What follows belongs to an exercise in optimizing a design on an open flow for small area; a production flow would make more cautious choices.
At most, simulation tests tie the RTL to the original design; equivalence was not proved.
Some runs may be left out. An edit can pass the tests and still lose a function that they never use.
Only the layout flow was run in runs 2, 3 and 5; the RTL was not checked for function there.
Power figures rest on the tool's default switching activity, not on a simulated workload.

### config.mk
export PLATFORM = sky130hd
export DESIGN_NAME = parking
export DESIGN_NICKNAME = parking
export VERILOG_FILES = /design/flow/design.v
export SDC_FILE = /design/flow/constraint.sdc
export NUM_CORES = 4
export LEC_CHECK = 0
export CAP_MARGIN = 20
export CORE_MARGIN = 2
export CORE_UTILIZATION = 40
export SLEW_MARGIN = 20
### constraint.sdc
create_clock -name core_clock -period 20.0 [get_ports {clk}]
set_input_delay 4.0000 -clock core_clock [delete_from_list [all_inputs] [get_ports {clk}]]
set_output_delay 4.0000 -clock core_clock [all_outputs]
set_load 0.01 [all_outputs]
### run.sh
#!/bin/bash
# synth_recipe.tcl (not shown) runs the flow's synth.tcl, then flattens the netlist and writes it again
# the make line also repeats each setting of config.mk as NAME=value (left out here)
make -C /OpenROAD-flow-scripts/flow DESIGN_CONFIG=/design/flow/config.mk WORK_HOME=/design/flow/orfs CLKGATE_MAP_FILE= SYNTH_SCRIPT=/design/flow/synth_recipe.tcl finish
### design.v
`timescale 1ns / 1ps
module parking(
    input clk,
    input sw,
    input rst,
    input come, place, stop_car,
    output reg full_switch,
    output reg [15:0] stop_place_num_light, 
    input leave,
    input [3:0] outplace_carnum,
    output reg count_down,empty_switch,
    output reg [6:0] money,stop_time,
    output reg [127:0] car_leave_light,
    input [3:0]keyboard_val,
    input pay,
    input empty,change,
    input [3:0] initial_money,   
    input [2:0] per_money,
    input [3:0] place_number,
    output reg [119:0] information_light,
    output reg [55:0] pay_light,
    input time_end,
    output reg allpay
);
    reg [6:0] carplaceA[7:0],carplaceB[7:0];
    wire [7:0] A,B;
    reg A0,A1,A2,A3,A4,A5,A6,A7,B0,B1,B2,B3,B4,B5,B6,B7;
    reg [2:0]empty_place;
    reg [15:0] stop_time_light,money_light;
    reg [3:0]initial_mon;
    reg [2:0]per;
    reg [3:0]place_num;
    reg [13:0] cnt_first,cnt_second;
    reg [7:0] initial_money_light,place_number_light,A_light,B_light;
    reg [7:0] per_money_light,A_rest_light,B_rest_light;
    integer i,j,restA,restB;
    reg [7:0]haspay;
    reg pay_off;
    reg [1:0]t1;
    assign A = {A0,A1,A2,A3,A4,A5,A6,A7};
    assign B = {B0,B1,B2,B3,B4,B5,B6,B7};
    localparam [13:0] FIRST_WRAP  = 14'd4;
    localparam [13:0] SECOND_WRAP = 14'd9;
    localparam [13:0] PARK_SLOT   = 14'd1;
    always@(posedge clk)
        if(rst) cnt_first <= 14'd0;
        else if(cnt_first ==FIRST_WRAP)
        cnt_first<= 14'd0;
        else cnt_first <= cnt_first+1'b1;
    always@(posedge clk)
        if(rst) cnt_second <= 14'd0;
        else if(cnt_second == SECOND_WRAP) cnt_second <= 14'd0;
        else if (cnt_first == FIRST_WRAP) cnt_second<=cnt_second+1'b1;
    reg [3:0] kv_q;
    reg [7:0] haspay_n;
    reg [1:0] t1_n;
    reg allpay_n;
    always@(posedge clk) begin
    kv_q <= keyboard_val;
    if(rst ==1) begin
        t1 <= 0;
        haspay <= 0;
        allpay <= 0;
    end
    else if(keyboard_val != kv_q) begin
        t1_n = t1;
        haspay_n = haspay;
        allpay_n = allpay;
        if(keyboard_val == 4'hA) begin
            allpay_n = 0;
            t1_n = 0;
        end
        if(keyboard_val == 4'hD) begin
                    allpay_n = 1;
                    t1_n = 0;
         end
        if(pay&&allpay_n == 0)begin
        if(t1_n == 0) begin
            haspay_n = keyboard_val*10+haspay_n;
            t1_n = t1_n+1;
        end
        if(t1_n ==1) begin
            haspay_n =keyboard_val+haspay_n;
            t1_n = t1_n+1;
        end
        end
        t1 <= t1_n;
        haspay <= haspay_n;
        allpay <= allpay_n;
    end
    end
always @(posedge clk) begin
if(rst) begin
        {A0,A1,A2,A3,A4,A5,A6,A7} = 8'b00000000;
        {B0,B1,B2,B3,B4,B5,B6,B7} = 8'b00000000;
        for(j=0;j<8;j=j+1) begin
            carplaceA[j] <= 7'd0;
            carplaceB[j] <= 7'd0;
        end
        full_switch = 0;
        initial_mon = 4'b1001;
        place_num = 4'b1000;
        per = 3'b101;
        empty_place = 3'b000;
        stop_place_num_light = 16'd0;
        count_down = 0;
        empty_switch = 0;
        money = 7'd0;
        stop_time = 7'd0;
        car_leave_light = 128'd0;
        information_light = 120'd0;
        pay_light = 56'd0;
        stop_time_light = 16'd0;
        money_light = 16'd0;
        initial_money_light = 8'd0;
        per_money_light = 8'd0;
        A_rest_light = 8'd0;
        B_rest_light = 8'd0;
        pay_off = 0;
end
else begin
        if(cnt_second == SECOND_WRAP) begin
            if(A0==1&&carplaceA[0]<99) carplaceA[0]<=carplaceA[0]+1;
            if(A1==1&&carplaceA[1]<99) carplaceA[1]<=carplaceA[1]+1;
            if(A2==1&&carplaceA[2]<99) carplaceA[2]<=carplaceA[2]+1;
            if(A3==1&&carplaceA[3]<99) carplaceA[3]<=carplaceA[3]+1;
            if(A4==1&&carplaceA[4]<99) carplaceA[4]<=carplaceA[4]+1;
            if(A5==1&&carplaceA[5]<99) carplaceA[5]<=carplaceA[5]+1;
            if(A6==1&&carplaceA[6]<99) carplaceA[6]<=carplaceA[6]+1;
            if(A7==1&&carplaceA[7]<99) carplaceA[7]<=carplaceA[7]+1;
            if(B0==1&&carplaceB[0]<99) carplaceB[0]<=carplaceA[0]+1;
            if(B1==1&&carplaceB[1]<99) carplaceB[1]<=carplaceB[1]+1;
            if(B2==1&&carplaceB[2]<99) carplaceB[2]<=carplaceB[2]+1;
            if(B3==1&&carplaceB[3]<99) carplaceB[3]<=carplaceB[3]+1;
            if(B4==1&&carplaceB[4]<99) carplaceB[4]<=carplaceB[4]+1;
            if(B5==1&&carplaceB[5]<99) carplaceB[5]<=carplaceB[5]+1;
            if(B6==1&&carplaceB[6]<99) carplaceB[6]<=carplaceB[6]+1;
            if(B7==1&&carplaceB[7]<99) carplaceB[7]<=carplaceB[7]+1;
        end
    if(empty&&sw&&come ==0&&leave ==0&&stop_car==0) begin
        {A0,A1,A2,A3,A4,A5,A6,A7} = 8'b00000000;
        {B0,B1,B2,B3,B4,B5,B6,B7} = 8'b00000000;    
    end
    if(~change&&sw&&come ==0&&leave ==0&&stop_car == 0) begin
        restA = 0;
        restB = 0;
        initial_mon = initial_money;
        place_num = place_number;
        per = per_money;
        i = 0;
        if(i<place_num) begin
            if(A0 == 0) begin
                restA = restA+1;
            end
            i = i+1;
        end
        if(i<place_num) begin
            if(A1 == 0) begin
                restA = restA+1;
            end
            i = i+1;
        end
        if(i<place_num) begin
            if(A2 == 0) begin
                restA = restA+1;
            end
            i = i+1;
        end
        if(i<place_num) begin
            if(A3 == 0) begin
                restA = restA+1;
            end
            i = i+1;
        end
        if(i<place_num) begin
            if(A4 == 0) begin
                restA = restA+1;
            end
            i = i+1;
        end
        if(i<place_num) begin
            if(A5 == 0) begin
                restA = restA+1;
            end
            i = i+1;
        end
        if(i<place_num) begin
            if(A6 == 0) begin
                restA = restA+1;
            end
            i = i+1;
        end
        if(i<place_num) begin
            if(A7 == 0) begin
                restA = restA+1;
            end
            i = i+1;
        end
        i = 0;
        if(i<place_num) begin
            if(B0 == 0) begin
                restB = restB+1;
            end
            i = i+1;
        end
        if(i<place_num) begin
            if(B1 == 0) begin
                restB = restB+1;
            end
            i = i+1;
        end
        if(i<place_num) begin
            if(B2 == 0) begin
                restB = restB+1;
            end
            i = i+1;
        end
        if(i<place_num) begin
            if(B3 == 0) begin
                restB = restB+1;
            end
            i = i+1;
        end
        if(i<place_num) begin
            if(B4 == 0) begin
                restB = restB+1;
            end
            i = i+1;
        end
        if(i<place_num) begin
            if(B5 == 0) begin
                restB = restB+1;
            end
            i = i+1;
        end
        if(i<place_num) begin
            if(B6 == 0) begin
                restB = restB+1;
            end
            i = i+1;
        end
        if(i<place_num) begin
            if(B7 == 0) begin
                restB = restB+1;
            end
            i = i+1;
        end
        case (restA)
            4'b0000:A_rest_light = 8'b11000000;
            4'b0001:A_rest_light = 8'b11111001;
            4'b0010:A_rest_light = 8'b10100100;
            4'b0011:A_rest_light = 8'b10110000;
            4'b0100:A_rest_light = 8'b10011001;
            4'b0101:A_rest_light = 8'b10010010;
            4'b0110:A_rest_light = 8'b10000010;
            4'b0111:A_rest_light = 8'b11111000;
            4'b1000:A_rest_light = 8'b10000000;
            default:A_rest_light = 8'b11111111;
        endcase
        case (restB)
            4'b0000:B_rest_light= 8'b11000000;
            4'b0001:B_rest_light = 8'b11111001;
            4'b0010:B_rest_light = 8'b10100100;
            4'b0011:B_rest_light = 8'b10110000;
            4'b0100:B_rest_light = 8'b10011001;
            4'b0101:B_rest_light = 8'b10010010;
            4'b0110:B_rest_light = 8'b10000010;
            4'b0111:B_rest_light = 8'b11111000;
            4'b1000:A_rest_light = 8'b10000000;
            default:B_rest_light = 8'b11111111;
        endcase
        case (initial_mon)
            4'b0000:initial_money_light = 8'b11000000;
            4'b0001:initial_money_light = 8'b11111001;
            4'b0010:initial_money_light = 8'b10100100;
            4'b0011:initial_money_light = 8'b10110000;
            4'b0100:initial_money_light = 8'b10011001;
            4'b0101:initial_money_light = 8'b10010010;
            4'b0110:initial_money_light = 8'b10000010;
            4'b0111:initial_money_light = 8'b11111000;
            4'b1000:initial_money_light = 8'b10000000;
            4'b1001:initial_money_light = 8'b10010000;
            default:initial_money_light = 8'b11111111;
        endcase
        case (per)
            4'b0000:per_money_light = 8'b11000000;
            4'b0001:per_money_light = 8'b11111001;
            4'b0010:per_money_light = 8'b10100100;
            4'b0011:per_money_light = 8'b10110000;
            4'b0100:per_money_light = 8'b10011001;
            4'b0101:per_money_light = 8'b10010010;
            4'b0110:per_money_light = 8'b10000010;
            4'b0111:per_money_light = 8'b11111000;
            default:per_money_light = 8'b11111111;
        endcase
         information_light = {8'b10001000,A_rest_light,8'b11111111,8'b10000011,B_rest_light,8'b11111111,16'b10110110_10000111,initial_money_light,8'b11111111,16'b10000110_10001000,per_money_light};
    end
if(sw == 1&&come ==1&&leave ==0&&stop_car == 0) begin
        full_switch = 0;
        if(place == 1) begin
            if(A0 == 0) begin
                empty_place = 3'b000;
            end
            else if(A1 ==0) begin
                empty_place = 3'b001;
            end
            else if(A2 ==0) begin
                empty_place = 3'b010;
            end
            else if(A3 ==0) begin
                empty_place = 3'b011;
            end
            else if(A4 ==0) begin
                empty_place = 3'b100;
            end
            else if(A5 ==0) begin
                empty_place = 3'b101;
            end
            else if(A6 ==0) begin
                empty_place = 3'b110;
            end
            else if(A7 ==0) begin
                empty_place = 3'b111;
            end
            else begin
            full_switch = 1;
            end
            if(empty_place>=place_num) full_switch = 1;
        end
        else begin
            if(B0 == 0) begin
                empty_place = 000;
            end
            else if(B1 == 0) begin
                empty_place = 001;
            end
            else if(B2 == 0) begin
                empty_place = 010;
            end
            else if(B3 == 0) begin
                empty_place = 011;
            end
            else if(B4 == 0) begin
                empty_place = 100;
            end
            else if(B5 == 0) begin
                empty_place = 101;
            end
            else if(B6 == 0) begin
                empty_place = 110;
            end
            else if(B7 == 0) begin
                empty_place = 111;
            end
            else begin
            full_switch = 1;
            end
            if(empty_place>=place_num) full_switch = 1;
        end
end
if(sw == 1&&come ==1&&full_switch == 0&&leave ==0&&stop_car == 1) begin
 if(cnt_second == PARK_SLOT)begin
        if(place)
            case(empty_place)
                3'b000:begin stop_place_num_light = 16'b10001000_11000000;A0 = 1;end
                3'b001:begin stop_place_num_light = 16'b10001000_11111001;A1 = 1;end
                3'b010:begin stop_place_num_light = 16'b10001000_10100100;A2 = 1;end
                3'b011:begin stop_place_num_light = 16'b10001000_10110000;A3 = 1;end
                3'b100:begin stop_place_num_light = 16'b10001000_10011001;A4 = 1;end
                3'b101:begin stop_place_num_light = 16'b10001000_10010010;A5 = 1;end
                3'b110:begin stop_place_num_light = 16'b10001000_10000010;A6 = 1;end
                3'b111:begin stop_place_num_light = 16'b10001000_11111000;A7 = 1;end
                default:stop_place_num_light = 16'b11111111_11111111;
            endcase
        else 
            case(empty_place)
                3'b000:begin stop_place_num_light = 16'b10000011_11000000;B0 = 1;end
                3'b001:begin stop_place_num_light = 16'b10000011_11111001;B1 = 1;end
                3'b010:begin stop_place_num_light = 16'b10000011_10100100;B2 = 1;end
                3'b011:begin stop_place_num_light = 16'b10000011_10110000;B3 = 1;end
                3'b100:begin stop_place_num_light = 16'b10000011_10011001;B4 = 1;end
                3'b101:begin stop_place_num_light = 16'b10000011_10010010;B5 = 1;end
                3'b110:begin stop_place_num_light = 16'b10000011_10000010;B6 = 1;end
                3'b111:begin stop_place_num_light = 16'b10000011_11111000;B7 = 1;end
                default:stop_place_num_light = 16'b11111111_11111111;
            endcase
end
end
if(sw == 1&&come ==0&&full_switch == 0&&leave ==1&&stop_car == 0&&allpay ==0) begin
        empty_switch = 0;
        if(place) begin
            case(outplace_carnum)
                3'b000:if(A0 == 1) begin
                            stop_time = carplaceA[0];
                            if(carplaceA[0]>10) money = initial_mon+per*10;
                            else money = initial_mon+stop_time*per;
                       end
                       else empty_switch = 1;
                3'b001:if(A1 == 1) begin
                            stop_time = carplaceA[1];
                            if(carplaceA[1]>10) money = initial_mon+per*10;
                            else money = initial_mon+stop_time*per;
                       end
                       else empty_switch = 1;
                 3'b010:if(A2 == 1) begin
                           stop_time = carplaceA[2];
                           if(carplaceA[2]>10) money = initial_mon+per*10;
                           else money = initial_mon+stop_time*per;
                       end
                       else empty_switch = 1;                      
                3'b011:if(A3 == 1) begin
                           stop_time = carplaceA[3];
                           if(carplaceA[3]>10) money = initial_mon+per*10;
                              else money = initial_mon+stop_time*per;
                       end
                       else empty_switch = 1;                       
                3'b100:if(A4 == 1) begin
                           stop_time = carplaceA[4];
                           if(carplaceA[4]>10) money = initial_mon+per*10;
                              else money = initial_mon+stop_time*per;
                       end
                       else empty_switch = 1;                       
                3'b101:if(A5 == 1) begin
                           stop_time = carplaceA[5];
                           if(carplaceA[5]>10) money = initial_mon+per*10;
                              else money = initial_mon+stop_time*per;
                       end
                       else empty_switch = 1;   
                3'b110:if(A6 == 1) begin
                           stop_time = carplaceA[6];
                           if(carplaceA[6]>10) money = initial_mon+per*10;
                              else money = initial_mon+stop_time*per;
                       end
                       else empty_switch = 1;
                3'b111:if(A7 == 1) begin
                           stop_time = carplaceA[7];
                           if(carplaceA[7]>10) money = initial_mon+per*10;
                              else money = initial_mon+stop_time*per;
                       end
                       else empty_switch = 1;                                                       
            endcase
        end
        else begin
            case(outplace_carnum)
                3'b000:if(B0 == 1) begin
                            stop_time = carplaceB[0];
                            if(carplaceB[0]>10) money = initial_mon+per*10;
                            else money = initial_mon+stop_time*per;
                       end
                       else empty_switch = 1;
                3'b001:if(B1 == 1) begin
                            stop_time = carplaceB[1];
                            if(carplaceB[1]>10) money = initial_mon+per*10;
                            else money = initial_mon+stop_time*per;
                       end
                       else empty_switch = 1;
                3'b010:if(B2 == 1) begin
                            stop_time = carplaceB[2];
                            if(carplaceB[2]>10) money = initial_mon+per*10;
                            else money = initial_mon+stop_time*per;
                       end
                       else empty_switch = 1;                      
                3'b011:if(B3 == 1) begin
                            stop_time = carplaceB[3];
                            if(carplaceB[3]>10) money = initial_mon+per*10;
                            else money = initial_mon+stop_time*per;
                       end
                       else empty_switch = 1;                       
                 3'b100:if(B4 == 1) begin
                             stop_time = carplaceB[4];
                             if(carplaceB[4]>10) money = initial_mon+per*10;
                             else money = initial_mon+stop_time*per;
                        end
                        else empty_switch = 1;                       
                 3'b101:if(B5 == 1) begin
                             stop_time = carplaceB[5];
                             if(carplaceB[5]>10) money = initial_mon+per*10;
                             else money = initial_mon+stop_time*per;
                        end
                        else empty_switch = 1;   
                 3'b110:if(B6 == 1) begin
                             stop_time = carplaceB[6];
                             if(carplaceB[6]>10) money = initial_mon+per*10;
                             else money = initial_mon+stop_time*per;
                        end
                        else empty_switch = 1;
                 3'b111:if(B7 == 1) begin
                             stop_time = carplaceB[7];
                             if(carplaceB[7]>10) money = initial_mon+per*10;
                             else money = initial_mon+stop_time*per;
                        end
                        else empty_switch = 1;                                                       
            endcase
        end 
        case (stop_time/10)
            4'b0000:stop_time_light[15:8] = 8'b11000000;
            4'b0001:stop_time_light[15:8] = 8'b11111001;
            4'b0010:stop_time_light[15:8] = 8'b10100100;
            4'b0011:stop_time_light[15:8] = 8'b10110000;
            4'b0100:stop_time_light[15:8] = 8'b10011001;
            4'b0101:stop_time_light[15:8] = 8'b10010010;
            4'b0110:stop_time_light[15:8] = 8'b10000010;
            4'b0111:stop_time_light[15:8] = 8'b11111000;
            4'b1000:stop_time_light[15:8] = 8'b10000000;
            4'b1001:stop_time_light[15:8] = 8'b10010000;
            default: stop_time_light[15:8] = 8'b11111111;
        endcase
        case (stop_time-10*(stop_time/10))
            4'b0000:stop_time_light[7:0] = 8'b11000000;
            4'b0001:stop_time_light[7:0] = 8'b11111001;
            4'b0010:stop_time_light[7:0] = 8'b10100100;
            4'b0011:stop_time_light[7:0] = 8'b10110000;
            4'b0100:stop_time_light[7:0] = 8'b10011001;
            4'b0101:stop_time_light[7:0] = 8'b10010010;
            4'b0110:stop_time_light[7:0] = 8'b10000010;
            4'b0111:stop_time_light[7:0] = 8'b11111000;
            4'b1000:stop_time_light[7:0] = 8'b10000000;
            4'b1001:stop_time_light[7:0] = 8'b10010000;
            default: stop_time_light[7:0] = 8'b11111111;
        endcase
        case (money/10)
            4'b0000:money_light[15:8] = 8'b11000000;
            4'b0001:money_light[15:8] = 8'b11111001;
            4'b0010:money_light[15:8] = 8'b10100100;
            4'b0011:money_light[15:8] = 8'b10110000;
            4'b0100:money_light[15:8] = 8'b10011001;
            4'b0101:money_light[15:8] = 8'b10010010;
            4'b0110:money_light[15:8] = 8'b10000010;
            4'b0111:money_light[15:8] = 8'b11111000;
            4'b1000:money_light[15:8] = 8'b10000000;
            4'b1001:money_light[15:8] = 8'b10010000;
            default: money_light[15:8] = 8'b11111111;            
        endcase
        case (money-(money/10)*10)
            4'b0000:money_light[7:0] = 8'b11000000;
            4'b0001:money_light[7:0] = 8'b11111001;
            4'b0010:money_light[7:0] = 8'b10100100;
            4'b0011:money_light[7:0] = 8'b10110000;
            4'b0100:money_light[7:0] = 8'b10011001;
            4'b0101:money_light[7:0] = 8'b10010010;
            4'b0110:money_light[7:0] = 8'b10000010;
            4'b0111:money_light[7:0] = 8'b11111000;
            4'b1000:money_light[7:0] = 8'b10000000;
            4'b1001:money_light[7:0] = 8'b10010000;
            default: money_light[7:0] = 8'b11111111;            
        endcase
        count_down = ~count_down;
        pay_off = 0;
        car_leave_light = {32'b10000111_11110000_11001000_10000110,8'b11111111,stop_time_light,8'b1111111,40'b11001000_10100011_10101011_10000110_10010001,8'b11111111,money_light};
end
if(sw == 1&&come ==0&&full_switch == 0&&leave ==1&&stop_car == 0&&allpay ==1&&time_end== 0) begin
pay_light =56'b10000111_11110000_11001000_10000110_10000110_10101011_10100001 ;
end
if(sw == 1&&come ==0&&full_switch == 0&&leave ==1&&stop_car == 0&&allpay ==1&&time_end== 0&&pay_off ==0) begin
    if (money<haspay)begin
        money = haspay-money;
         case (money/10)
                            4'b0000: pay_light[15:8] = 8'b11000000;
                            4'b0001: pay_light[15:8] = 8'b11111001;
                            4'b0010: pay_light[15:8] = 8'b10100100;
                            4'b0011: pay_light[15:8] = 8'b10110000;
                            4'b0100: pay_light[15:8] = 8'b10011001;
                            4'b0101: pay_light[15:8] = 8'b10010010;
                            4'b0110: pay_light[15:8] = 8'b10000010;
                            4'b0111: pay_light[15:8] = 8'b11111000;
                            4'b1000: pay_light[15:8] = 8'b10000000;
                            4'b1001: pay_light[15:8] = 8'b10010000;
                            default: pay_light[15:8] = 8'b11111111;
                         endcase
                         case (money-(money/10)*10)
                             4'b0000: pay_light[7:0] = 8'b11000000;
                             4'b0001: pay_light[7:0] = 8'b11111001;
                             4'b0010: pay_light[7:0] = 8'b10100100;
                             4'b0011: pay_light[7:0] = 8'b10110000;
                             4'b0100: pay_light[7:0] = 8'b10011001;
                             4'b0101: pay_light[7:0] = 8'b10010010;
                             4'b0110: pay_light[7:0] = 8'b10000010;
                             4'b0111: pay_light[7:0] = 8'b11111000;
                             4'b1000: pay_light[7:0] = 8'b10000000;
                             4'b1001: pay_light[7:0] = 8'b10010000;
                             default: pay_light[7:0] = 8'b11111111;
                         endcase
            pay_light[55:16] =40'b10101011_10000110_10000110_10100001_11111111;
            count_down = ~count_down;
    end
    else begin
        money = haspay-money;
        case (money/10)
            4'b0000: pay_light[15:8] = 8'b11000000;
            4'b0001: pay_light[15:8] = 8'b11111001;
            4'b0010: pay_light[15:8] = 8'b10100100;
            4'b0011: pay_light[15:8] = 8'b10110000;
            4'b0100: pay_light[15:8] = 8'b10011001;
            4'b0101: pay_light[15:8] = 8'b10010010;
            4'b0110: pay_light[15:8] = 8'b10000010;
            4'b0111: pay_light[15:8] = 8'b11111000;
            4'b1000: pay_light[15:8] = 8'b10000000;
            4'b1001: pay_light[15:8] = 8'b10010000;
            default: pay_light[15:8] = 8'b11111111;
        endcase
        case (money-(money/10)*10)
            4'b0000: pay_light[7:0] = 8'b11000000;
            4'b0001: pay_light[7:0] = 8'b11111001;
            4'b0010: pay_light[7:0] = 8'b10100100;
            4'b0011: pay_light[7:0] = 8'b10110000;
            4'b0100: pay_light[7:0] = 8'b10011001;
            4'b0101: pay_light[7:0] = 8'b10010010;
            4'b0110: pay_light[7:0] = 8'b10000010;
            4'b0111: pay_light[7:0] = 8'b11111000;
            4'b1000: pay_light[7:0] = 8'b10000000;
            4'b1001: pay_light[7:0] = 8'b10010000;
            default: pay_light[7:0] = 8'b11111111;
        endcase
        pay_light[55:16] =40'b10000011_10001000_11000110_10001010_11111111;
        if(place) begin
            case(outplace_carnum)
                3'b000:A0 = 1;
                3'b001:A1 = 1;
                3'b010:A2 = 1;
                3'b011:A3 = 1;
                3'b100:A4 = 1;
                3'b101:A5 = 1;
                3'b110:A6 = 1;
                3'b111:A7 = 1;
            endcase
        end
        else begin
            case(outplace_carnum)
                3'b000:B0 = 1;
                3'b001:B1 = 1;
                3'b010:B2 = 1;
                3'b011:B3 = 1;
                3'b100:B4 = 1;
                3'b101:B5 = 1;
                3'b110:B6 = 1;
                3'b111:B7 = 1;
            endcase
        end
        pay_off =1;
    end
end
end
end
endmodule
run_1/routing.png
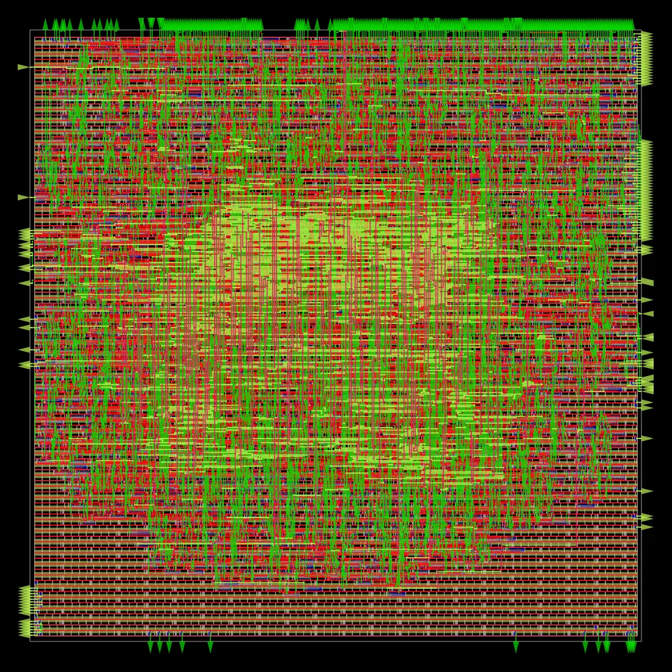
routed wire length: 140 mm
post-detailed-route wirelength per cell: 24.0 µm
Metal-1 WL: 57.5 mm
metal2 WL: 59.2 mm

run_1/layer_met1.png
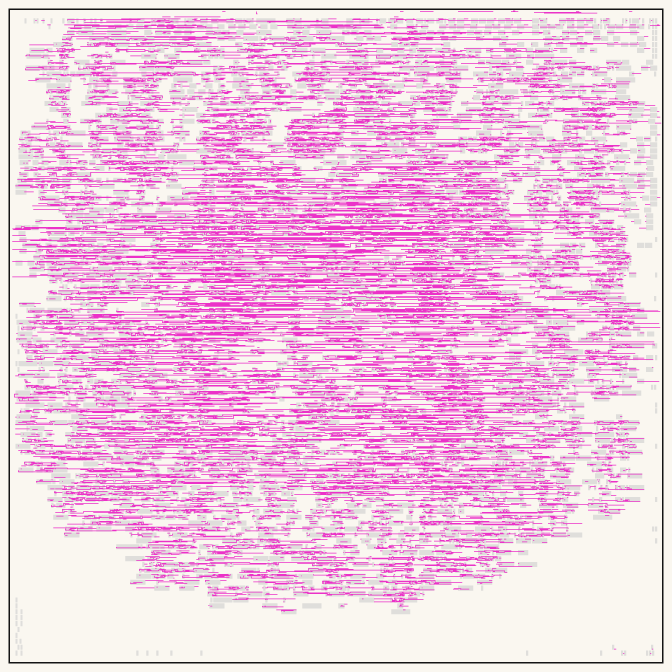
- wire length on this layer: 57.5 mm
- longest straight run: 83.3 µm
- nets with wire on the layer: 4,676
- share of all routed wire: 41%

run_1/congestion.png
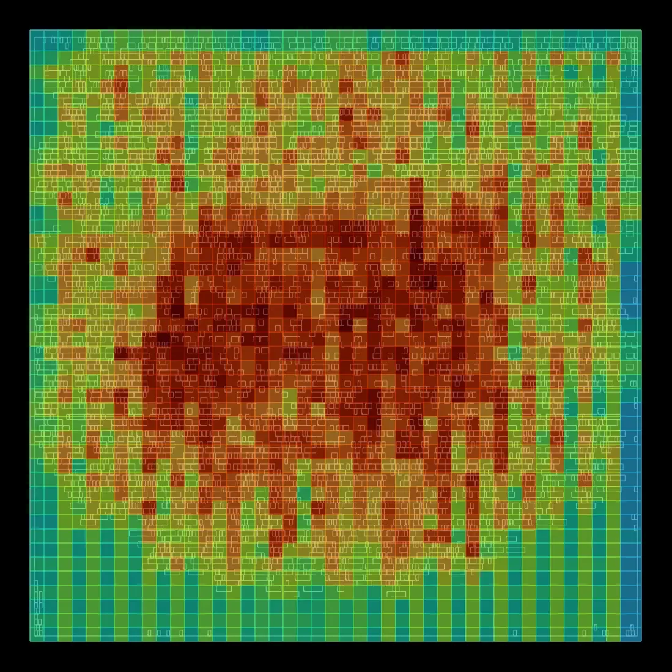
Final Util: 0.445
met3 Resource Use GR: 0.0859

==> reports/summary.txt, run 1 <==
status: complete, no violations
DP HPWL: 107 mm
Largest Pwr Group: combinational logic
Clock Path Buffers: 3
Setup crit start: sw
R2R Setup Slk: 6.26 ns
Flop pwr share: 0.208
Worst VDD drop: 162 µV
DP Area: 0.0376 mm²
setup TNS: 0 ns
largest cells by area after synthesis: dfxtp_1 17%, ha_1 12%, fa_1 7.0%, nand2_1 5.9%, nor2_1 5.1%
number of detailed-route iterations in the first pass: 7
GR Util met1: 0.385
first-pass GRT wire length: 207 mm
Sw Ratio: 0.439
Int Power: 1630 µW
PnR Total Power: 2900 µW
Most common cell on crit path: ha_1
Clock-cell share: 0.0294
top cell class by occupied area: multi-input combinational cells
Post-CTS Hold Buffers: 0
Worst-path clk slew: 0.05 ns
GRT overflow: 0
P per Cell Area: 74.9 mW/mm²
critical path depth: 51
final worst slack: 1.93 ns
Final GP Congestion: 1.07
capture point of the worst reg-to-reg path: pay_light[5]
crit path kind: in -> reg
post-synth top area cell: dfxtp_1
synthesized area: 0.0351 mm²
hold path cells: 2
share of post-route cells with drive strength above 1: 0.0611
crit-path max FO: 28
Leakage Power: 0.0159 µW
GRT busiest layer: met2
Top FF cell, synth: dfxtp_1
Worst Hold Path EP: pay_light[10]
Setup crit end: pay_light[5]
Vias/cell: 5.88
CTS HTree Levels: 2
highest routed layer: met4
skew final: 0.0345 ns
Max stage delay on crit path: 1.05 ns
area grow syn2layout: 10.4%
RSZ-0062 raised after global routing: false
Finish-stage setup viols: 0
CP Capture Type: register
most numerous cell in the Yosys netlist: nand2_1
Synth Register Bits: 292
crit path time final: 18.07 ns
clock sink count: 292
post-synth top area share: 0.167
root buffer cell: clkbuf_16
final instance area: 0.0387 mm²
# IOs: 368
P_sw: 1270 µW
Tightest Pin Transition: 1.23 ns
ys async rst share: 0
clock-net power: 659 µW
# rows: 108
fillcell total: 8,936
EDFF count, synth: 0
Post-Layout Cell Count: 5,820
worst-skew pair later-pin latency: 0.60 ns
Worst Path Required: 20.46 ns
largest net degree at the start of global routing: 85
Initial Util: 0.404
core area: 0.0869 mm²
GR Util met2: 0.459
ANT cells: 2
commonest cells after routing, fill and taps aside: 550 x nand2_1, 475 x nor2_1, 347 x ha_1
min-delay worst type: reg -> reg
final hold vios: 0
Comb pwr share: 0.565
Routed Antenna Nets: 0
post-CTS sizing: 0
post-synthesis adder-cell area fraction: 0.195
Die Wd: 300 µm
slowest stage cell, crit path: nor4_1
RR Startpoint: per[2]
sequential cell count: 292
non-clock inverter count: 323
Port Buffer Count: 269
Post-CTS Setup Bufs: 0
final net count: 5,138
fraction of area in registers: 0.151
Simple-Gate Fraction of Synth Area: 0.218
Multi-In Gates: 3,620
Hold Slack: 0.449 ns
fraction of area in non-clock buffers: 0.0888
DRT iter0 DRCs: 3,698
total track usage: 0.300
Chip Height: 300 µm
==> run 2: a larger rewrite; changed files in full <==
==> design.v <==
`timescale 1ns / 1ps
module parking(
    input clk,
    input sw,
    input rst,
    input come, place, stop_car,
    output reg full_switch,
    output [15:0] stop_place_num_light,
    input leave,
    input [3:0] outplace_carnum,
    output reg count_down, empty_switch,
    output [6:0] money,
    output reg [6:0] stop_time,
    output [127:0] car_leave_light,
    input [3:0] keyboard_val,
    input pay,
    input empty, change,
    input [3:0] initial_money,
    input [2:0] per_money,
    input [3:0] place_number,
    output [119:0] information_light,
    output [55:0] pay_light,
    input time_end,
    output reg allpay
);
    function [7:0] seg;
        input [3:0] d;
        begin
            seg[7] = 1'b1;
            seg[0] = 16'b1111110000010010 >> d;
            seg[1] = 16'b1111110001100000 >> d;
            seg[2] = 16'b1111110000000100 >> d;
            seg[3] = 16'b1111110010010010 >> d;
            seg[4] = 16'b1111111010111010 >> d;
            seg[5] = 16'b1111110010001110 >> d;
            seg[6] = 16'b1111110010000011 >> d;
        end
    endfunction
    function [15:0] seg2;
        input [6:0] v;
        reg [3:0] t;
        reg [6:0] u;
        begin
            t = v / 7'd10;
            u = v - t * 7'd10;
            seg2 = {seg(t), seg(u[3:0])};
        end
    endfunction
    reg [5:0] tb;
    wire tick = (tb == 6'd0);
    wire slot = (tb >= 6'd5) && (tb <= 6'd9);
    always @(posedge clk)
        if (rst || tb == 6'd44) tb <= 6'd0;
        else tb <= tb + 6'd1;
    reg [3:0] kv_q;
    reg t1;
    reg [7:0] haspay;
    wire key_a = keyboard_val == 4'hA;
    wire key_d = keyboard_val == 4'hD;
    wire allpay_n = key_d | (allpay & ~key_a);
    wire t1_n = t1 & ~key_a & ~key_d;
    wire add = pay & ~allpay_n & ~t1_n;
    always @(posedge clk) begin
        kv_q <= keyboard_val;
        if (rst) begin
            t1 <= 1'b0;
            haspay <= 8'd0;
            allpay <= 1'b0;
        end else if (keyboard_val != kv_q) begin
            allpay <= allpay_n;
            t1 <= t1_n | add;
            if (add) haspay <= haspay + {keyboard_val, 3'b000} + {keyboard_val, 1'b0} + keyboard_val;
        end
    end
    reg [7:0] occA, occB;           
    reg [2:0] empty_place;
    reg [3:0] initial_mon, place_num;
    reg [2:0] per;
    reg sp_v, sp_row;
    reg [2:0] sp_idx;
    reg cl_v;
    reg [6:0] m_leave, m_pay;
    reg m_sel;                       
    reg [3:0] restA_c;               
    reg [3:0] restB_c;               
    reg [1:0] pl_mode;               
    reg pay_off;
    assign money = m_sel ? m_pay : m_leave;
    wire ctl = sw & ~stop_car;
    wire idle = ctl & ~come & ~leave;
    wire do_empty = idle & empty;
    wire do_info = idle & ~change;
    wire do_come = ctl & come & ~leave;
    wire do_park = sw & come & ~full_switch & ~leave & stop_car & slot;
    wire lv = ctl & ~come & ~full_switch & leave;
    wire do_leave = lv & ~allpay;
    wire do_pay = lv & allpay & ~time_end;
    reg [6:0] cpA [0:7];
    reg [6:0] cpB [0:7];
    wire [6:0] a0 = cpA[0];
    wire [6:0] a0p;
    assign a0p[0] = ~a0[0];
    genvar g, h;
    generate
        for (h = 1; h < 7; h = h + 1) begin : inc_a0
            assign a0p[h] = a0[h] ^ (&a0[h-1:0]);
        end
        for (g = 0; g < 8; g = g + 1) begin : ctr
            wire [6:0] qa = cpA[g];
            wire [6:0] qb = cpB[g];
            wire ena = tick & occA[g] & ~(qa[6] & qa[5] & qa[1] & qa[0]);
            wire [7:0] ca;
            assign ca[0] = ena;
            for (h = 0; h < 7; h = h + 1) begin : ch
                assign ca[h+1] = ca[h] & qa[h];
            end
            always @(posedge clk) cpA[g] <= rst ? 7'd0 : qa ^ ca[6:0];
            if (g == 0) begin : b0
                wire enb = tick & occB[0] & ~(qb[6] & qb[5] & (qb[2] | (qb[1] & qb[0])));
                always @(posedge clk) cpB[g] <= rst ? 7'd0 : enb ? a0p : qb;
            end else begin : bn
                wire enb = tick & occB[g] & ~(qb[6] & qb[5] & qb[1] & qb[0]);
                wire [7:0] cb;
                assign cb[0] = enb;
                for (h = 0; h < 7; h = h + 1) begin : ch
                    assign cb[h+1] = cb[h] & qb[h];
                end
                always @(posedge clk) cpB[g] <= rst ? 7'd0 : qb ^ cb[6:0];
            end
        end
    endgenerate
    wire [7:0] occA_i = do_empty ? 8'd0 : occA;
    wire [7:0] occB_i = do_empty ? 8'd0 : occB;
    wire [7:0] cmask = (place_number >= 4'd8) ? 8'hFF : ~(8'hFF << place_number[2:0]);
    wire [7:0] freeA = ~occA_i & cmask;
    wire [7:0] freeB = ~occB_i & cmask;
    wire [3:0] restA = freeA[0] + freeA[1] + freeA[2] + freeA[3] + freeA[4] + freeA[5] + freeA[6] + freeA[7];
    wire [3:0] restB = freeB[0] + freeB[1] + freeB[2] + freeB[3] + freeB[4] + freeB[5] + freeB[6] + freeB[7];
    wire [7:0] occR = place ? occA : occB;
    reg [2:0] ff;
    always @* begin
        casez (occR)
            8'b???????0: ff = 3'd0;
            8'b??????01: ff = 3'd1;
            8'b?????011: ff = 3'd2;
            8'b????0111: ff = 3'd3;
            8'b???01111: ff = 3'd4;
            8'b??011111: ff = 3'd5;
            8'b?0111111: ff = 3'd6;
            default:     ff = 3'd7;
        endcase
    end
    wire rfull = &occR;
    wire [2:0] ep_n = rfull ? empty_place : ff;
    wire [2:0] ox = outplace_carnum[2:0];
    wire ovalid = ~outplace_carnum[3];
    wire [7:0] occL = place ? occA : occB;
    wire occ_l = occL[ox];
    wire [6:0] cp_l = place ? cpA[ox] : cpB[ox];
    wire [3:0] units = (cp_l > 7'd10) ? 4'd10 : cp_l[3:0];
    wire [6:0] fee = initial_mon + per * units;
    wire taken = ovalid & occ_l;
    wire [6:0] money_lv = taken ? fee : money;
    wire [7:0] diff = haspay - {1'b0, money};
    wire short = {1'b0, money} < haspay;
    wire do_settle = do_pay & ~pay_off;
    wire pay_set = do_settle & ~short & ovalid;
    integer k;
    always @(posedge clk) begin
        if (rst) begin
            occA <= 8'd0;
            occB <= 8'd0;
            full_switch <= 1'b0;
            initial_mon <= 4'd9;
            place_num <= 4'd8;
            per <= 3'd5;
            empty_place <= 3'd0;
            count_down <= 1'b0;
            empty_switch <= 1'b0;
            stop_time <= 7'd0;
            sp_v <= 1'b0;
            sp_row <= 1'b0;
            sp_idx <= 3'd0;
            cl_v <= 1'b0;
            m_leave <= 7'd0;
            m_pay <= 7'd0;
            m_sel <= 1'b0;
            restA_c <= 4'd15;
            restB_c <= 4'd8;
            pl_mode <= 2'd0;
            pay_off <= 1'b0;
        end else begin
            if (do_empty) begin
                occA <= 8'd0;
                occB <= 8'd0;
            end
            if (do_info) begin
                initial_mon <= initial_money;
                place_num <= place_number;
                per <= per_money;
                restA_c <= (restB == 4'd8) ? 4'd8 : restA;
                if (restB != 4'd8) restB_c <= restB;
            end
            if (do_come) begin
                empty_place <= ep_n;
                full_switch <= rfull | ({1'b0, ep_n} >= place_num);
            end
            if (do_park) begin
                if (place) occA[empty_place] <= 1'b1;
                else occB[empty_place] <= 1'b1;
                sp_v <= 1'b1;
                sp_row <= place;
                sp_idx <= empty_place;
            end
            if (do_leave) begin
                empty_switch <= ovalid & ~occ_l;
                if (taken) stop_time <= cp_l;
                m_leave <= money_lv;
                m_sel <= 1'b0;
                count_down <= ~count_down;
                pay_off <= 1'b0;
                cl_v <= 1'b1;
            end
            if (do_pay) begin
                if (pay_off) pl_mode <= 2'd1;
                else begin
                    m_pay <= diff[6:0];
                    m_sel <= 1'b1;
                    if (short) begin
                        pl_mode <= 2'd2;
                        count_down <= ~count_down;
                    end else begin
                        pl_mode <= 2'd3;
                        pay_off <= 1'b1;
                    end
                end
            end
            if (pay_set) begin
                if (place) occA[ox] <= 1'b1;
                else occB[ox] <= 1'b1;
            end
        end
    end
    assign stop_place_num_light = sp_v ? {sp_row ? 8'b10001000 : 8'b10000011, seg({1'b0, sp_idx})} : 16'd0;
    assign car_leave_light = cl_v ? {32'b10000111_11110000_11001000_10000110, 8'b11111111, seg2(stop_time),
                                     8'b01111111, 40'b11001000_10100011_10101011_10000110_10010001, 8'b11111111,
                                     seg2(m_leave)} : 128'd0;
    wire info_v = restA_c != 4'd15;
    assign information_light = info_v ? {8'b10001000, seg(restA_c), 8'b11111111, 8'b10000011,
                                         restB_c[3] ? 8'd0 : seg(restB_c), 8'b11111111,
                                         16'b10110110_10000111, seg(initial_mon), 8'b11111111,
                                         16'b10000110_10001000, seg({1'b0, per})} : 120'd0;
    assign pay_light = (pl_mode == 2'd0) ? 56'd0 :
                       (pl_mode == 2'd1) ? 56'b10000111_11110000_11001000_10000110_10000110_10101011_10100001 :
                       {pl_mode[0] ? 40'b10000011_10001000_11000110_10001010_11111111
                                   : 40'b10101011_10000110_10000110_10100001_11111111, seg2(m_pay)};
endmodule
==> config.mk <==
export PLATFORM = sky130hd
export DESIGN_NAME = parking
export DESIGN_NICKNAME = parking
export VERILOG_FILES = /design/flow/design.v
export SDC_FILE = /design/flow/constraint.sdc
export NUM_CORES = 4
export LEC_CHECK = 0
export ABC_AREA = 1
export CAP_MARGIN = 20
export CORE_MARGIN = 2
export CORE_UTILIZATION = 40
export CTS_BUF_LIST = sky130_fd_sc_hd__clkbuf_4
export SLEW_MARGIN = 20
run_2/power_grid.png
The bar under the picture is 50 µm long. Pins as bars on the die edge.
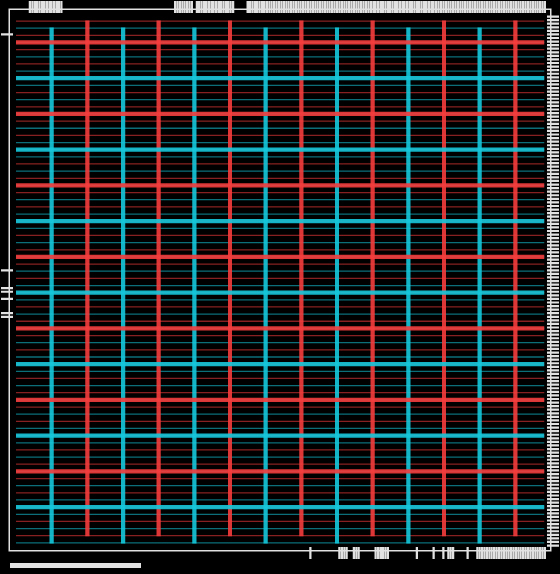
- red: VDD
- cyan: VSS
- signal pins: 368
- met5 straps: 14
- met1 rails: 74
- rows: 73

==> run 2 against run 1 <==
Maximum frequency up 100%. Area after synthesis down 54%. Cell count down 50%. Critical path type is now reg -> out. Clock-buffer cell count up 31. Critical endpoint is now car_leave_light[77]. Core utilization up 2.4 points. Combinational power down 87%.
==> reports/summary.txt, run 2 <==
status: complete, no violations
post-synthesis adder-cell area fraction: 0.200 (+0.00473)
Largest Pwr Group: sequential cells
setup TNS: 0 ns (unchanged)
PnR Total Power: 1000 µW (-65%)
Chip Height: 205 µm (-32%)
post-synth top area share: 0.252 (+0.0848)
fraction of area in registers: 0.218 (+0.0669)
crit-path max FO: 9 (-68%)
final net count: 2,637 (-49%)
GRT overflow: 0 (unchanged)
most numerous cell in the Yosys netlist: inv_1
Comb pwr share: 0.208 (-0.357)
Post-CTS Setup Bufs: 0 (unchanged)
largest cells by area after synthesis: dfxtp_1 25%, ha_1 17%, buf_4 11%, inv_1 7.5%, nand2_1 7.2%
critical path depth: 23 (-55%)
number of detailed-route iterations in the first pass: 5 (-2)
slowest stage cell, crit path: clkdlybuf4s50_1
final worst slack: 11.08 ns (+9.15 ns)
area grow syn2layout: 15.4%
ys async rst share: 0 (unchanged)
final hold vios: 0 (unchanged)
Worst Path Required: 16.00 ns (-4.46 ns)
Setup crit end: car_leave_light[77]
total track usage: 0.201 (-0.0996)
capture point of the worst reg-to-reg path: m_leave[6]
R2R Setup Slk: 15.64 ns (+9.38 ns)
hold path cells: 1 (-1)
EDFF count, synth: 0 (unchanged)
largest net degree at the start of global routing: 84 (-1.2%)
final instance area: 0.0187 mm² (-52%)
Post-CTS Hold Buffers: 0 (unchanged)
# rows: 73 (-32%)
Final Util: 0.470 (+0.0242)
highest routed layer: met4
post-CTS sizing: 0 (unchanged)
fraction of area in non-clock buffers: 0.147 (+0.0579)
share of post-route cells with drive strength above 1: 0.0675 (+0.00641)
GRT busiest layer: met2
# IOs: 368 (unchanged)
DP HPWL: 34.6 mm (-68%)
core area: 0.0399 mm² (-54%)
root buffer cell: clkbuf_4
Worst-path clk slew: 0.06 ns (about the same)
P_sw: 301 µW (-76%)
post-synth top area cell: dfxtp_1
Sw Ratio: 0.301 (-0.138)
Simple-Gate Fraction of Synth Area: 0.197 (-0.0213)
fillcell total: 4,028 (-55%)
metal2 WL: 21.1 mm (-64%)
Int Power: 701 µW (-57%)
RSZ-0062 raised after global routing: false
Top FF cell, synth: dfxtp_1
Initial Util: 0.407 (+0.00316)
crit path kind: reg -> out
Vias/cell: 4.75 (-19%)
DP Area: 0.0180 mm² (-52%)
clock sink count: 204 (-30%)
Tightest Pin Transition: 0.981 ns (-0.247 ns)
Post-Layout Cell Count: 2,926 (-50%)
CP Capture Type: output pin
Flop pwr share: 0.418 (+0.210)
Worst VDD drop: 42.8 µV (-74%)
Most common cell on crit path: nand2_1
Hold Slack: 0.455 ns (+0.00634 ns)
Metal-1 WL: 18.4 mm (-68%)
Leakage Power: 0.00885 µW (-44%)
synthesized area: 0.0162 mm² (-54%)
Clock-cell share: 0.0376 (+0.00826)
GR Util met2: 0.354 (-0.105)
top cell class by occupied area: multi-input combinational cells
ANT cells: 2 (unchanged)
Multi-In Gates: 1,489 (-59%)
P per Cell Area: 53.5 mW/mm² (-29%)
met3 Resource Use GR: 0.0276 (-0.0584)
clock-net power: 375 µW (-43%)
CTS HTree Levels: 2 (unchanged)
Setup crit start: stop_time[5]
Clock Path Buffers: 3 (unchanged)
run_2/metal_density.png
The bar under the picture is 50 µm long. 21 x 21 tiles, from black (low) to pale yellow (high), scaled to the fullest tile. Values are wire area over tile area, all layers added.
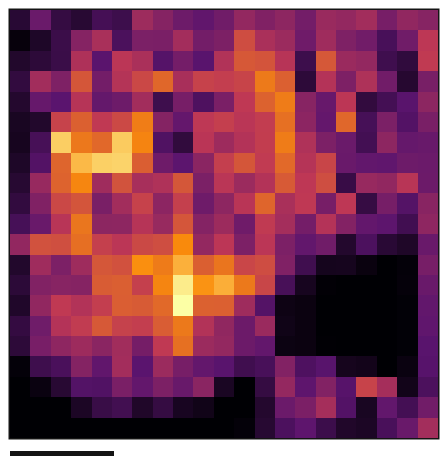
- fullest tile: 0.49
- emptiest ninth of the die: lower right
- mean over tiles: 0.16
- tiles over half the peak: 23%

## Run 3: what changed since run 2
==> flow/run.sh (new file) <==
#!/bin/bash
# The standard layout, with the port buffers made from the smallest buffer cell.
set -euo pipefail
bash standard.sh BUFFER_PORTS_ARGS="-buffer_cell sky130_fd_sc_hd__buf_1" > standard.log 2>&1
==> standard.sh (new file) <==
#!/bin/bash
# synth_recipe.tcl (not shown) runs the flow's synth.tcl, then flattens the netlist and writes it again
# the make line also repeats each setting of config.mk as NAME=value (left out here)
make -C /OpenROAD-flow-scripts/flow DESIGN_CONFIG=/design/flow/config.mk WORK_HOME=/design/flow/orfs CLKGATE_MAP_FILE= SYNTH_SCRIPT=/design/flow/synth_recipe.tcl "${@:-finish}"
removed: run.sh
run_3/routing.png
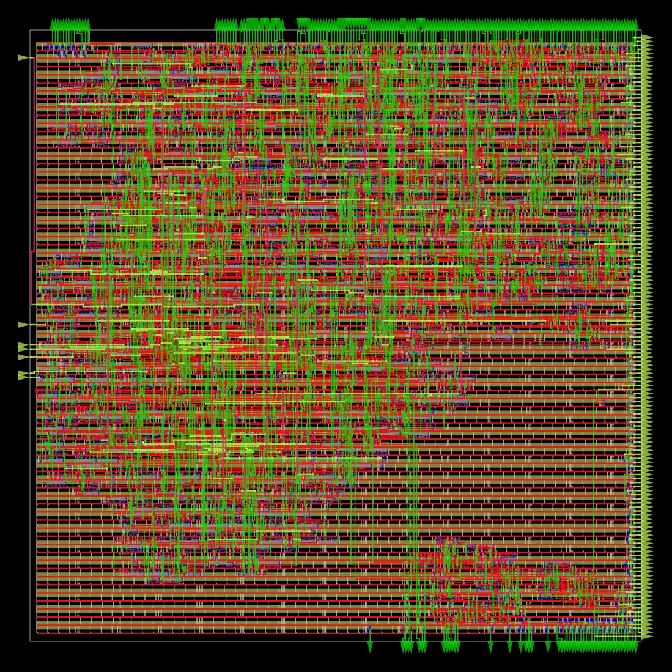
met3 wire len: 2.22 mm
metal2 WL: 20.0 mm

==> run 3 against run 2 <==
Critical path depth grew 4. Clock power is 3% higher. Global-route usage fell by 0.82 points. Cell count is 0.14% higher. Register-to-register slack improved by 0.07 ns. Final area down 8.9%. Hold slack about the same. First-iteration DRC count grew 22%.
==> reports/summary.txt, run 3 <==
DP HPWL: 33.3 mm (-3.7%)
Leakage Power: 0.00825 µW (-6.9%)
RSZ-0062 raised after global routing: false
area grow syn2layout: 5.21%
Clock Path Buffers: 3 (unchanged)
status: complete, no violations
core area: 0.0399 mm² (unchanged)
final instance area: 0.0171 mm² (-8.9%)
Worst Path Required: 20.57 ns (+4.57 ns)
post-CTS sizing: 0 (unchanged)
capture point of the worst reg-to-reg path: m_leave[6]
clock sink count: 204 (unchanged)
Tightest Pin Transition: 0.924 ns (-0.0576 ns)
Setup crit end: m_leave[6]
# IOs: 368 (unchanged)
largest cells by area after synthesis: dfxtp_1 25%, ha_1 17%, buf_4 11%, inv_1 7.5%, nand2_1 7.2%
slowest stage cell, crit path: inv_1
setup TNS: 0 ns (unchanged)
final hold vios: 0 (unchanged)
crit path kind: in -> reg
post-synthesis adder-cell area fraction: 0.200 (unchanged)
Worst-path clk slew: 0.06 ns (about the same)
Metal-1 WL: 18.6 mm (+0.76%)
highest routed layer: met4
Comb pwr share: 0.189 (-0.019)
Largest Pwr Group: sequential cells
GRT overflow: 0 (unchanged)
R2R Setup Slk: 15.71 ns (+0.07 ns)
ANT cells: 3 (+1)
Int Power: 682 µW (-2.7%)
Setup crit start: outplace_carnum[2]
final net count: 2,638 (+0.038%)
final worst slack: 11.45 ns (+0.370 ns)
hold path cells: 1 (unchanged)
PnR Total Power: 991 µW (-1.1%)
Most common cell on crit path: nand2_1
share of post-route cells with drive strength above 1: 0.0683 (+0.000748)
ys async rst share: 0 (unchanged)
fraction of area in non-clock buffers: 0.0634 (-0.0834)
P_sw: 309 µW (+2.6%)
Multi-In Gates: 1,489 (unchanged)
synthesized area: 0.0162 mm² (unchanged)
Worst VDD drop: 49.7 µV (+16%)
DP Area: 0.0164 mm² (-9.3%)
Initial Util: 0.407 (unchanged)
top cell class by occupied area: multi-input combinational cells
Flop pwr share: 0.422 (+0.004)
run_3/congestion.png
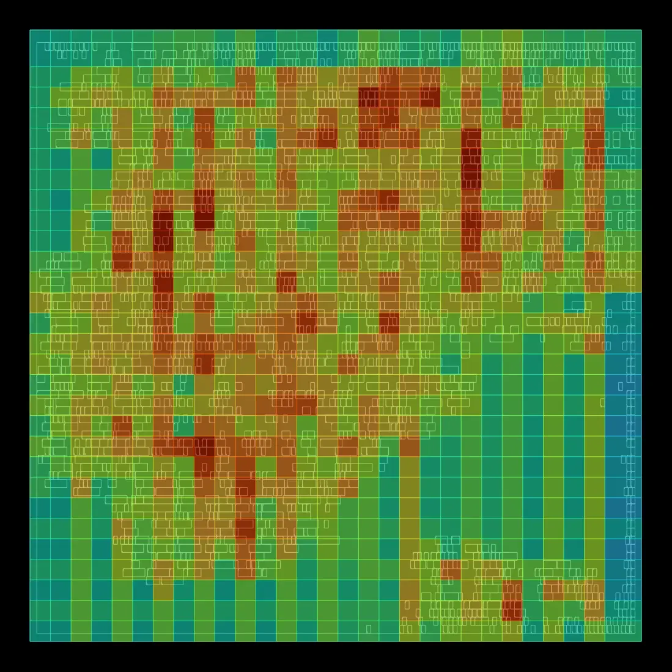
Final Util: 0.428
met3 Resource Use GR: 0.0344
GR Util met2: 0.329
total track usage: 0.193
GRT busiest layer: met2

## Run 4: what changed since run 3
--- a/design.v
+++ b/design.v
@@ -73,6 +73,8 @@
         end
     end
     reg [7:0] occA, occB;           
+    reg [6:0] cpA [0:7];
+    reg [6:0] cpB [0:7];
     reg [2:0] empty_place;
     reg [3:0] initial_mon, place_num;
     reg [2:0] per;
@@ -95,40 +97,6 @@
     wire lv = ctl & ~come & ~full_switch & leave;
     wire do_leave = lv & ~allpay;
     wire do_pay = lv & allpay & ~time_end;
-    reg [6:0] cpA [0:7];
-    reg [6:0] cpB [0:7];
-    wire [6:0] a0 = cpA[0];
-    wire [6:0] a0p;
-    assign a0p[0] = ~a0[0];
-    genvar g, h;
-    generate
-        for (h = 1; h < 7; h = h + 1) begin : inc_a0
-            assign a0p[h] = a0[h] ^ (&a0[h-1:0]);
-        end
-        for (g = 0; g < 8; g = g + 1) begin : ctr
-            wire [6:0] qa = cpA[g];
-            wire [6:0] qb = cpB[g];
-            wire ena = tick & occA[g] & ~(qa[6] & qa[5] & qa[1] & qa[0]);
-            wire [7:0] ca;
-            assign ca[0] = ena;
-            for (h = 0; h < 7; h = h + 1) begin : ch
-                assign ca[h+1] = ca[h] & qa[h];
-            end
-            always @(posedge clk) cpA[g] <= rst ? 7'd0 : qa ^ ca[6:0];
-            if (g == 0) begin : b0
-                wire enb = tick & occB[0] & ~(qb[6] & qb[5] & (qb[2] | (qb[1] & qb[0])));
-                always @(posedge clk) cpB[g] <= rst ? 7'd0 : enb ? a0p : qb;
-            end else begin : bn
-                wire enb = tick & occB[g] & ~(qb[6] & qb[5] & qb[1] & qb[0]);
-                wire [7:0] cb;
-                assign cb[0] = enb;
-                for (h = 0; h < 7; h = h + 1) begin : ch
-                    assign cb[h+1] = cb[h] & qb[h];
-                end
-                always @(posedge clk) cpB[g] <= rst ? 7'd0 : qb ^ cb[6:0];
-            end
-        end
-    endgenerate
     wire [7:0] occA_i = do_empty ? 8'd0 : occA;
     wire [7:0] occB_i = do_empty ? 8'd0 : occB;
     wire [7:0] cmask = (place_number >= 4'd8) ? 8'hFF : ~(8'hFF << place_number[2:0]);
@@ -170,6 +138,10 @@
         if (rst) begin
             occA <= 8'd0;
             occB <= 8'd0;
+            for (k = 0; k < 8; k = k + 1) begin
+                cpA[k] <= 7'd0;
+                cpB[k] <= 7'd0;
+            end
             full_switch <= 1'b0;
             initial_mon <= 4'd9;
             place_num <= 4'd8;
@@ -190,6 +162,13 @@
             pl_mode <= 2'd0;
             pay_off <= 1'b0;
         end else begin
+            if (tick) begin
+                for (k = 0; k < 8; k = k + 1) begin
+                    if (occA[k] && cpA[k] != 7'd99) cpA[k] <= cpA[k] + 7'd1;
+                    if (k != 0 && occB[k] && cpB[k] != 7'd99) cpB[k] <= cpB[k] + 7'd1;
+                end
+                if (occB[0] && cpB[0] < 7'd99) cpB[0] <= cpA[0] + 7'd1;
+            end
             if (do_empty) begin
                 occA <= 8'd0;
                 occB <= 8'd0;
==> run.sh (new file) <==
#!/bin/bash
# synth_recipe.tcl (not shown) runs the flow's synth.tcl, then flattens the netlist and writes it again
# the make line also repeats each setting of config.mk as NAME=value (left out here)
make -C /OpenROAD-flow-scripts/flow DESIGN_CONFIG=/design/flow/config.mk WORK_HOME=/design/flow/orfs CLKGATE_MAP_FILE= SYNTH_SCRIPT=/design/flow/synth_recipe.tcl finish
--- a/config.mk
+++ b/config.mk
@@ -5,9 +5,7 @@
 export SDC_FILE = /design/flow/constraint.sdc
 export NUM_CORES = 4
 export LEC_CHECK = 0
-export ABC_AREA = 1
 export CAP_MARGIN = 20
 export CORE_MARGIN = 2
 export CORE_UTILIZATION = 40
-export CTS_BUF_LIST = sky130_fd_sc_hd__clkbuf_4
 export SLEW_MARGIN = 20
removed: flow/run.sh
removed: standard.sh
run_4/metal_density.png
The bar under the picture is 50 µm long. 21 x 21 tiles, from black (low) to pale yellow (high), scaled to the fullest tile. Values are wire area over tile area, all layers added.
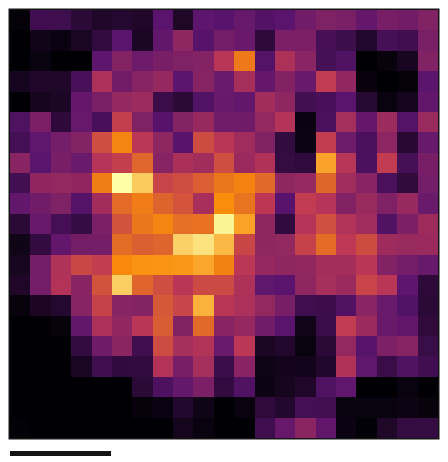
- nearly empty tiles: 11%
- mean over tiles: 0.16
- densest ninth of the die: center
- tiles over half the peak: 16%
- fullest tile: 0.54
- emptiest ninth of the die: lower left

==> run 4 against run 3 <==
Combinational power up 21%. Register-to-register slack worse by 0.27 ns. Synthesized cell count fell by 3.8%. Clock skew down 0.013 ns. Clock-buffer cell count shrank 49. Global-route usage is 0.28 points higher.
==> reports/summary.txt, run 4 <==
capture point of the worst reg-to-reg path: m_leave[6]
met3 wire len: 2.24 mm (+0.99%)
final worst slack: 9.78 ns (-1.67 ns)
Clock Path Buffers: 3 (unchanged)
critical path, cell by cell: nor2b_1 > o21ai_0 > a21oi_1 > inv_1 > ha_1 > nor2b_1 > o22ai_1 > a211oi_2 > inv_1 > ha_1 > fa_1 > and4b_1 > a31o_2 > a211oi_1 > xnor2_1 > mux2i_1 > clkdlybuf4s50_1
RSZ-0062 raised after global routing: false
Final Util: 0.465 (+0.0373)
Largest Pwr Group: clock
PnR Total Power: 1100 µW (+11%)
commonest non-fill, non-tap cell in the layout: clkdlybuf4s50_1
final net count: 2,398 (-9.1%)
Hold Crit Start: empty_switch
metal2 WL: 22.4 mm (+12%)
Post-CTS Setup Bufs: 0
fraction of area in registers: 0.208
Flop pwr share: 0.384 (-0.038)
Initial Util: 0.407 (+0.000486)
Multi-In Gates: 1,589 (+6.7%)
syn avg cell area: 8.03 µm²
root buffer cell: clkbuf_16
Seq/Total Area, Yosys: 0.238
Leakage Power: 0.00779 µW (-5.5%)
post-CTS sizing: 0 (unchanged)
synthesized area: 0.0172 mm² (+5.7%)
number of max-cap violations: 0
initial antenna violation count: 1
crit path time final: 10.22 ns
Worst VDD drop: 56.4 µV (+14%)
Comb pwr share: 0.206 (+0.017)
CTS HTree Levels: 1
ys async rst share: 0 (unchanged)
GRT overflow: 0 (unchanged)
final hold vios: 0 (unchanged)
highest routed layer: met4
final instance area: 0.0196 mm² (+15%)
worst-skew pair later-pin latency: 0.55 ns
fraction of area in non-clock buffers: 0.141 (+0.0776)
setup TNS: 0 ns (unchanged)
largest cells by area after synthesis: dfxtp_1 24%, ha_1 11%, buf_4 10%, nor2_1 4.7%, xor2_1 4.4%
ANT cells: 1 (-2)
# IOs: 368 (unchanged)
crit path kind: reg -> out
clock sink count: 204 (unchanged)
Int Power: 780 µW (+14%)
slowest stage cell, crit path: a211oi_2
routed wire length: 45.5 mm
GR Util met2: 0.342 (+0.0136)
P_sw: 317 µW (+2.4%)
sequential cell count: 204
Tightest Pin Transition: 0.987 ns (+0.0635 ns)
hold path cells: 2 (+1)
post-synthesis adder-cell area fraction: 0.134 (-0.0665)
Setup crit start: m_pay[6]
number of instances in the placed design: 2,713
Setup crit end: pay_light[4]
Worst-path clk slew: 0.06 ns (about the same)
DP HPWL: 34.9 mm (+4.9%)
number of detailed-route iterations in the first pass: 6
DP Area: 0.0188 mm² (+15%)
top cell class by occupied area: multi-input combinational cells
Routed Antenna Nets: 0
share of post-route cells with drive strength above 1: 0.0402 (-0.0281)
core area: 0.0421 mm² (+5.6%)
GRT busiest layer: met2
status: complete, no violations
Worst Path Required: 16.00 ns (-4.57 ns)
R2R Setup Slk: 15.44 ns (-0.27 ns)
Metal-1 WL: 19.6 mm (+5.6%)
area grow syn2layout: 14.2%
run_4/congestion.png
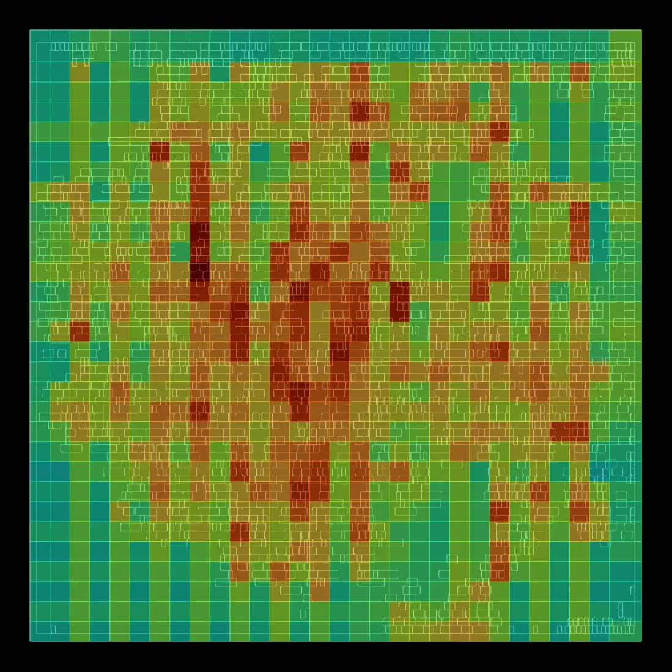
GR Util met1: 0.248
post-detailed-route wirelength per cell: 16.5 µm
met3 Resource Use GR: 0.0257
total track usage: 0.195

==> run 5: a larger rewrite; changed files in full <==
removed: run.sh
==> design.v <==
`timescale 1ns / 1ps
module parking(
    input clk,
    input sw,
    input rst,
    input come, place, stop_car,
    output reg full_switch,
    output [15:0] stop_place_num_light,
    input leave,
    input [3:0] outplace_carnum,
    output reg count_down, empty_switch,
    output [6:0] money,
    output reg [6:0] stop_time,
    output [127:0] car_leave_light,
    input [3:0] keyboard_val,
    input pay,
    input empty, change,
    input [3:0] initial_money,
    input [2:0] per_money,
    input [3:0] place_number,
    output [119:0] information_light,
    output [55:0] pay_light,
    input time_end,
    output reg allpay
);
    function [7:0] seg_u;
        input [3:0] d;
        begin
            seg_u[0] = (d[2] & ~d[1] & ~d[0]) | (~d[3] & ~d[2] & ~d[1] & d[0]);
            seg_u[1] = (d[2] & ~d[1] & d[0]) | (d[2] & d[1] & ~d[0]);
            seg_u[2] = (~d[2] & d[1] & ~d[0]);
            seg_u[3] = (d[2] & ~d[1] & ~d[0]) | (d[2] & d[1] & d[0]) | (~d[3] & ~d[2] & ~d[1] & d[0]);
            seg_u[4] = (d[0]) | (d[2] & ~d[1]);
            seg_u[5] = (d[1] & d[0]) | (~d[2] & d[1]) | (~d[3] & ~d[2] & d[0]);
            seg_u[6] = (d[2] & d[1] & d[0]) | (~d[3] & ~d[2] & ~d[1]);
            seg_u[7] = 1'b1;
        end
    endfunction
    function [7:0] seg_t;
        input [3:0] d;
        begin
            seg_t[0] = (d[3] & d[1]) | (d[2] & ~d[1] & ~d[0]) | (~d[3] & ~d[2] & ~d[1] & d[0]);
            seg_t[1] = (d[3] & d[1]) | (d[3] & d[2]) | (d[2] & ~d[1] & d[0]) | (d[2] & d[1] & ~d[0]);
            seg_t[2] = ~((~d[2] & ~d[1]) | (~d[3] & d[0]) | (~d[3] & d[2]));
            seg_t[3] = (d[3] & d[1]) | (d[2] & ~d[1] & ~d[0]) | (d[2] & d[1] & d[0]) | (~d[3] & ~d[2] & ~d[1] & d[0]);
            seg_t[4] = (d[0]) | (d[2] & ~d[1]) | (d[3] & d[1]);
            seg_t[5] = (d[1] & d[0]) | (~d[2] & d[1]) | (d[3] & d[2]) | (~d[3] & ~d[2] & d[0]);
            seg_t[6] = (d[3] & d[1]) | (d[3] & d[2]) | (d[2] & d[1] & d[0]) | (~d[3] & ~d[2] & ~d[1]);
            seg_t[7] = 1'b1;
        end
    endfunction
    function [7:0] seg_10;
        input [3:0] d;
        begin
            seg_10[0] = (d[3] & d[1]) | (d[3] & d[2]) | (d[2] & ~d[1] & ~d[0]) | (~d[3] & ~d[2] & ~d[1] & d[0]);
            seg_10[1] = (d[3] & d[1]) | (d[3] & d[2]) | (d[2] & ~d[1] & d[0]) | (d[2] & d[1] & ~d[0]);
            seg_10[2] = ~((~d[2] & ~d[1]) | (~d[3] & d[0]) | (~d[3] & d[2]));
            seg_10[3] = (d[3] & d[1]) | (d[3] & d[2]) | (d[2] & ~d[1] & ~d[0]) | (d[2] & d[1] & d[0]) | (~d[3] & ~d[2] & ~d[1] & d[0]);
            seg_10[4] = (d[0]) | (d[2] & ~d[1]) | (d[3] & d[1]);
            seg_10[5] = (d[1] & d[0]) | (~d[2] & d[1]) | (d[3] & d[2]) | (~d[3] & ~d[2] & d[0]);
            seg_10[6] = (d[3] & d[1]) | (d[3] & d[2]) | (d[2] & d[1] & d[0]) | (~d[3] & ~d[2] & ~d[1]);
            seg_10[7] = 1'b1;
        end
    endfunction
    function [7:0] seg_8;
        input [2:0] d;
        begin
            seg_8[0] = (~d[2] & ~d[1] & d[0]) | (d[2] & ~d[1] & ~d[0]);
            seg_8[1] = (d[2] & ~d[1] & d[0]) | (d[2] & d[1] & ~d[0]);
            seg_8[2] = (~d[2] & d[1] & ~d[0]);
            seg_8[3] = (~d[2] & ~d[1] & d[0]) | (d[2] & ~d[1] & ~d[0]) | (d[2] & d[1] & d[0]);
            seg_8[4] = (d[0]) | (d[2] & ~d[1]);
            seg_8[5] = (d[1] & d[0]) | (~d[2] & d[0]) | (~d[2] & d[1]);
            seg_8[6] = (~d[2] & ~d[1]) | (d[2] & d[1] & d[0]);
            seg_8[7] = 1'b1;
        end
    endfunction
    function [7:0] seg_ra;
        input [3:0] d;
        begin
            seg_ra[0] = (~d[2] & ~d[1] & d[0]) | (d[2] & ~d[1] & ~d[0]);
            seg_ra[1] = (d[2] & ~d[1] & d[0]) | (d[2] & d[1] & ~d[0]);
            seg_ra[2] = (~d[2] & d[1] & ~d[0]);
            seg_ra[3] = (~d[2] & ~d[1] & d[0]) | (d[2] & ~d[1] & ~d[0]) | (~d[3] & d[2] & d[1] & d[0]);
            seg_ra[4] = (d[2] & ~d[1]) | (~d[3] & d[0]);
            seg_ra[5] = (~d[2] & d[0]) | (~d[2] & d[1]) | (~d[3] & d[1] & d[0]);
            seg_ra[6] = (~d[3] & ~d[2] & ~d[1]) | (~d[3] & d[2] & d[1] & d[0]);
            seg_ra[7] = ~((d[3] & d[0]));
        end
    endfunction
    function [7:0] seg_rb;
        input [3:0] d;
        begin
            seg_rb[0] = (~d[2] & ~d[1] & d[0]) | (d[2] & ~d[1] & ~d[0]);
            seg_rb[1] = (d[2] & ~d[1] & d[0]) | (d[2] & d[1] & ~d[0]);
            seg_rb[2] = (~d[2] & d[1] & ~d[0]);
            seg_rb[3] = (~d[2] & ~d[1] & d[0]) | (d[2] & ~d[1] & ~d[0]) | (d[2] & d[1] & d[0]);
            seg_rb[4] = (d[0]) | (d[2] & ~d[1]);
            seg_rb[5] = (d[1] & d[0]) | (~d[2] & d[0]) | (~d[2] & d[1]);
            seg_rb[6] = (d[2] & d[1] & d[0]) | (~d[3] & ~d[2] & ~d[1]);
            seg_rb[7] = (~d[3]);
        end
    endfunction
    function [3:0] add3;
        input [3:0] d;
        begin
            add3[0] = (d[3] & ~d[0]) | (d[2] & d[1] & ~d[0]) | (~d[3] & ~d[2] & d[0]);
            add3[1] = (d[1] & d[0]) | (~d[2] & d[1]) | (d[3] & ~d[0]);
            add3[2] = (d[3] & d[0]) | (d[2] & ~d[1] & ~d[0]);
            add3[3] = ~((~d[3] & ~d[2]) | (d[2] & ~d[1] & ~d[0]));
        end
    endfunction
    function [15:0] seg2;
        input [6:0] v;
        reg [3:0] a, b, c, d;
        begin
            a = add3({1'b0, v[6:4]});
            b = add3({a[2:0], v[3]});
            c = add3({b[2:0], v[2]});
            d = add3({c[2:0], v[1]});
            seg2 = {seg_t({a[3], b[3], c[3], d[3]}), seg_u({d[2:0], v[0]})};
        end
    endfunction
    reg [5:0] tb;
    wire tick = (tb == 6'd0);
    wire slot = (tb >= 6'd5) && (tb <= 6'd9);
    always @(posedge clk)
        if (rst || tb == 6'd44) tb <= 6'd0;
        else tb <= tb + 6'd1;
    reg [3:0] kv_q;
    reg t1;
    reg [7:0] haspay;
    wire key_a = keyboard_val == 4'hA;
    wire key_d = keyboard_val == 4'hD;
    wire allpay_n = key_d | (allpay & ~key_a);
    wire t1_n = t1 & ~key_a & ~key_d;
    wire add = pay & ~allpay_n & ~t1_n;
    always @(posedge clk) begin
        kv_q <= keyboard_val;
        if (rst) begin
            t1 <= 1'b0;
            haspay <= 8'd0;
            allpay <= 1'b0;
        end else if (keyboard_val != kv_q) begin
            allpay <= allpay_n;
            t1 <= t1_n | add;
            if (add) haspay <= haspay + {keyboard_val, 3'b000} + {keyboard_val, 1'b0} + keyboard_val;
        end
    end
    reg [7:0] occA, occB;           
    reg [2:0] empty_place;
    reg [3:0] initial_mon, place_num;
    reg [2:0] per;
    reg sp_v, sp_row;
    reg [2:0] sp_idx;
    reg cl_v;
    reg [6:0] m_leave, m_pay;
    reg m_sel;                       
    reg [3:0] restA_c;               
    reg [3:0] restB_c;               
    reg [1:0] pl_mode;               
    reg pay_off;
    assign money = m_sel ? m_pay : m_leave;
    wire ctl = sw & ~stop_car;
    wire idle = ctl & ~come & ~leave;
    wire do_empty = idle & empty;
    wire do_info = idle & ~change;
    wire do_come = ctl & come & ~leave;
    wire do_park = sw & come & ~full_switch & ~leave & stop_car & slot;
    wire lv = ctl & ~come & ~full_switch & leave;
    wire do_leave = lv & ~allpay;
    wire do_pay = lv & allpay & ~time_end;
    reg [6:0] cpA [0:7];
    reg [6:0] cpB [0:7];
    wire [6:0] a0 = cpA[0];
    wire [6:0] a0p;
    assign a0p[0] = ~a0[0];
    genvar g, h;
    generate
        for (h = 1; h < 7; h = h + 1) begin : inc_a0
            assign a0p[h] = a0[h] ^ (&a0[h-1:0]);
        end
        for (g = 0; g < 8; g = g + 1) begin : ctr
            wire [6:0] qa = cpA[g];
            wire [6:0] qb = cpB[g];
            wire ena = tick & occA[g] & ~(qa[6] & qa[5] & qa[1] & qa[0]);
            wire [7:0] ca;
            assign ca[0] = ena;
            for (h = 0; h < 7; h = h + 1) begin : ch
                assign ca[h+1] = ena & (&qa[h:0]);
            end
            always @(posedge clk) cpA[g] <= ~({7{rst}} | (qa ~^ ca[6:0]));
            if (g == 0) begin : b0
                wire enb = tick & occB[0] & ~(qb[6] & qb[5] & (qb[2] | (qb[1] & qb[0])));
                always @(posedge clk) cpB[g] <= rst ? 7'd0 : enb ? a0p : qb;
            end else begin : bn
                wire enb = tick & occB[g] & ~(qb[6] & qb[5] & qb[1] & qb[0]);
                wire [7:0] cb;
                assign cb[0] = enb;
                for (h = 0; h < 7; h = h + 1) begin : ch
                    assign cb[h+1] = enb & (&qb[h:0]);
                end
                always @(posedge clk) cpB[g] <= ~({7{rst}} | (qb ~^ cb[6:0]));
            end
        end
    endgenerate
    wire [7:0] occA_i = do_empty ? 8'd0 : occA;
    wire [7:0] occB_i = do_empty ? 8'd0 : occB;
    wire [7:0] cmask = (place_number >= 4'd8) ? 8'hFF : ~(8'hFF << place_number[2:0]);
    wire [7:0] freeA = ~occA_i & cmask;
    wire [7:0] freeB = ~occB_i & cmask;
    wire [3:0] restA = freeA[0] + freeA[1] + freeA[2] + freeA[3] + freeA[4] + freeA[5] + freeA[6] + freeA[7];
    wire [3:0] restB = freeB[0] + freeB[1] + freeB[2] + freeB[3] + freeB[4] + freeB[5] + freeB[6] + freeB[7];
    wire [7:0] occR = place ? occA : occB;
    reg [2:0] ff;
    always @* begin
        casez (occR)
            8'b???????0: ff = 3'd0;
            8'b??????01: ff = 3'd1;
            8'b?????011: ff = 3'd2;
            8'b????0111: ff = 3'd3;
            8'b???01111: ff = 3'd4;
            8'b??011111: ff = 3'd5;
            8'b?0111111: ff = 3'd6;
            default:     ff = 3'd7;
        endcase
    end
    wire rfull = &occR;
    wire [2:0] ep_n = rfull ? empty_place : ff;
    wire [2:0] ox = outplace_carnum[2:0];
    wire ovalid = ~outplace_carnum[3];
    wire [7:0] occL = place ? occA : occB;
    wire occ_l = occL[ox];
    wire [6:0] cp_l = place ? cpA[ox] : cpB[ox];
    wire [3:0] units = (cp_l > 7'd10) ? 4'd10 : cp_l[3:0];
    wire [6:0] fee = initial_mon + per * units;
    wire taken = ovalid & occ_l;
    wire [6:0] money_lv = taken ? fee : money;
    wire [7:0] diff = haspay - {1'b0, money};
    wire short = {1'b0, money} < haspay;
    wire do_settle = do_pay & ~pay_off;
    wire pay_set = do_settle & ~short & ovalid;
    integer k;
    always @(posedge clk) begin
        if (rst) begin
            occA <= 8'd0;
            occB <= 8'd0;
            full_switch <= 1'b0;
            initial_mon <= 4'd9;
            place_num <= 4'd8;
            per <= 3'd5;
            empty_place <= 3'd0;
            count_down <= 1'b0;
            empty_switch <= 1'b0;
            stop_time <= 7'd0;
            sp_v <= 1'b0;
            sp_row <= 1'b0;
            sp_idx <= 3'd0;
            cl_v <= 1'b0;
            m_leave <= 7'd0;
            m_pay <= 7'd0;
            m_sel <= 1'b0;
            restA_c <= 4'd15;
            restB_c <= 4'd8;
            pl_mode <= 2'd0;
            pay_off <= 1'b0;
        end else begin
            if (do_empty) begin
                occA <= 8'd0;
                occB <= 8'd0;
            end
            if (do_info) begin
                initial_mon <= initial_money;
                place_num <= place_number;
                per <= per_money;
                restA_c <= (restB == 4'd8) ? 4'd8 : restA;
                if (restB != 4'd8) restB_c <= restB;
            end
            if (do_come) begin
                empty_place <= ep_n;
                full_switch <= rfull | ({1'b0, ep_n} >= place_num);
            end
            if (do_park) begin
                if (place) occA[empty_place] <= 1'b1;
                else occB[empty_place] <= 1'b1;
                sp_v <= 1'b1;
                sp_row <= place;
                sp_idx <= empty_place;
            end
            if (do_leave) begin
                empty_switch <= ovalid & ~occ_l;
                if (taken) stop_time <= cp_l;
                m_leave <= money_lv;
                m_sel <= 1'b0;
                count_down <= ~count_down;
                pay_off <= 1'b0;
                cl_v <= 1'b1;
            end
            if (do_pay) begin
                if (pay_off) pl_mode <= 2'd1;
                else begin
                    m_pay <= diff[6:0];
                    m_sel <= 1'b1;
                    if (short) begin
                        pl_mode <= 2'd2;
                        count_down <= ~count_down;
                    end else begin
                        pl_mode <= 2'd3;
                        pay_off <= 1'b1;
                    end
                end
            end
            if (pay_set) begin
                if (place) occA[ox] <= 1'b1;
                else occB[ox] <= 1'b1;
            end
        end
    end
    assign stop_place_num_light = sp_v ? {sp_row ? 8'b10001000 : 8'b10000011, seg_8(sp_idx)} : 16'd0;
    assign car_leave_light = cl_v ? {32'b10000111_11110000_11001000_10000110, 8'b11111111, seg2(stop_time),
                                     8'b01111111, 40'b11001000_10100011_10101011_10000110_10010001, 8'b11111111,
                                     seg2(m_leave)} : 128'd0;
    wire info_v = restA_c != 4'd15;
    assign information_light = {info_v ? 8'b10001000 : 8'd0, seg_ra(restA_c), {8{info_v}},
                                info_v ? 8'b10000011 : 8'd0, seg_rb(restB_c), {8{info_v}},
                                info_v ? 16'b10110110_10000111 : 16'd0, info_v ? seg_10(initial_mon) : 8'd0,
                                {8{info_v}}, info_v ? 16'b10000110_10001000 : 16'd0, info_v ? seg_8(per) : 8'd0};
    assign pay_light = (pl_mode == 2'd0) ? 56'd0 :
                       (pl_mode == 2'd1) ? 56'b10000111_11110000_11001000_10000110_10000110_10101011_10100001 :
                       {pl_mode[0] ? 40'b10000011_10001000_11000110_10001010_11111111
                                   : 40'b10101011_10000110_10000110_10100001_11111111, seg2(m_pay)};
endmodule
==> flow/run.sh <==
#!/bin/bash
# The standard layout, with the port buffers made from the smallest buffer cell.
set -euo pipefail
bash standard.sh BUFFER_PORTS_ARGS="-buffer_cell sky130_fd_sc_hd__buf_1" > standard.log 2>&1
==> standard.sh <==
#!/bin/bash
# synth_recipe.tcl (not shown) runs the flow's synth.tcl, then flattens the netlist and writes it again
# the make line also repeats each setting of config.mk as NAME=value (left out here)
make -C /OpenROAD-flow-scripts/flow DESIGN_CONFIG=/design/flow/config.mk WORK_HOME=/design/flow/orfs CLKGATE_MAP_FILE= SYNTH_SCRIPT=/design/flow/synth_recipe.tcl "${@:-finish}"
==> config.mk <==
export PLATFORM = sky130hd
export DESIGN_NAME = parking
export DESIGN_NICKNAME = parking
export VERILOG_FILES = /design/flow/design.v
export SDC_FILE = /design/flow/constraint.sdc
export NUM_CORES = 4
export LEC_CHECK = 0
export ABC_AREA = 1
export CAP_MARGIN = 20
export CORE_MARGIN = 2
export CORE_UTILIZATION = 40
export CTS_BUF_LIST = sky130_fd_sc_hd__clkbuf_8
export CTS_CLUSTER_DIAMETER = 80
export CTS_CLUSTER_SIZE = 16
export SLEW_MARGIN = 20
run_5/layer_met1.png
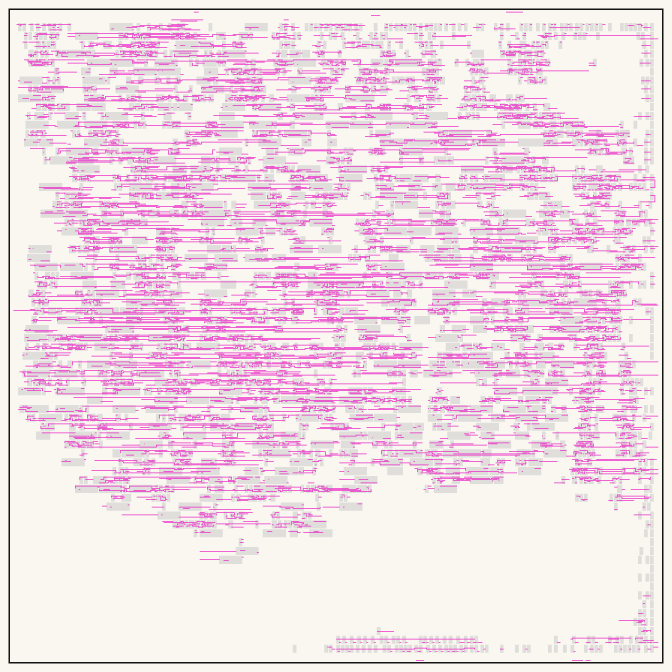
via count: 14,100
GR Util met1: 0.250
routed wire length: 40.9 mm

==> run 5 against run 4 <==
Critical path depth up 10. Clock-buffer cell count down 21. Global-route usage up 0.11 points. Flip-flop and latch count unchanged. Worst setup slack better by 1.8 ns. Critical path type is now in -> reg. Area after synthesis down 11%. Hold slack better by 0.030 ns. Routed wire length down 10%. Synthesized cell count up 5.8%. Still clean on timing, DRC and antenna. Critical endpoint is now m_leave[6]. Maximum frequency up 21%.
==> reports/summary.txt, run 5 <==
sequential cell count: 204 (unchanged)
Comb pwr share: 0.231 (+0.025)
Setup crit start: outplace_carnum[0]
post-synth top area share: 0.266
area grow syn2layout: 2.10%
synthesized area: 0.0153 mm² (-11%)
CP Buf/Inv Count: 5
RR Startpoint: occB[0]
PnR Total Power: 838 µW (-24%)
GR Util met2: 0.347 (+0.00475)
post-detailed-route wirelength per cell: 14.2 µm (-14%)
Worst Path Required: 20.42 ns (+4.42 ns)
commonest non-fill, non-tap cell in the layout: nand2_1
Post-CTS Hold Buffers: 0
synthesized instance count: 2,260
CTS HTree Levels: 1 (unchanged)
status: complete, no violations
number of non-clock buffers: 275
number of instances in the placed design: 2,856 (+5.3%)
R2R Setup Slk: 15.97 ns (+0.53 ns)
final worst slack: 11.58 ns (+1.80 ns)
Tightest Pin Transition: 1.06 ns (+0.0700 ns)
share of post-route cells with drive strength above 1: 0.0533 (+0.0132)
number of max-cap violations: 0 (unchanged)
final net count: 2,493 (+4.0%)
Routed Antenna Nets: 0 (unchanged)
met3 wire len: 2.42 mm (+8.0%)
P_sw: 273 µW (-14%)
largest net degree at the start of global routing: 99
capture point of the worst reg-to-reg path: restB_c[0]
root buffer cell: clkbuf_8
total track usage: 0.196 (+0.00105)
ANT cells: 0 (-1)
Synth Register Bits: 204
final hold vios: 0 (unchanged)
Multi-In Gates: 1,527 (-3.9%)
highest routed layer: met4
fraction of area in non-clock buffers: 0.0679 (-0.0731)
Worst Hold Path EP: cpB[2][4]
Die Wd: 200 µm
syn avg cell area: 6.78 µm² (-16%)
hold path cells: 2 (unchanged)
Metal-1 WL: 17.8 mm (-9.2%)
DP HPWL: 32.6 mm (-6.7%)
Vias/cell: 4.90
CP Capture Type: register
EDFF count, synth: 0
setup TNS: 0 ns (unchanged)
Clock Path Buffers: 3 (unchanged)
final instance area: 0.0156 mm² (-20%)
RSZ-0062 raised after global routing: false
slowest stage cell, crit path: fa_1
Synth Area in Compound Gates: 0.156
GRT overflow: 0 (unchanged)
clock buffer count: 16
Max stage delay on crit path: 0.55 ns
min-delay worst type: reg -> reg
DP Area: 0.0154 mm² (-18%)
crit path time final: 8.42 ns (-1.80 ns)
Unique masters post-synth: 55
Commonest cells post-synth: 399 x nand2_1, 308 x inv_1, 237 x buf_4
critical path depth: 27
Port Buffer Count: 269
ys async rst share: 0 (unchanged)
Hold Crit Start: cpB[2][4]
Worst VDD drop: 33.8 µV (-40%)
Setup crit end: m_leave[6]
largest cells by area after synthesis: dfxtp_1 27%, buf_4 12%, nand2_1 9.8%, inv_1 7.5%, ha_1 6.5%
crit path kind: in -> reg
post-synthesis adder-cell area fraction: 0.0914 (-0.0423)
initial antenna violation count: 0 (-1)
Seq/Total Area, Yosys: 0.266 (+0.0285)
core area: 0.0377 mm² (-11%)
largest family of logic cells by synthesized area: simple AND/OR/NAND/NOR gates
metal2 WL: 19.6 mm (-13%)
Flop pwr share: 0.500 (+0.116)
Finish-stage setup viols: 0
post-CTS sizing: 0 (unchanged)
worst-skew pair later-pin latency: 0.53 ns (-0.02 ns)
met3 Resource Use GR: 0.0264 (+0.000657)
fin. max-slew vios: 0
Leakage Power: 0.00680 µW (-13%)
# IOs: 368 (unchanged)
clock sink count: 204 (unchanged)
Most common cell on crit path: nand2_1
Int Power: 565 µW (-28%)
GRT busiest layer: met2
Worst-path clk slew: 0.11 ns (+0.05 ns)
commonest cells after routing, fill and taps aside: 399 x nand2_1, 307 x inv_1, 268 x buf_1
number of detailed-route iterations in the first pass: 6 (unchanged)
Comb power: 193 µW
Largest Pwr Group: sequential cells
Final GP Congestion: 0.971
non-clock inverter count: 339
Post-CTS Setup Bufs: 0 (unchanged)
top cell class by occupied area: multi-input combinational cells
Simple-Gate Fraction of Synth Area: 0.249
worst reg-to-reg path cell count: 17
Initial Util: 0.407 (-0.000419)
Final Util: 0.415 (-0.0499)
fraction of area in registers: 0.261 (+0.0529)
run_5/power_grid.png
The bar under the picture is 50 µm long. Pins as bars on the die edge.
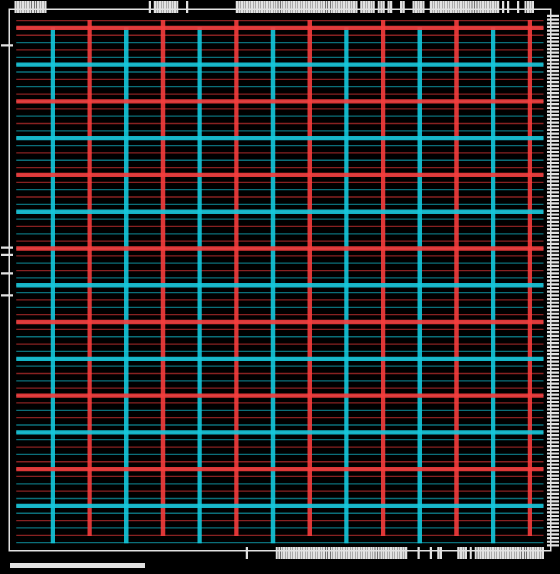
- cyan: VSS
- red: VDD
- met5 straps: 14
- signal pins: 368
- met4 straps: 14
- rows: 71

## Run 6: what changed since run 5
--- a/design.v
+++ b/design.v
@@ -135,6 +135,39 @@
     wire allpay_n = key_d | (allpay & ~key_a);
     wire t1_n = t1 & ~key_a & ~key_d;
     wire add = pay & ~allpay_n & ~t1_n;
+    wire hp_1 = haspay[0] ^ keyboard_val[0];
+    wire hp_2 = haspay[0] & keyboard_val[0];
+    wire hp_3 = haspay[1] ^ keyboard_val[0] ^ keyboard_val[1];
+    wire hp_4 = (haspay[1] & keyboard_val[0]) | (haspay[1] & keyboard_val[1]) | (keyboard_val[0] & keyboard_val[1]);
+    wire hp_5 = hp_2 ^ hp_3;
+    wire hp_6 = hp_2 & hp_3;
+    wire hp_7 = haspay[2] ^ keyboard_val[1] ^ keyboard_val[2];
+    wire hp_8 = (haspay[2] & keyboard_val[1]) | (haspay[2] & keyboard_val[2]) | (keyboard_val[1] & keyboard_val[2]);
+    wire hp_9 = hp_4 ^ hp_6 ^ hp_7;
+    wire hp_10 = (hp_4 & hp_6) | (hp_4 & hp_7) | (hp_6 & hp_7);
+    wire hp_11 = haspay[3] ^ keyboard_val[0] ^ keyboard_val[2];
+    wire hp_12 = (haspay[3] & keyboard_val[0]) | (haspay[3] & keyboard_val[2]) | (keyboard_val[0] & keyboard_val[2]);
+    wire hp_13 = keyboard_val[3] ^ hp_8 ^ hp_10;
+    wire hp_14 = (keyboard_val[3] & hp_8) | (keyboard_val[3] & hp_10) | (hp_8 & hp_10);
+    wire hp_15 = hp_11 ^ hp_13;
+    wire hp_16 = hp_11 & hp_13;
+    wire hp_17 = haspay[4] ^ keyboard_val[1] ^ keyboard_val[3];
+    wire hp_18 = (haspay[4] & keyboard_val[1]) | (haspay[4] & keyboard_val[3]) | (keyboard_val[1] & keyboard_val[3]);
+    wire hp_19 = hp_12 ^ hp_14 ^ hp_16;
+    wire hp_20 = (hp_12 & hp_14) | (hp_12 & hp_16) | (hp_14 & hp_16);
+    wire hp_21 = hp_17 ^ hp_19;
+    wire hp_22 = hp_17 & hp_19;
+    wire hp_23 = haspay[5] ^ keyboard_val[2] ^ hp_18;
+    wire hp_24 = (haspay[5] & keyboard_val[2]) | (haspay[5] & hp_18) | (keyboard_val[2] & hp_18);
+    wire hp_25 = hp_20 ^ hp_22 ^ hp_23;
+    wire hp_26 = (hp_20 & hp_22) | (hp_20 & hp_23) | (hp_22 & hp_23);
+    wire hp_27 = haspay[6] ^ keyboard_val[3] ^ hp_24;
+    wire hp_28 = (haspay[6] & keyboard_val[3]) | (haspay[6] & hp_24) | (keyboard_val[3] & hp_24);
+    wire hp_29 = hp_26 ^ hp_27;
+    wire hp_30 = hp_26 & hp_27;
+    wire hp_31 = haspay[7] ^ hp_28 ^ hp_30;
+    wire hp_32 = (haspay[7] & hp_28) | (haspay[7] & hp_30) | (hp_28 & hp_30);
+    wire [7:0] haspay_add = {hp_31, hp_29, hp_25, hp_21, hp_15, hp_9, hp_5, hp_1};
     always @(posedge clk) begin
         kv_q <= keyboard_val;
         if (rst) begin
@@ -144,7 +177,7 @@
         end else if (keyboard_val != kv_q) begin
             allpay <= allpay_n;
             t1 <= t1_n | add;
-            if (add) haspay <= haspay + {keyboard_val, 3'b000} + {keyboard_val, 1'b0} + keyboard_val;
+            if (add) haspay <= haspay_add;
         end
     end
     reg [7:0] occA, occB;           
@@ -209,8 +242,36 @@
     wire [7:0] cmask = (place_number >= 4'd8) ? 8'hFF : ~(8'hFF << place_number[2:0]);
     wire [7:0] freeA = ~occA_i & cmask;
     wire [7:0] freeB = ~occB_i & cmask;
-    wire [3:0] restA = freeA[0] + freeA[1] + freeA[2] + freeA[3] + freeA[4] + freeA[5] + freeA[6] + freeA[7];
-    wire [3:0] restB = freeB[0] + freeB[1] + freeB[2] + freeB[3] + freeB[4] + freeB[5] + freeB[6] + freeB[7];
+    wire pcA_1 = freeA[0] ^ freeA[1] ^ freeA[2];
+    wire pcA_2 = (freeA[0] & freeA[1]) | (freeA[0] & freeA[2]) | (freeA[1] & freeA[2]);
+    wire pcA_3 = freeA[3] ^ freeA[4] ^ freeA[5];
+    wire pcA_4 = (freeA[3] & freeA[4]) | (freeA[3] & freeA[5]) | (freeA[4] & freeA[5]);
+    wire pcA_5 = freeA[6] ^ freeA[7] ^ pcA_1;
+    wire pcA_6 = (freeA[6] & freeA[7]) | (freeA[6] & pcA_1) | (freeA[7] & pcA_1);
+    wire pcA_7 = pcA_3 ^ pcA_5;
+    wire pcA_8 = pcA_3 & pcA_5;
+    wire pcA_9 = pcA_2 ^ pcA_4 ^ pcA_6;
+    wire pcA_10 = (pcA_2 & pcA_4) | (pcA_2 & pcA_6) | (pcA_4 & pcA_6);
+    wire pcA_11 = pcA_8 ^ pcA_9;
+    wire pcA_12 = pcA_8 & pcA_9;
+    wire pcA_13 = pcA_10 ^ pcA_12;
+    wire pcA_14 = pcA_10 & pcA_12;
+    wire [3:0] restA = {pcA_14, pcA_13, pcA_11, pcA_7};
+    wire pcB_1 = freeB[0] ^ freeB[1] ^ freeB[2];
+    wire pcB_2 = (freeB[0] & freeB[1]) | (freeB[0] & freeB[2]) | (freeB[1] & freeB[2]);
+    wire pcB_3 = freeB[3] ^ freeB[4] ^ freeB[5];
+    wire pcB_4 = (freeB[3] & freeB[4]) | (freeB[3] & freeB[5]) | (freeB[4] & freeB[5]);
+    wire pcB_5 = freeB[6] ^ freeB[7] ^ pcB_1;
+    wire pcB_6 = (freeB[6] & freeB[7]) | (freeB[6] & pcB_1) | (freeB[7] & pcB_1);
+    wire pcB_7 = pcB_3 ^ pcB_5;
+    wire pcB_8 = pcB_3 & pcB_5;
+    wire pcB_9 = pcB_2 ^ pcB_4 ^ pcB_6;
+    wire pcB_10 = (pcB_2 & pcB_4) | (pcB_2 & pcB_6) | (pcB_4 & pcB_6);
+    wire pcB_11 = pcB_8 ^ pcB_9;
+    wire pcB_12 = pcB_8 & pcB_9;
+    wire pcB_13 = pcB_10 ^ pcB_12;
+    wire pcB_14 = pcB_10 & pcB_12;
+    wire [3:0] restB = {pcB_14, pcB_13, pcB_11, pcB_7};
     wire [7:0] occR = place ? occA : occB;
     reg [2:0] ff;
     always @* begin
@@ -233,11 +294,54 @@
     wire occ_l = occL[ox];
     wire [6:0] cp_l = place ? cpA[ox] : cpB[ox];
     wire [3:0] units = (cp_l > 7'd10) ? 4'd10 : cp_l[3:0];
-    wire [6:0] fee = initial_mon + per * units;
+    wire fe_1 = initial_mon[0] ^ (per[0] & units[0]);
+    wire fe_2 = initial_mon[0] & (per[0] & units[0]);
+    wire fe_3 = initial_mon[1] ^ (per[0] & units[1]) ^ (per[1] & units[0]);
+    wire fe_4 = (initial_mon[1] & (per[0] & units[1])) | (initial_mon[1] & (per[1] & units[0])) | ((per[0] & units[1]) & (per[1] & units[0]));
+    wire fe_5 = fe_2 ^ fe_3;
+    wire fe_6 = fe_2 & fe_3;
+    wire fe_7 = initial_mon[2] ^ (per[0] & units[2]) ^ (per[1] & units[1]);
+    wire fe_8 = (initial_mon[2] & (per[0] & units[2])) | (initial_mon[2] & (per[1] & units[1])) | ((per[0] & units[2]) & (per[1] & units[1]));
+    wire fe_9 = (per[2] & units[0]) ^ fe_4 ^ fe_6;
+    wire fe_10 = ((per[2] & units[0]) & fe_4) | ((per[2] & units[0]) & fe_6) | (fe_4 & fe_6);
+    wire fe_11 = fe_7 ^ fe_9;
+    wire fe_12 = fe_7 & fe_9;
+    wire fe_13 = initial_mon[3] ^ (per[0] & units[3]) ^ (per[1] & units[2]);
+    wire fe_14 = (initial_mon[3] & (per[0] & units[3])) | (initial_mon[3] & (per[1] & units[2])) | ((per[0] & units[3]) & (per[1] & units[2]));
+    wire fe_15 = (per[2] & units[1]) ^ fe_8 ^ fe_10;
+    wire fe_16 = ((per[2] & units[1]) & fe_8) | ((per[2] & units[1]) & fe_10) | (fe_8 & fe_10);
+    wire fe_17 = fe_12 ^ fe_13 ^ fe_15;
+    wire fe_18 = (fe_12 & fe_13) | (fe_12 & fe_15) | (fe_13 & fe_15);
+    wire fe_19 = (per[1] & units[3]) ^ (per[2] & units[2]) ^ fe_14;
+    wire fe_20 = ((per[1] & units[3]) & (per[2] & units[2])) | ((per[1] & units[3]) & fe_14) | ((per[2] & units[2]) & fe_14);
+    wire fe_21 = fe_16 ^ fe_18 ^ fe_19;
+    wire fe_22 = (fe_16 & fe_18) | (fe_16 & fe_19) | (fe_18 & fe_19);
+    wire fe_23 = (per[2] & units[3]) ^ fe_20 ^ fe_22;
+    wire fe_24 = ((per[2] & units[3]) & fe_20) | ((per[2] & units[3]) & fe_22) | (fe_20 & fe_22);
+    wire [6:0] fee = {fe_24, fe_23, fe_21, fe_17, fe_11, fe_5, fe_1};
     wire taken = ovalid & occ_l;
     wire [6:0] money_lv = taken ? fee : money;
-    wire [7:0] diff = haspay - {1'b0, money};
-    wire short = {1'b0, money} < haspay;
+    wire df_1 = haspay[0] ^ ~money[0] ^ 1'b1;
+    wire df_2 = (haspay[0] & ~money[0]) | (haspay[0] & 1'b1) | (~money[0] & 1'b1);
+    wire df_3 = haspay[1] ^ ~money[1] ^ df_2;
+    wire df_4 = (haspay[1] & ~money[1]) | (haspay[1] & df_2) | (~money[1] & df_2);
+    wire df_5 = haspay[2] ^ ~money[2] ^ df_4;
+    wire df_6 = (haspay[2] & ~money[2]) | (haspay[2] & df_4) | (~money[2] & df_4);
+    wire df_7 = haspay[3] ^ ~money[3] ^ df_6;
+    wire df_8 = (haspay[3] & ~money[3]) | (haspay[3] & df_6) | (~money[3] & df_6);
+    wire df_9 = haspay[4] ^ ~money[4] ^ df_8;
+    wire df_10 = (haspay[4] & ~money[4]) | (haspay[4] & df_8) | (~money[4] & df_8);
+    wire df_11 = haspay[5] ^ ~money[5] ^ df_10;
+    wire df_12 = (haspay[5] & ~money[5]) | (haspay[5] & df_10) | (~money[5] & df_10);
+    wire df_13 = haspay[6] ^ ~money[6] ^ df_12;
+    wire df_14 = (haspay[6] & ~money[6]) | (haspay[6] & df_12) | (~money[6] & df_12);
+    wire df_15 = haspay[7] ^ 1'b1 ^ df_14;
+    wire df_16 = (haspay[7] & 1'b1) | (haspay[7] & df_14) | (1'b1 & df_14);
+    wire df_17 = 1'b1 ^ df_16;
+    wire df_18 = 1'b1 & df_16;
+    wire [8:0] dd = {df_17, df_15, df_13, df_11, df_9, df_7, df_5, df_3, df_1};
+    wire [7:0] diff = dd[7:0];
+    wire short = ~dd[8] & (|dd[7:0]);
     wire do_settle = do_pay & ~pay_off;
     wire pay_set = do_settle & ~short & ovalid;
     integer k;
--- a/config.mk
+++ b/config.mk
@@ -9,7 +9,7 @@
 export CAP_MARGIN = 20
 export CORE_MARGIN = 2
 export CORE_UTILIZATION = 40
-export CTS_BUF_LIST = sky130_fd_sc_hd__clkbuf_8
-export CTS_CLUSTER_DIAMETER = 80
-export CTS_CLUSTER_SIZE = 16
+export CTS_BUF_LIST = sky130_fd_sc_hd__clkbuf_16
+export CTS_CLUSTER_DIAMETER = 100
+export CTS_CLUSTER_SIZE = 40
 export SLEW_MARGIN = 20
run_6/power_grid.png
The bar under the picture is 50 µm long. Pins as bars on the die edge.
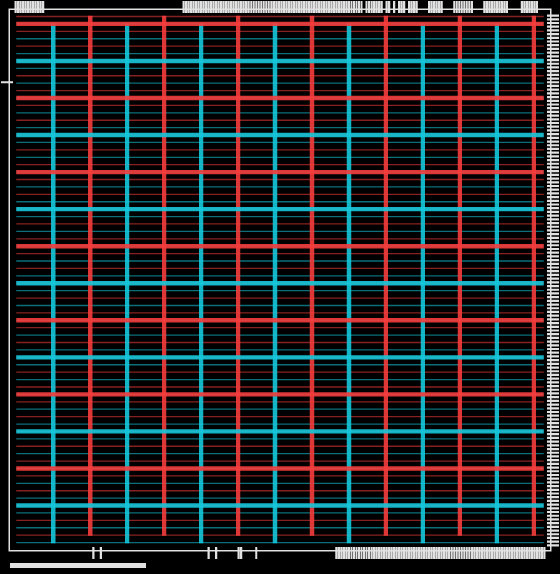
- red: VDD
- cyan: VSS
- rows: 71
- signal pins: 368

==> run 6 against run 5 <==
Clock power is 37% higher. Global-route usage up 0.98 points. Cell count decreased by 1.7%. Critical path depth unchanged. Core utilization about the same. Non-clock buffer count is 1 lower. First-iteration DRC count shrank 6.0%. Clock-buffer cell count decreased by 3. Flip-flop and latch count unchanged. Clock skew increased by 0.0047 ns. Critical path type unchanged.
==> reports/summary.txt, run 6 <==
status: complete, no violations
area grow syn2layout: 3.03%
largest net degree at the start of global routing: 70 (-29%)
met3 Resource Use GR: 0.0230 (-0.00338)
Multi-In Gates: 1,453 (-4.8%)
Setup crit start: outplace_carnum[0]
min-delay worst type: reg -> reg
share of post-route cells with drive strength above 1: 0.0666 (+0.0133)
Die Wd: 198 µm (-0.76%)
Vias/cell: 4.86 (-0.81%)
final instance area: 0.0155 mm² (-0.64%)
root buffer cell: clkbuf_16
crit path kind: in -> reg
post-CTS sizing: 0 (unchanged)
Leakage Power: 0.00672 µW (-1.1%)
metal2 WL: 19.8 mm (+1.0%)
CTS HTree Levels: 1 (unchanged)
Clock Path Buffers: 3 (unchanged)
top cell class by occupied area: multi-input combinational cells
Final GP Congestion: 0.892 (-8.2%)
final hold vios: 0 (unchanged)
Hold Crit Start: place_num[1]
capture point of the worst reg-to-reg path: occB[0]
ANT cells: 1 (+1)
worst reg-to-reg path cell count: 20 (+3)
hold path cells: 2 (unchanged)
Max stage delay on crit path: 0.51 ns (-0.04 ns)
Comb power: 158 µW (-18%)
clock sink count: 204 (unchanged)
Worst Path Required: 20.40 ns (-0.02 ns)
setup TNS: 0 ns (unchanged)
CP Buf/Inv Count: 7 (+2)
number of max-cap violations: 0 (unchanged)
RSZ-0062 raised after global routing: false
met3 wire len: 2.39 mm (-1.3%)
final net count: 2,420 (-2.9%)
Flop pwr share: 0.473 (-0.027)
P_sw: 271 µW (-0.50%)
sequential cell count: 204 (unchanged)
Simple-Gate Fraction of Synth Area: 0.250 (+0.000572)
Post-CTS Setup Bufs: 0 (unchanged)
synthesized instance count: 2,213 (-2.1%)
GR Util met1: 0.268 (+0.0180)
clock buffer count: 13 (-3)
slowest stage cell, crit path: fa_1
ys async rst share: 0 (unchanged)
core area: 0.0374 mm² (-0.71%)
Worst-path clk slew: 0.12 ns (about the same)
run_6/layer_met1.png
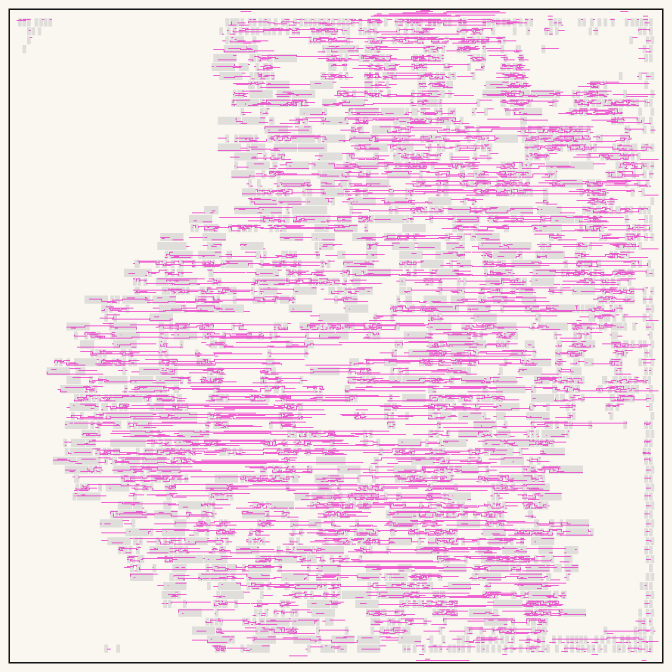
- main direction: horizontal
- longest straight run: 51.5 µm
- share of all routed wire: 44%
- wire length on this layer: 18,200 µm
- nets with wire on the layer: 2,148

## Run 7: what changed since run 6
--- a/config.mk
+++ b/config.mk
@@ -9,7 +9,7 @@
 export CAP_MARGIN = 20
 export CORE_MARGIN = 2
 export CORE_UTILIZATION = 40
-export CTS_BUF_LIST = sky130_fd_sc_hd__clkbuf_16
-export CTS_CLUSTER_DIAMETER = 100
-export CTS_CLUSTER_SIZE = 40
+export CTS_BUF_LIST = sky130_fd_sc_hd__clkbuf_8
+export CTS_CLUSTER_DIAMETER = 80
+export CTS_CLUSTER_SIZE = 16
 export SLEW_MARGIN = 20
run_7/congestion.png
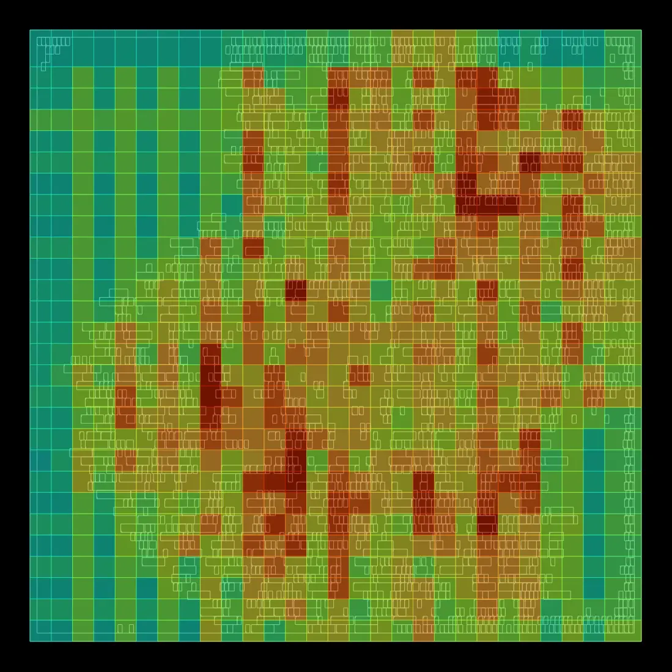
Final Util: 0.411
GR Util met1: 0.268
post-detailed-route wirelength per cell: 14.8 µm

==> run 7 against run 6 <==
Core utilization is 0.43 points lower. Non-clock buffer count unchanged. Critical path depth unchanged. Sequential power about the same. Flip-flop and latch count is the same. Power shrank 8.2%. Via count is 0.12% lower. Synthesized cell count did not move. Die area unchanged. Clock skew increased by 0.010 ns. Largest power group unchanged.
==> reports/summary.txt, run 7 <==
core area: 0.0374 mm² (unchanged)
post-synth top area share: 0.271
clock buffer count: 17 (+4)
root buffer cell: clkbuf_8
P_seq: 418 µW
Post-CTS Hold Buffers: 0
synthesized instance count: 2,213 (unchanged)
metal2 WL: 19.6 mm (-1.0%)
clock share of power: 0.290
# rows: 71
number of non-clock buffers: 274
Largest Pwr Group: sequential cells
highest routed layer: met4
slowest stage cell, crit path: ha_1
synth warn: 3
clock sink count: 204 (unchanged)
Simple-Gate Fraction of Synth Area: 0.250 (unchanged)
Hold Slack: 0.478 ns
number of instances in the placed design: 2,802
# IOs: 368
min-delay worst type: reg -> reg
initial antenna violation count: 0
Max stage delay on crit path: 0.51 ns (about the same)
RSZ-0062 raised after global routing: false
commonest cells after routing, fill and taps aside: 375 x nand2_1, 326 x inv_1, 268 x buf_1
GR Util met2: 0.353
Comb power: 158 µW (about the same)
Tightest Pin Transition: 1.02 ns
Hold Crit Start: place_num[1]
DP Area: 0.0151 mm²
PnR Total Power: 811 µW
P per Cell Area: 52.7 mW/mm²
area grow syn2layout: 1.97%
status: complete, no violations
top cell class by occupied area: multi-input combinational cells
Worst Path Required: 20.43 ns (+0.03 ns)
post-synth top area cell: dfxtp_1
Setup crit start: outplace_carnum[0]
EDFF count, synth: 0
Startpoint Class: input pin
Commonest cells post-synth: 375 x nand2_1, 325 x inv_1, 240 x buf_4
syn avg cell area: 6.82 µm²
final instance area: 0.0154 mm² (-1.0%)
Initial Util: 0.403
Die Wd: 198 µm (unchanged)
first-pass GRT wire length: 64.3 mm
DRC Markers: 0
final net count: 2,425 (+0.21%)
P_sw: 258 µW (-5.0%)
Top FF cell, synth: dfxtp_1
Multi-In Gates: 1,453 (unchanged)
ys async rst share: 0 (unchanged)
Post-CTS Setup Bufs: 0 (unchanged)
ANT cells: 1 (unchanged)
crit path kind: in -> reg
Clock-cell share: 0.0188
CTS HTree Levels: 1 (unchanged)
Worst-path clk slew: 0.11 ns (about the same)
Final GP Congestion: 0.892 (unchanged)
largest net degree at the start of global routing: 70 (unchanged)
capture point of the worst reg-to-reg path: occB[0]
Synth Area in Compound Gates: 0.152
vias in the first global route: 12,000
Flop pwr share: 0.515 (+0.042)
Worst VDD drop: 30.3 µV
RR Startpoint: m_leave[0]
die area: 0.0393 mm²
sequential cell count: 204 (unchanged)
DP HPWL: 33.7 mm
share of post-route cells with drive strength above 1: 0.0666 (about the same)
Int Power: 553 µW
Finish-stage setup viols: 0
met3 wire len: 2.36 mm (-1.3%)
post-CTS sizing: 0 (unchanged)
Seq/Total Area, Yosys: 0.271
xor/xnor share of the synthesized area: 0.0157
met3 Resource Use GR: 0.0237 (+0.000681)
Clock Path Buffers: 3 (unchanged)
Vias/cell: 4.86 (-0.16%)
most numerous cell in the Yosys netlist: nand2_1
setup TNS: 0 ns (unchanged)
CP Buf/Inv Count: 7 (unchanged)
Synth Register Bits: 204
Leakage Power: 0.00666 µW (-0.99%)
GRT busiest layer: met2
fin. max-slew vios: 0
final hold vios: 0 (unchanged)
crit path time final: 8.98 ns
Worst Hold Path EP: place_num[1]
DRT iter0 DRCs: 840
fmax: 0.111 GHz
hold path cells: 2 (unchanged)
total track usage: 0.207
R2R Setup Slk: 14.93 ns
GRT overflow: 0
worst reg-to-reg path cell count: 20 (unchanged)
number of max-cap violations: 0 (unchanged)
clock-net power: 235 µW
run_7/layer_met1.png
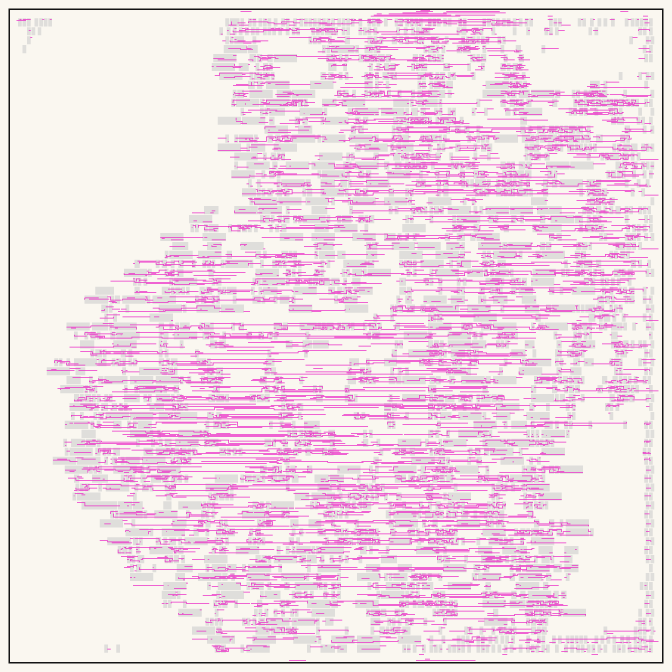
routed wire length: 41.9 mm
via count: 13,700

## Run 8: what changed since run 7
--- a/design.v
+++ b/design.v
@@ -344,11 +344,16 @@
     wire short = ~dd[8] & (|dd[7:0]);
     wire do_settle = do_pay & ~pay_off;
     wire pay_set = do_settle & ~short & ovalid;
+    wire occ_set = do_park | pay_set;
+    wire [2:0] set_idx = do_park ? empty_place : ox;
+    wire [15:0] set_oh = {8'd0, occ_set} << {place, set_idx};
+    always @(posedge clk) begin
+        if (rst || do_empty) {occA, occB} <= 16'd0;
+        else {occA, occB} <= {occA, occB} | set_oh;
+    end
     integer k;
     always @(posedge clk) begin
         if (rst) begin
-            occA <= 8'd0;
-            occB <= 8'd0;
             full_switch <= 1'b0;
             initial_mon <= 4'd9;
             place_num <= 4'd8;
@@ -369,10 +374,6 @@
             pl_mode <= 2'd0;
             pay_off <= 1'b0;
         end else begin
-            if (do_empty) begin
-                occA <= 8'd0;
-                occB <= 8'd0;
-            end
             if (do_info) begin
                 initial_mon <= initial_money;
                 place_num <= place_number;
@@ -385,8 +386,6 @@
                 full_switch <= rfull | ({1'b0, ep_n} >= place_num);
             end
             if (do_park) begin
-                if (place) occA[empty_place] <= 1'b1;
-                else occB[empty_place] <= 1'b1;
                 sp_v <= 1'b1;
                 sp_row <= place;
                 sp_idx <= empty_place;
@@ -414,10 +413,6 @@
                     end
                 end
             end
-            if (pay_set) begin
-                if (place) occA[ox] <= 1'b1;
-                else occB[ox] <= 1'b1;
-            end
         end
     end
     assign stop_place_num_light = sp_v ? {sp_row ? 8'b10001000 : 8'b10000011, seg_8(sp_idx)} : 16'd0;
run_8/layer_met1.png
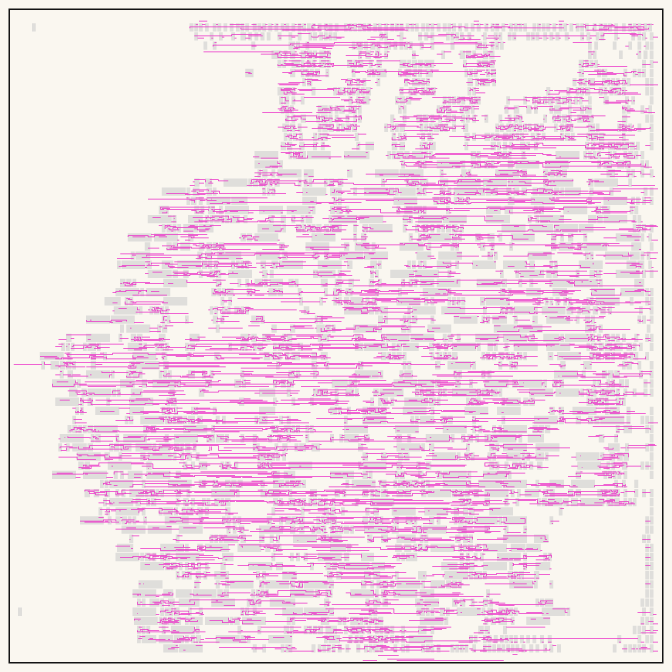
- main direction: horizontal
- nets with wire on the layer: 2,080
- wire length on this layer: 18,400 µm
- longest straight run: 60.5 µm
- share of all routed wire: 46%

==> run 8 against run 7 <==
Clock skew is 0.028 ns lower. Critical path type unchanged. Synthesized cell count is 4.1% lower. Largest cell class unchanged. Sequential share of layout area is 1.2 points higher.
==> reports/summary.txt, run 8 <==
clock-net power: 213 µW (-9.4%)
routed wire length: 40.3 mm (-3.8%)
fmax: 0.105 GHz (-5.4%)
clock sink count: 204 (unchanged)
GR Util met2: 0.347 (-0.00552)
Setup crit start: outplace_carnum[1]
Comb power: 149 µW (-6%)
Largest Pwr Group: sequential cells
slowest stage cell, crit path: nor2_1
clock share of power: 0.273 (-0.017)
Startpoint Class: input pin
largest cells by area after synthesis: dfxtp_1 28%, buf_4 12%, nand2_1 9.8%, inv_1 7.9%, a21oi_1 6.2%
Leakage Power: 0.00632 µW (-5.1%)
xor/xnor share of the synthesized area: 0.00605 (-0.00962)
core area: 0.0356 mm² (-4.9%)
Multi-In Gates: 1,404 (-3.4%)
Final GP Congestion: 0.926 (+3.8%)
Worst-path clk slew: 0.11 ns (about the same)
Unique masters post-synth: 58
hold path cells: 2 (unchanged)
worst-skew pair later-pin latency: 0.53 ns
top cell class by occupied area: multi-input combinational cells
CP Buf/Inv Count: 7 (unchanged)
R2R Setup Slk: 14.93 ns (about the same)
fin. max-slew vios: 0 (unchanged)
P per Cell Area: 52.9 mW/mm² (+0.40%)
crit path kind: in -> reg
DP Area: 0.0145 mm² (-3.9%)
via count: 13,300 (-3.1%)
Worst Path Required: 20.43 ns (about the same)
largest net degree at the start of global routing: 75 (+7.1%)
syn avg cell area: 6.82 µm² (about the same)
Max stage delay on crit path: 0.71 ns (+0.20 ns)
Hold Slack: 0.476 ns (-0.00266 ns)
die area: 0.0377 mm² (-4.0%)
Commonest cells post-synth: 379 x nand2_1, 305 x inv_1, 237 x buf_4
EDFF count, synth: 0 (unchanged)
ANT cells: 0 (-1)
sequential cell count: 204 (unchanged)
Post-CTS Hold Buffers: 0 (unchanged)
initial antenna violation count: 0 (unchanged)
worst reg-to-reg path cell count: 19 (-5.0%)
P_seq: 418 µW (about the same)
DRT iter0 DRCs: 953 (+13%)
RR Startpoint: m_sel
RSZ-0062 raised after global routing: false
final net count: 2,334 (-3.8%)
most numerous cell in the Yosys netlist: nand2_1
Int Power: 535 µW (-3.3%)
root buffer cell: clkbuf_8
number of non-clock buffers: 276 (+0.73%)
GRT overflow: 0 (unchanged)
# IOs: 368 (unchanged)
synth warn: 3 (unchanged)
Finish-stage setup viols: 0 (unchanged)
Seq/Total Area, Yosys: 0.282 (+0.0116)
area grow syn2layout: 1.83%
Worst Hold Path EP: place_num[2]
CTS tree: done
capture point of the worst reg-to-reg path: occB[1]
PnR Total Power: 780 µW (-3.8%)
clock buffer count: 17 (unchanged)
Initial Util: 0.407 (+0.00335)
Top FF cell, synth: dfxtp_1
final instance area: 0.0147 mm² (-4.2%)
total track usage: 0.207 (-0.000415)
post-synth top area cell: dfxtp_1
DRC Markers: 0 (unchanged)
P_sw: 245 µW (-4.9%)
Post-CTS Setup Bufs: 0 (unchanged)
synthesized instance count: 2,122 (-4.1%)
DP HPWL: 32.2 mm (-4.4%)
met3 wire len: 2.42 mm (+2.6%)
ys async rst share: 0 (unchanged)
commonest non-fill, non-tap cell in the layout: nand2_1
vias in the first global route: 11,700 (-2.0%)
Tightest Pin Transition: 0.881 ns (-0.139 ns)
first-pass GRT wire length: 63.5 mm (-1.3%)
setup TNS: 0 ns (unchanged)
crit path time final: 9.50 ns (+0.514 ns)
number of max-cap violations: 0 (unchanged)
Flop pwr share: 0.536 (+0.021)
CTS HTree Levels: 1 (unchanged)
Die Wd: 194 µm (-2.0%)
number of instances in the placed design: 2,673 (-4.6%)
Metal-1 WL: 18.4 mm
Simple-Gate Fraction of Synth Area: 0.241 (-0.00867)
Worst VDD drop: 27.9 µV (-7.9%)
Clock Path Buffers: 3 (unchanged)
# rows: 69 (-2.8%)
post-synth top area share: 0.282 (+0.0116)
Hold Crit Start: place_num[2]
commonest cells after routing, fill and taps aside: 379 x nand2_1, 305 x inv_1, 268 x buf_1
status: complete, no violations
highest routed layer: met4
Clock-cell share: 0.0165 (-0.00231)
Synth Area in Compound Gates: 0.166 (+0.0146)
Synth Register Bits: 204 (unchanged)
run_8/congestion.png
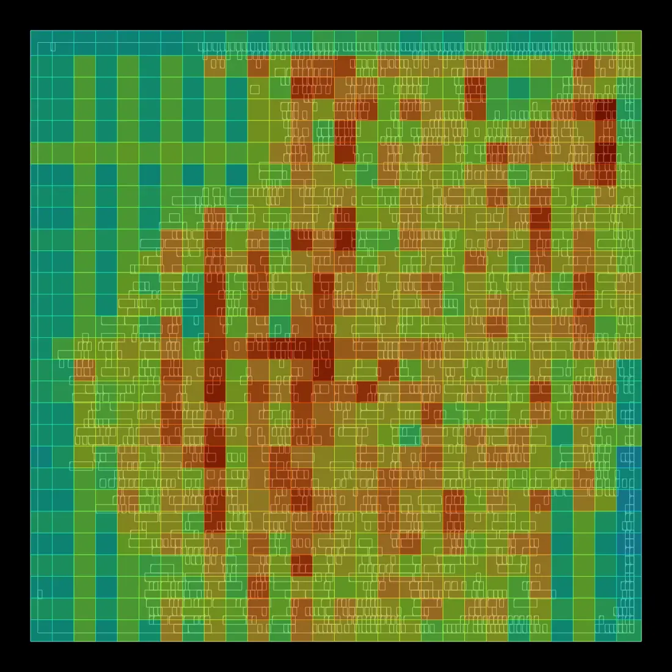
post-detailed-route wirelength per cell: 15.0 µm
Final Util: 0.414
met3 Resource Use GR: 0.0256
GR Util met1: 0.285

## Run 9: what changed since run 8
==> flow/run.sh (replaced) <==
#!/bin/bash
# The standard layout with two changes:
#  - synthesis maps the logic with flow/abc_area.script instead of ORFS's ABC script (same
#    synthesis otherwise, so the registers are the standard synthesis's);
#  - the port buffers are the smallest buffer cell.
set -euo pipefail
work=$PWD
# ORFS's synth.tcl, with abc given our script
sed 's|^source \$::env(SCRIPTS_DIR)/synth_preamble.tcl$|&\nset abc_args [lreplace $abc_args 1 1 '"$work"'/flow/abc_area.script]|' \
    "$FLOW_HOME/scripts/synth.tcl" > "$work/synth_abc.tcl"
grep -q "flow/abc_area.script" "$work/synth_abc.tcl"
# The standard flow's synthesis script, sourcing that copy
sed 's|\$::env(SCRIPTS_DIR)/synth.tcl|'"$work"'/synth_abc.tcl|' synth_recipe.tcl > "$work/synth_recipe_abc.tcl"
grep -q "synth_abc.tcl" "$work/synth_recipe_abc.tcl"
sed 's|synth_recipe.tcl|synth_recipe_abc.tcl|' standard.sh > standard_abc.sh
grep -q "synth_recipe_abc.tcl" standard_abc.sh
bash standard_abc.sh BUFFER_PORTS_ARGS="-buffer_cell sky130_fd_sc_hd__buf_1" > standard.log 2>&1
==> flow/abc_area.script (new file) <==
strash; &get -n; &deepsyn -T 20; &put; strash; &get -n; &dch -f; &nf -R 1000; &put; topo; stime -c
run_9/congestion.png
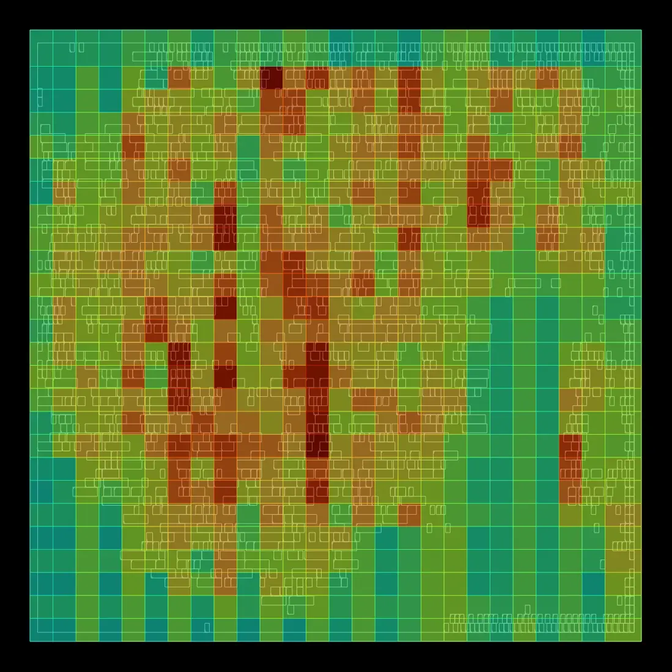
total track usage: 0.202
Final Util: 0.422
met3 Resource Use GR: 0.0210
GR Util met1: 0.266

==> run 9 against run 8 <==
Still clean. Register-to-register slack worse by 0.15 ns. Via count down 16%. Clock-buffer cell count unchanged. Non-clock buffer count up 4. Global-route usage down 0.48 points. Core utilization up 0.77 points. Maximum frequency down 0.75%. Clock power up 5%. Critical path type unchanged. Highest routed layer unchanged.
==> reports/summary.txt, run 9 <==
Clock Path Buffers: 3 (unchanged)
number of max-cap violations: 0 (unchanged)
root buffer cell: clkbuf_8
crit path kind: in -> reg
post-synth top area cell: dfxtp_1
Multi-In Gates: 1,141 (-19%)
DP Area: 0.0131 mm² (-9.7%)
RSZ-0062 raised after global routing: false
most numerous cell in the Yosys netlist: buf_4
Seq/Total Area, Yosys: 0.317 (+0.0350)
Commonest cells post-synth: 233 x buf_4, 204 x dfxtp_1, 159 x nand2_1
Tightest Pin Transition: 1.17 ns (+0.288 ns)
Max stage delay on crit path: 0.87 ns (+0.16 ns)
Hold Slack: 0.461 ns (-0.0148 ns)
Startpoint Class: input pin
highest routed layer: met4
Comb power: 125 µW (-16%)
DRT iter0 DRCs: 836 (-12%)
CP Buf/Inv Count: 4 (-3)
P per Cell Area: 57.4 mW/mm² (+8.5%)
status: complete, no violations
Clock-cell share: 0.0198 (+0.00330)
Top FF cell, synth: dfxtp_1
CTS tree: done
# IOs: 368 (unchanged)
number of instances in the placed design: 2,102 (-21%)
clock buffer count: 17 (unchanged)
Final GP Congestion: 0.895 (-3.3%)
GR Util met2: 0.347 (-0.000437)
# rows: 65 (-5.8%)
Worst-path clk slew: 0.10 ns (about the same)
clock sink count: 204 (unchanged)
Die Wd: 183 µm (-5.6%)
syn avg cell area: 8.26 µm² (+21%)
GRT overflow: 0 (unchanged)
P_sw: 222 µW (-9.5%)
final instance area: 0.0133 mm² (-9.4%)
R2R Setup Slk: 14.78 ns (-0.15 ns)
core area: 0.0316 mm² (-11%)
crit path time final: 9.57 ns (+0.0719 ns)
synthesized instance count: 1,558 (-27%)
Flop pwr share: 0.546 (+0.010)
synth warn: 3 (unchanged)
hold path cells: 2 (unchanged)
DP HPWL: 27.5 mm (-15%)
Synth Register Bits: 204 (unchanged)
CTS HTree Levels: 1 (unchanged)
largest net degree at the start of global routing: 80 (+6.7%)
post-detailed-route wirelength per cell: 16.7 µm (+11%)
commonest cells after routing, fill and taps aside: 268 x buf_1, 203 x dfxtp_1, 159 x nand2_1
fin. max-slew vios: 0 (unchanged)
PnR Total Power: 767 µW (-1.7%)
P_seq: 418 µW (about the same)
Metal-1 WL: 15.5 mm (-16%)
Post-CTS Hold Buffers: 0 (unchanged)
Worst Path Required: 20.42 ns (about the same)
routed wire length: 35.3 mm (-12%)
via count: 11,100 (-16%)
Initial Util: 0.407 (about the same)
Synth Area in Compound Gates: 0.188 (+0.0215)
area grow syn2layout: 3.68%
worst-skew pair later-pin latency: 0.52 ns (about the same)
Simple-Gate Fraction of Synth Area: 0.208 (-0.0335)
vias in the first global route: 9,690 (-18%)
first-pass GRT wire length: 53.8 mm (-15%)
Setup crit start: outplace_carnum[0]
Worst Hold Path EP: restB_c[3]
initial antenna violation count: 0 (unchanged)
post-synth top area share: 0.317 (+0.0350)
setup TNS: 0 ns (unchanged)
xor/xnor share of the synthesized area: 0.0224 (+0.0164)
Leakage Power: 0.00528 µW (-16%)
die area: 0.0336 mm² (-11%)
ANT cells: 0 (unchanged)
number of non-clock buffers: 280 (+1.4%)
Int Power: 545 µW (+1.9%)
Finish-stage setup viols: 0 (unchanged)
Hold Crit Start: restB_c[3]
worst reg-to-reg path cell count: 19 (unchanged)
Worst VDD drop: 33.8 µV (+21%)
Post-CTS Setup Bufs: 0 (unchanged)
slowest stage cell, crit path: nor2_1
largest cells by area after synthesis: dfxtp_1 32%, buf_4 14%, fa_1 5.1%, nand2_1 4.6%, a21oi_1 4.2%
final net count: 1,822 (-22%)
DRC Markers: 0 (unchanged)
run_9/power_grid.png
The bar under the picture is 50 µm long. Pins as bars on the die edge.
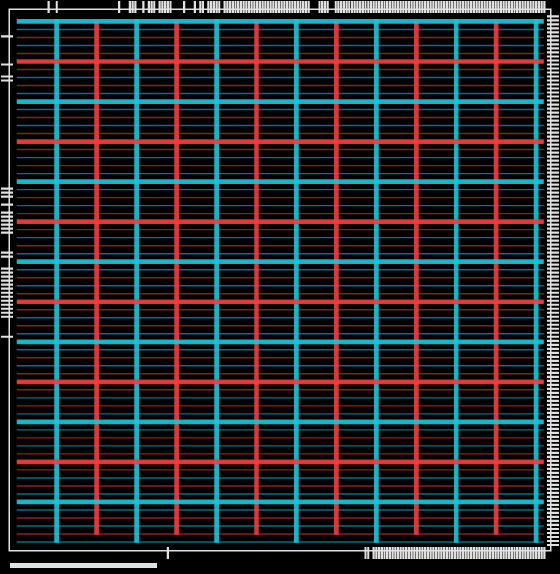
- red: VDD
- cyan: VSS
- signal pins: 368
- met1 rails: 66
- met5 straps: 13
- met4 straps: 13


==> notes/layouts.md <==
Pictures saved along the way, in no particular order.

Track usage over the die.
panel A
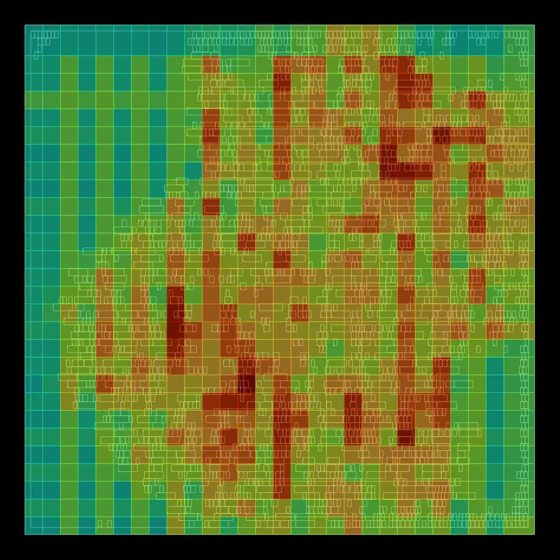
panel B
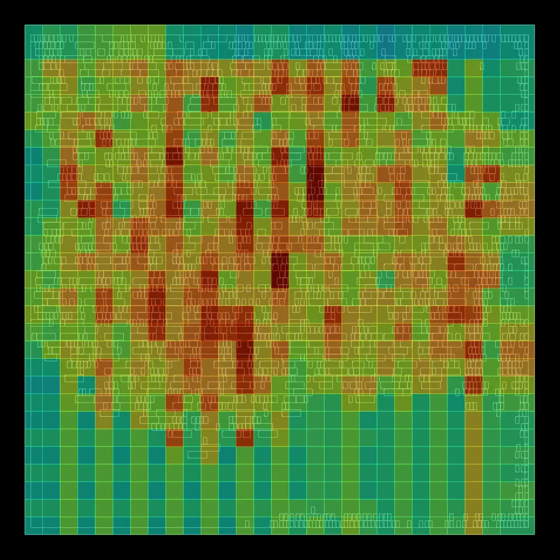
panel C
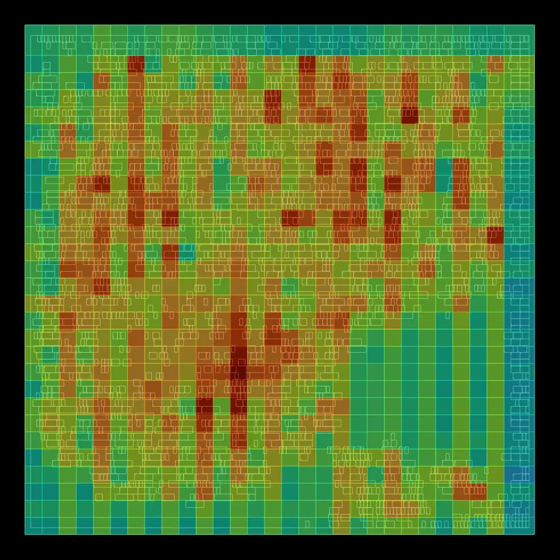
| from | picture |
|---|---|
| run 5 | panel B |
| run 2 | panel C |
| run 6 | panel A |


==> notes/layouts.md <==
Pictures saved along the way, in no particular order.

Metal 1.
image #1
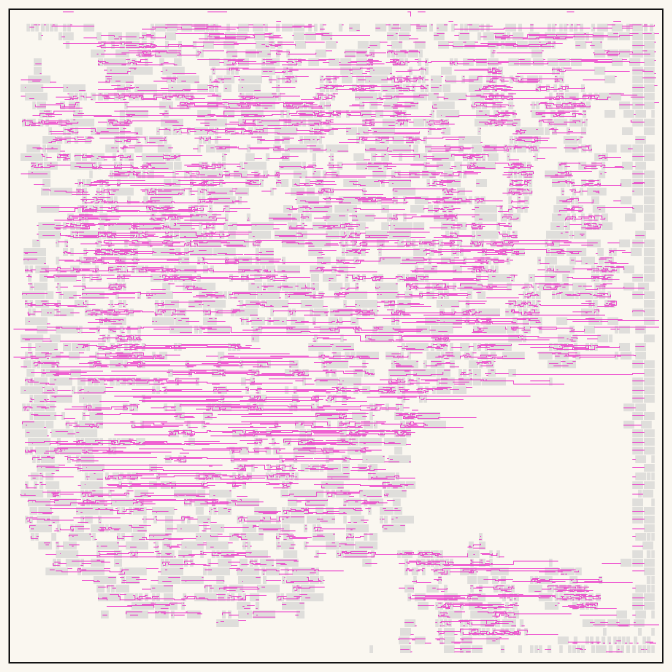
image #2
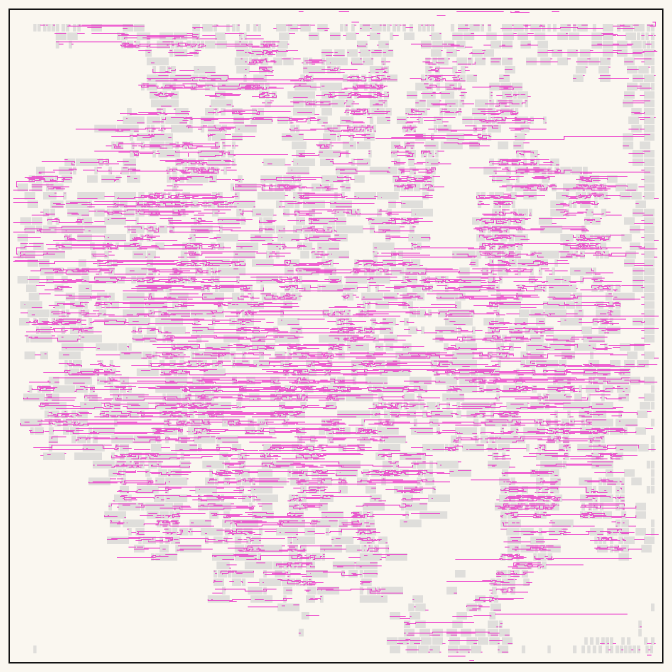
image #3
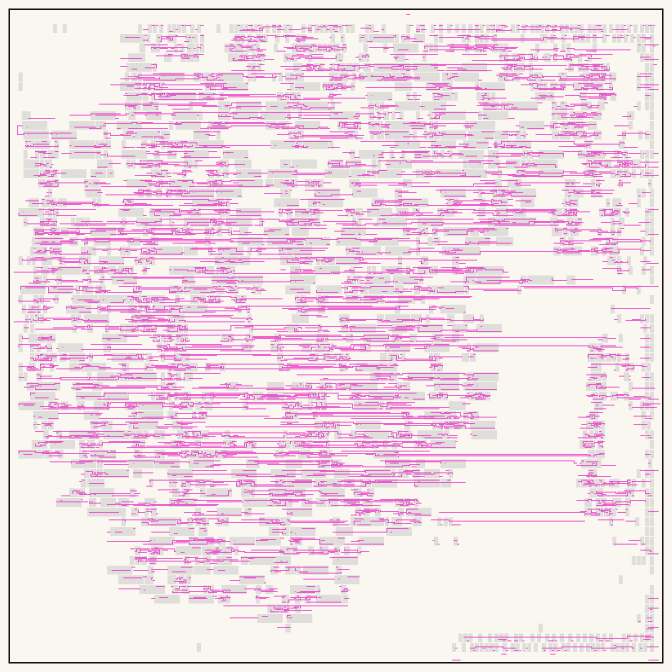
run 9: image #3
run 2: image #1
run 4: image #2

## static timing again, ports no longer ideal
The flow's constraints put no driver on any port. The routed layouts listed below were extracted and timed again, unchanged, in two steps. Step 1 sets driving cells, clkbuf_16 on the clock port and buf_2 on the other inputs (assumed; they add their load-dependent delay and slew). Step 2 moves the port delays by t, midway between the first and last clock arrival at a register: inputs arrive t later, outputs are due t later. That takes back most of the time a late clock gives input paths. a / b / c = ideal ports / drivers / drivers and shift; a / b = the first two.
| run | shift t [ns] | setup slack, ns | worst slew at a driven data input, ns |
|---|---|---|---|
| run 1 | 0.651 | 1.927 / 1.966 / 1.314 | 0.07 |
| run 2 | 0.732 | 11.080 / 11.032 / 10.365 | 0.08 |
| run 3 | 0.734 | 11.450 / 11.434 / 10.705 | 0.08 |
| run 4 | 0.583 | 9.782 / 9.731 / 10.190 | 0.10 |
| run 5 | 0.567 | 11.582 / 11.597 / 11.031 | 0.06 |
| run 6 | 0.534 | 10.997 / 11.003 / 10.469 | 0.07 |
| run 7 | 0.559 | 11.019 / 11.023 / 10.463 | 0.07 |
| run 8 | 0.566 | 10.504 / 10.527 / 9.961 | 0.06 |
| run 9 | 0.554 | 10.432 / 10.438 / 9.884 | 0.06 |
After both steps setup and hold are still met in every run listed. The setup slack of run 3, which loses most, moves by -0.016 ns with the drivers and by -0.745 ns with both steps.
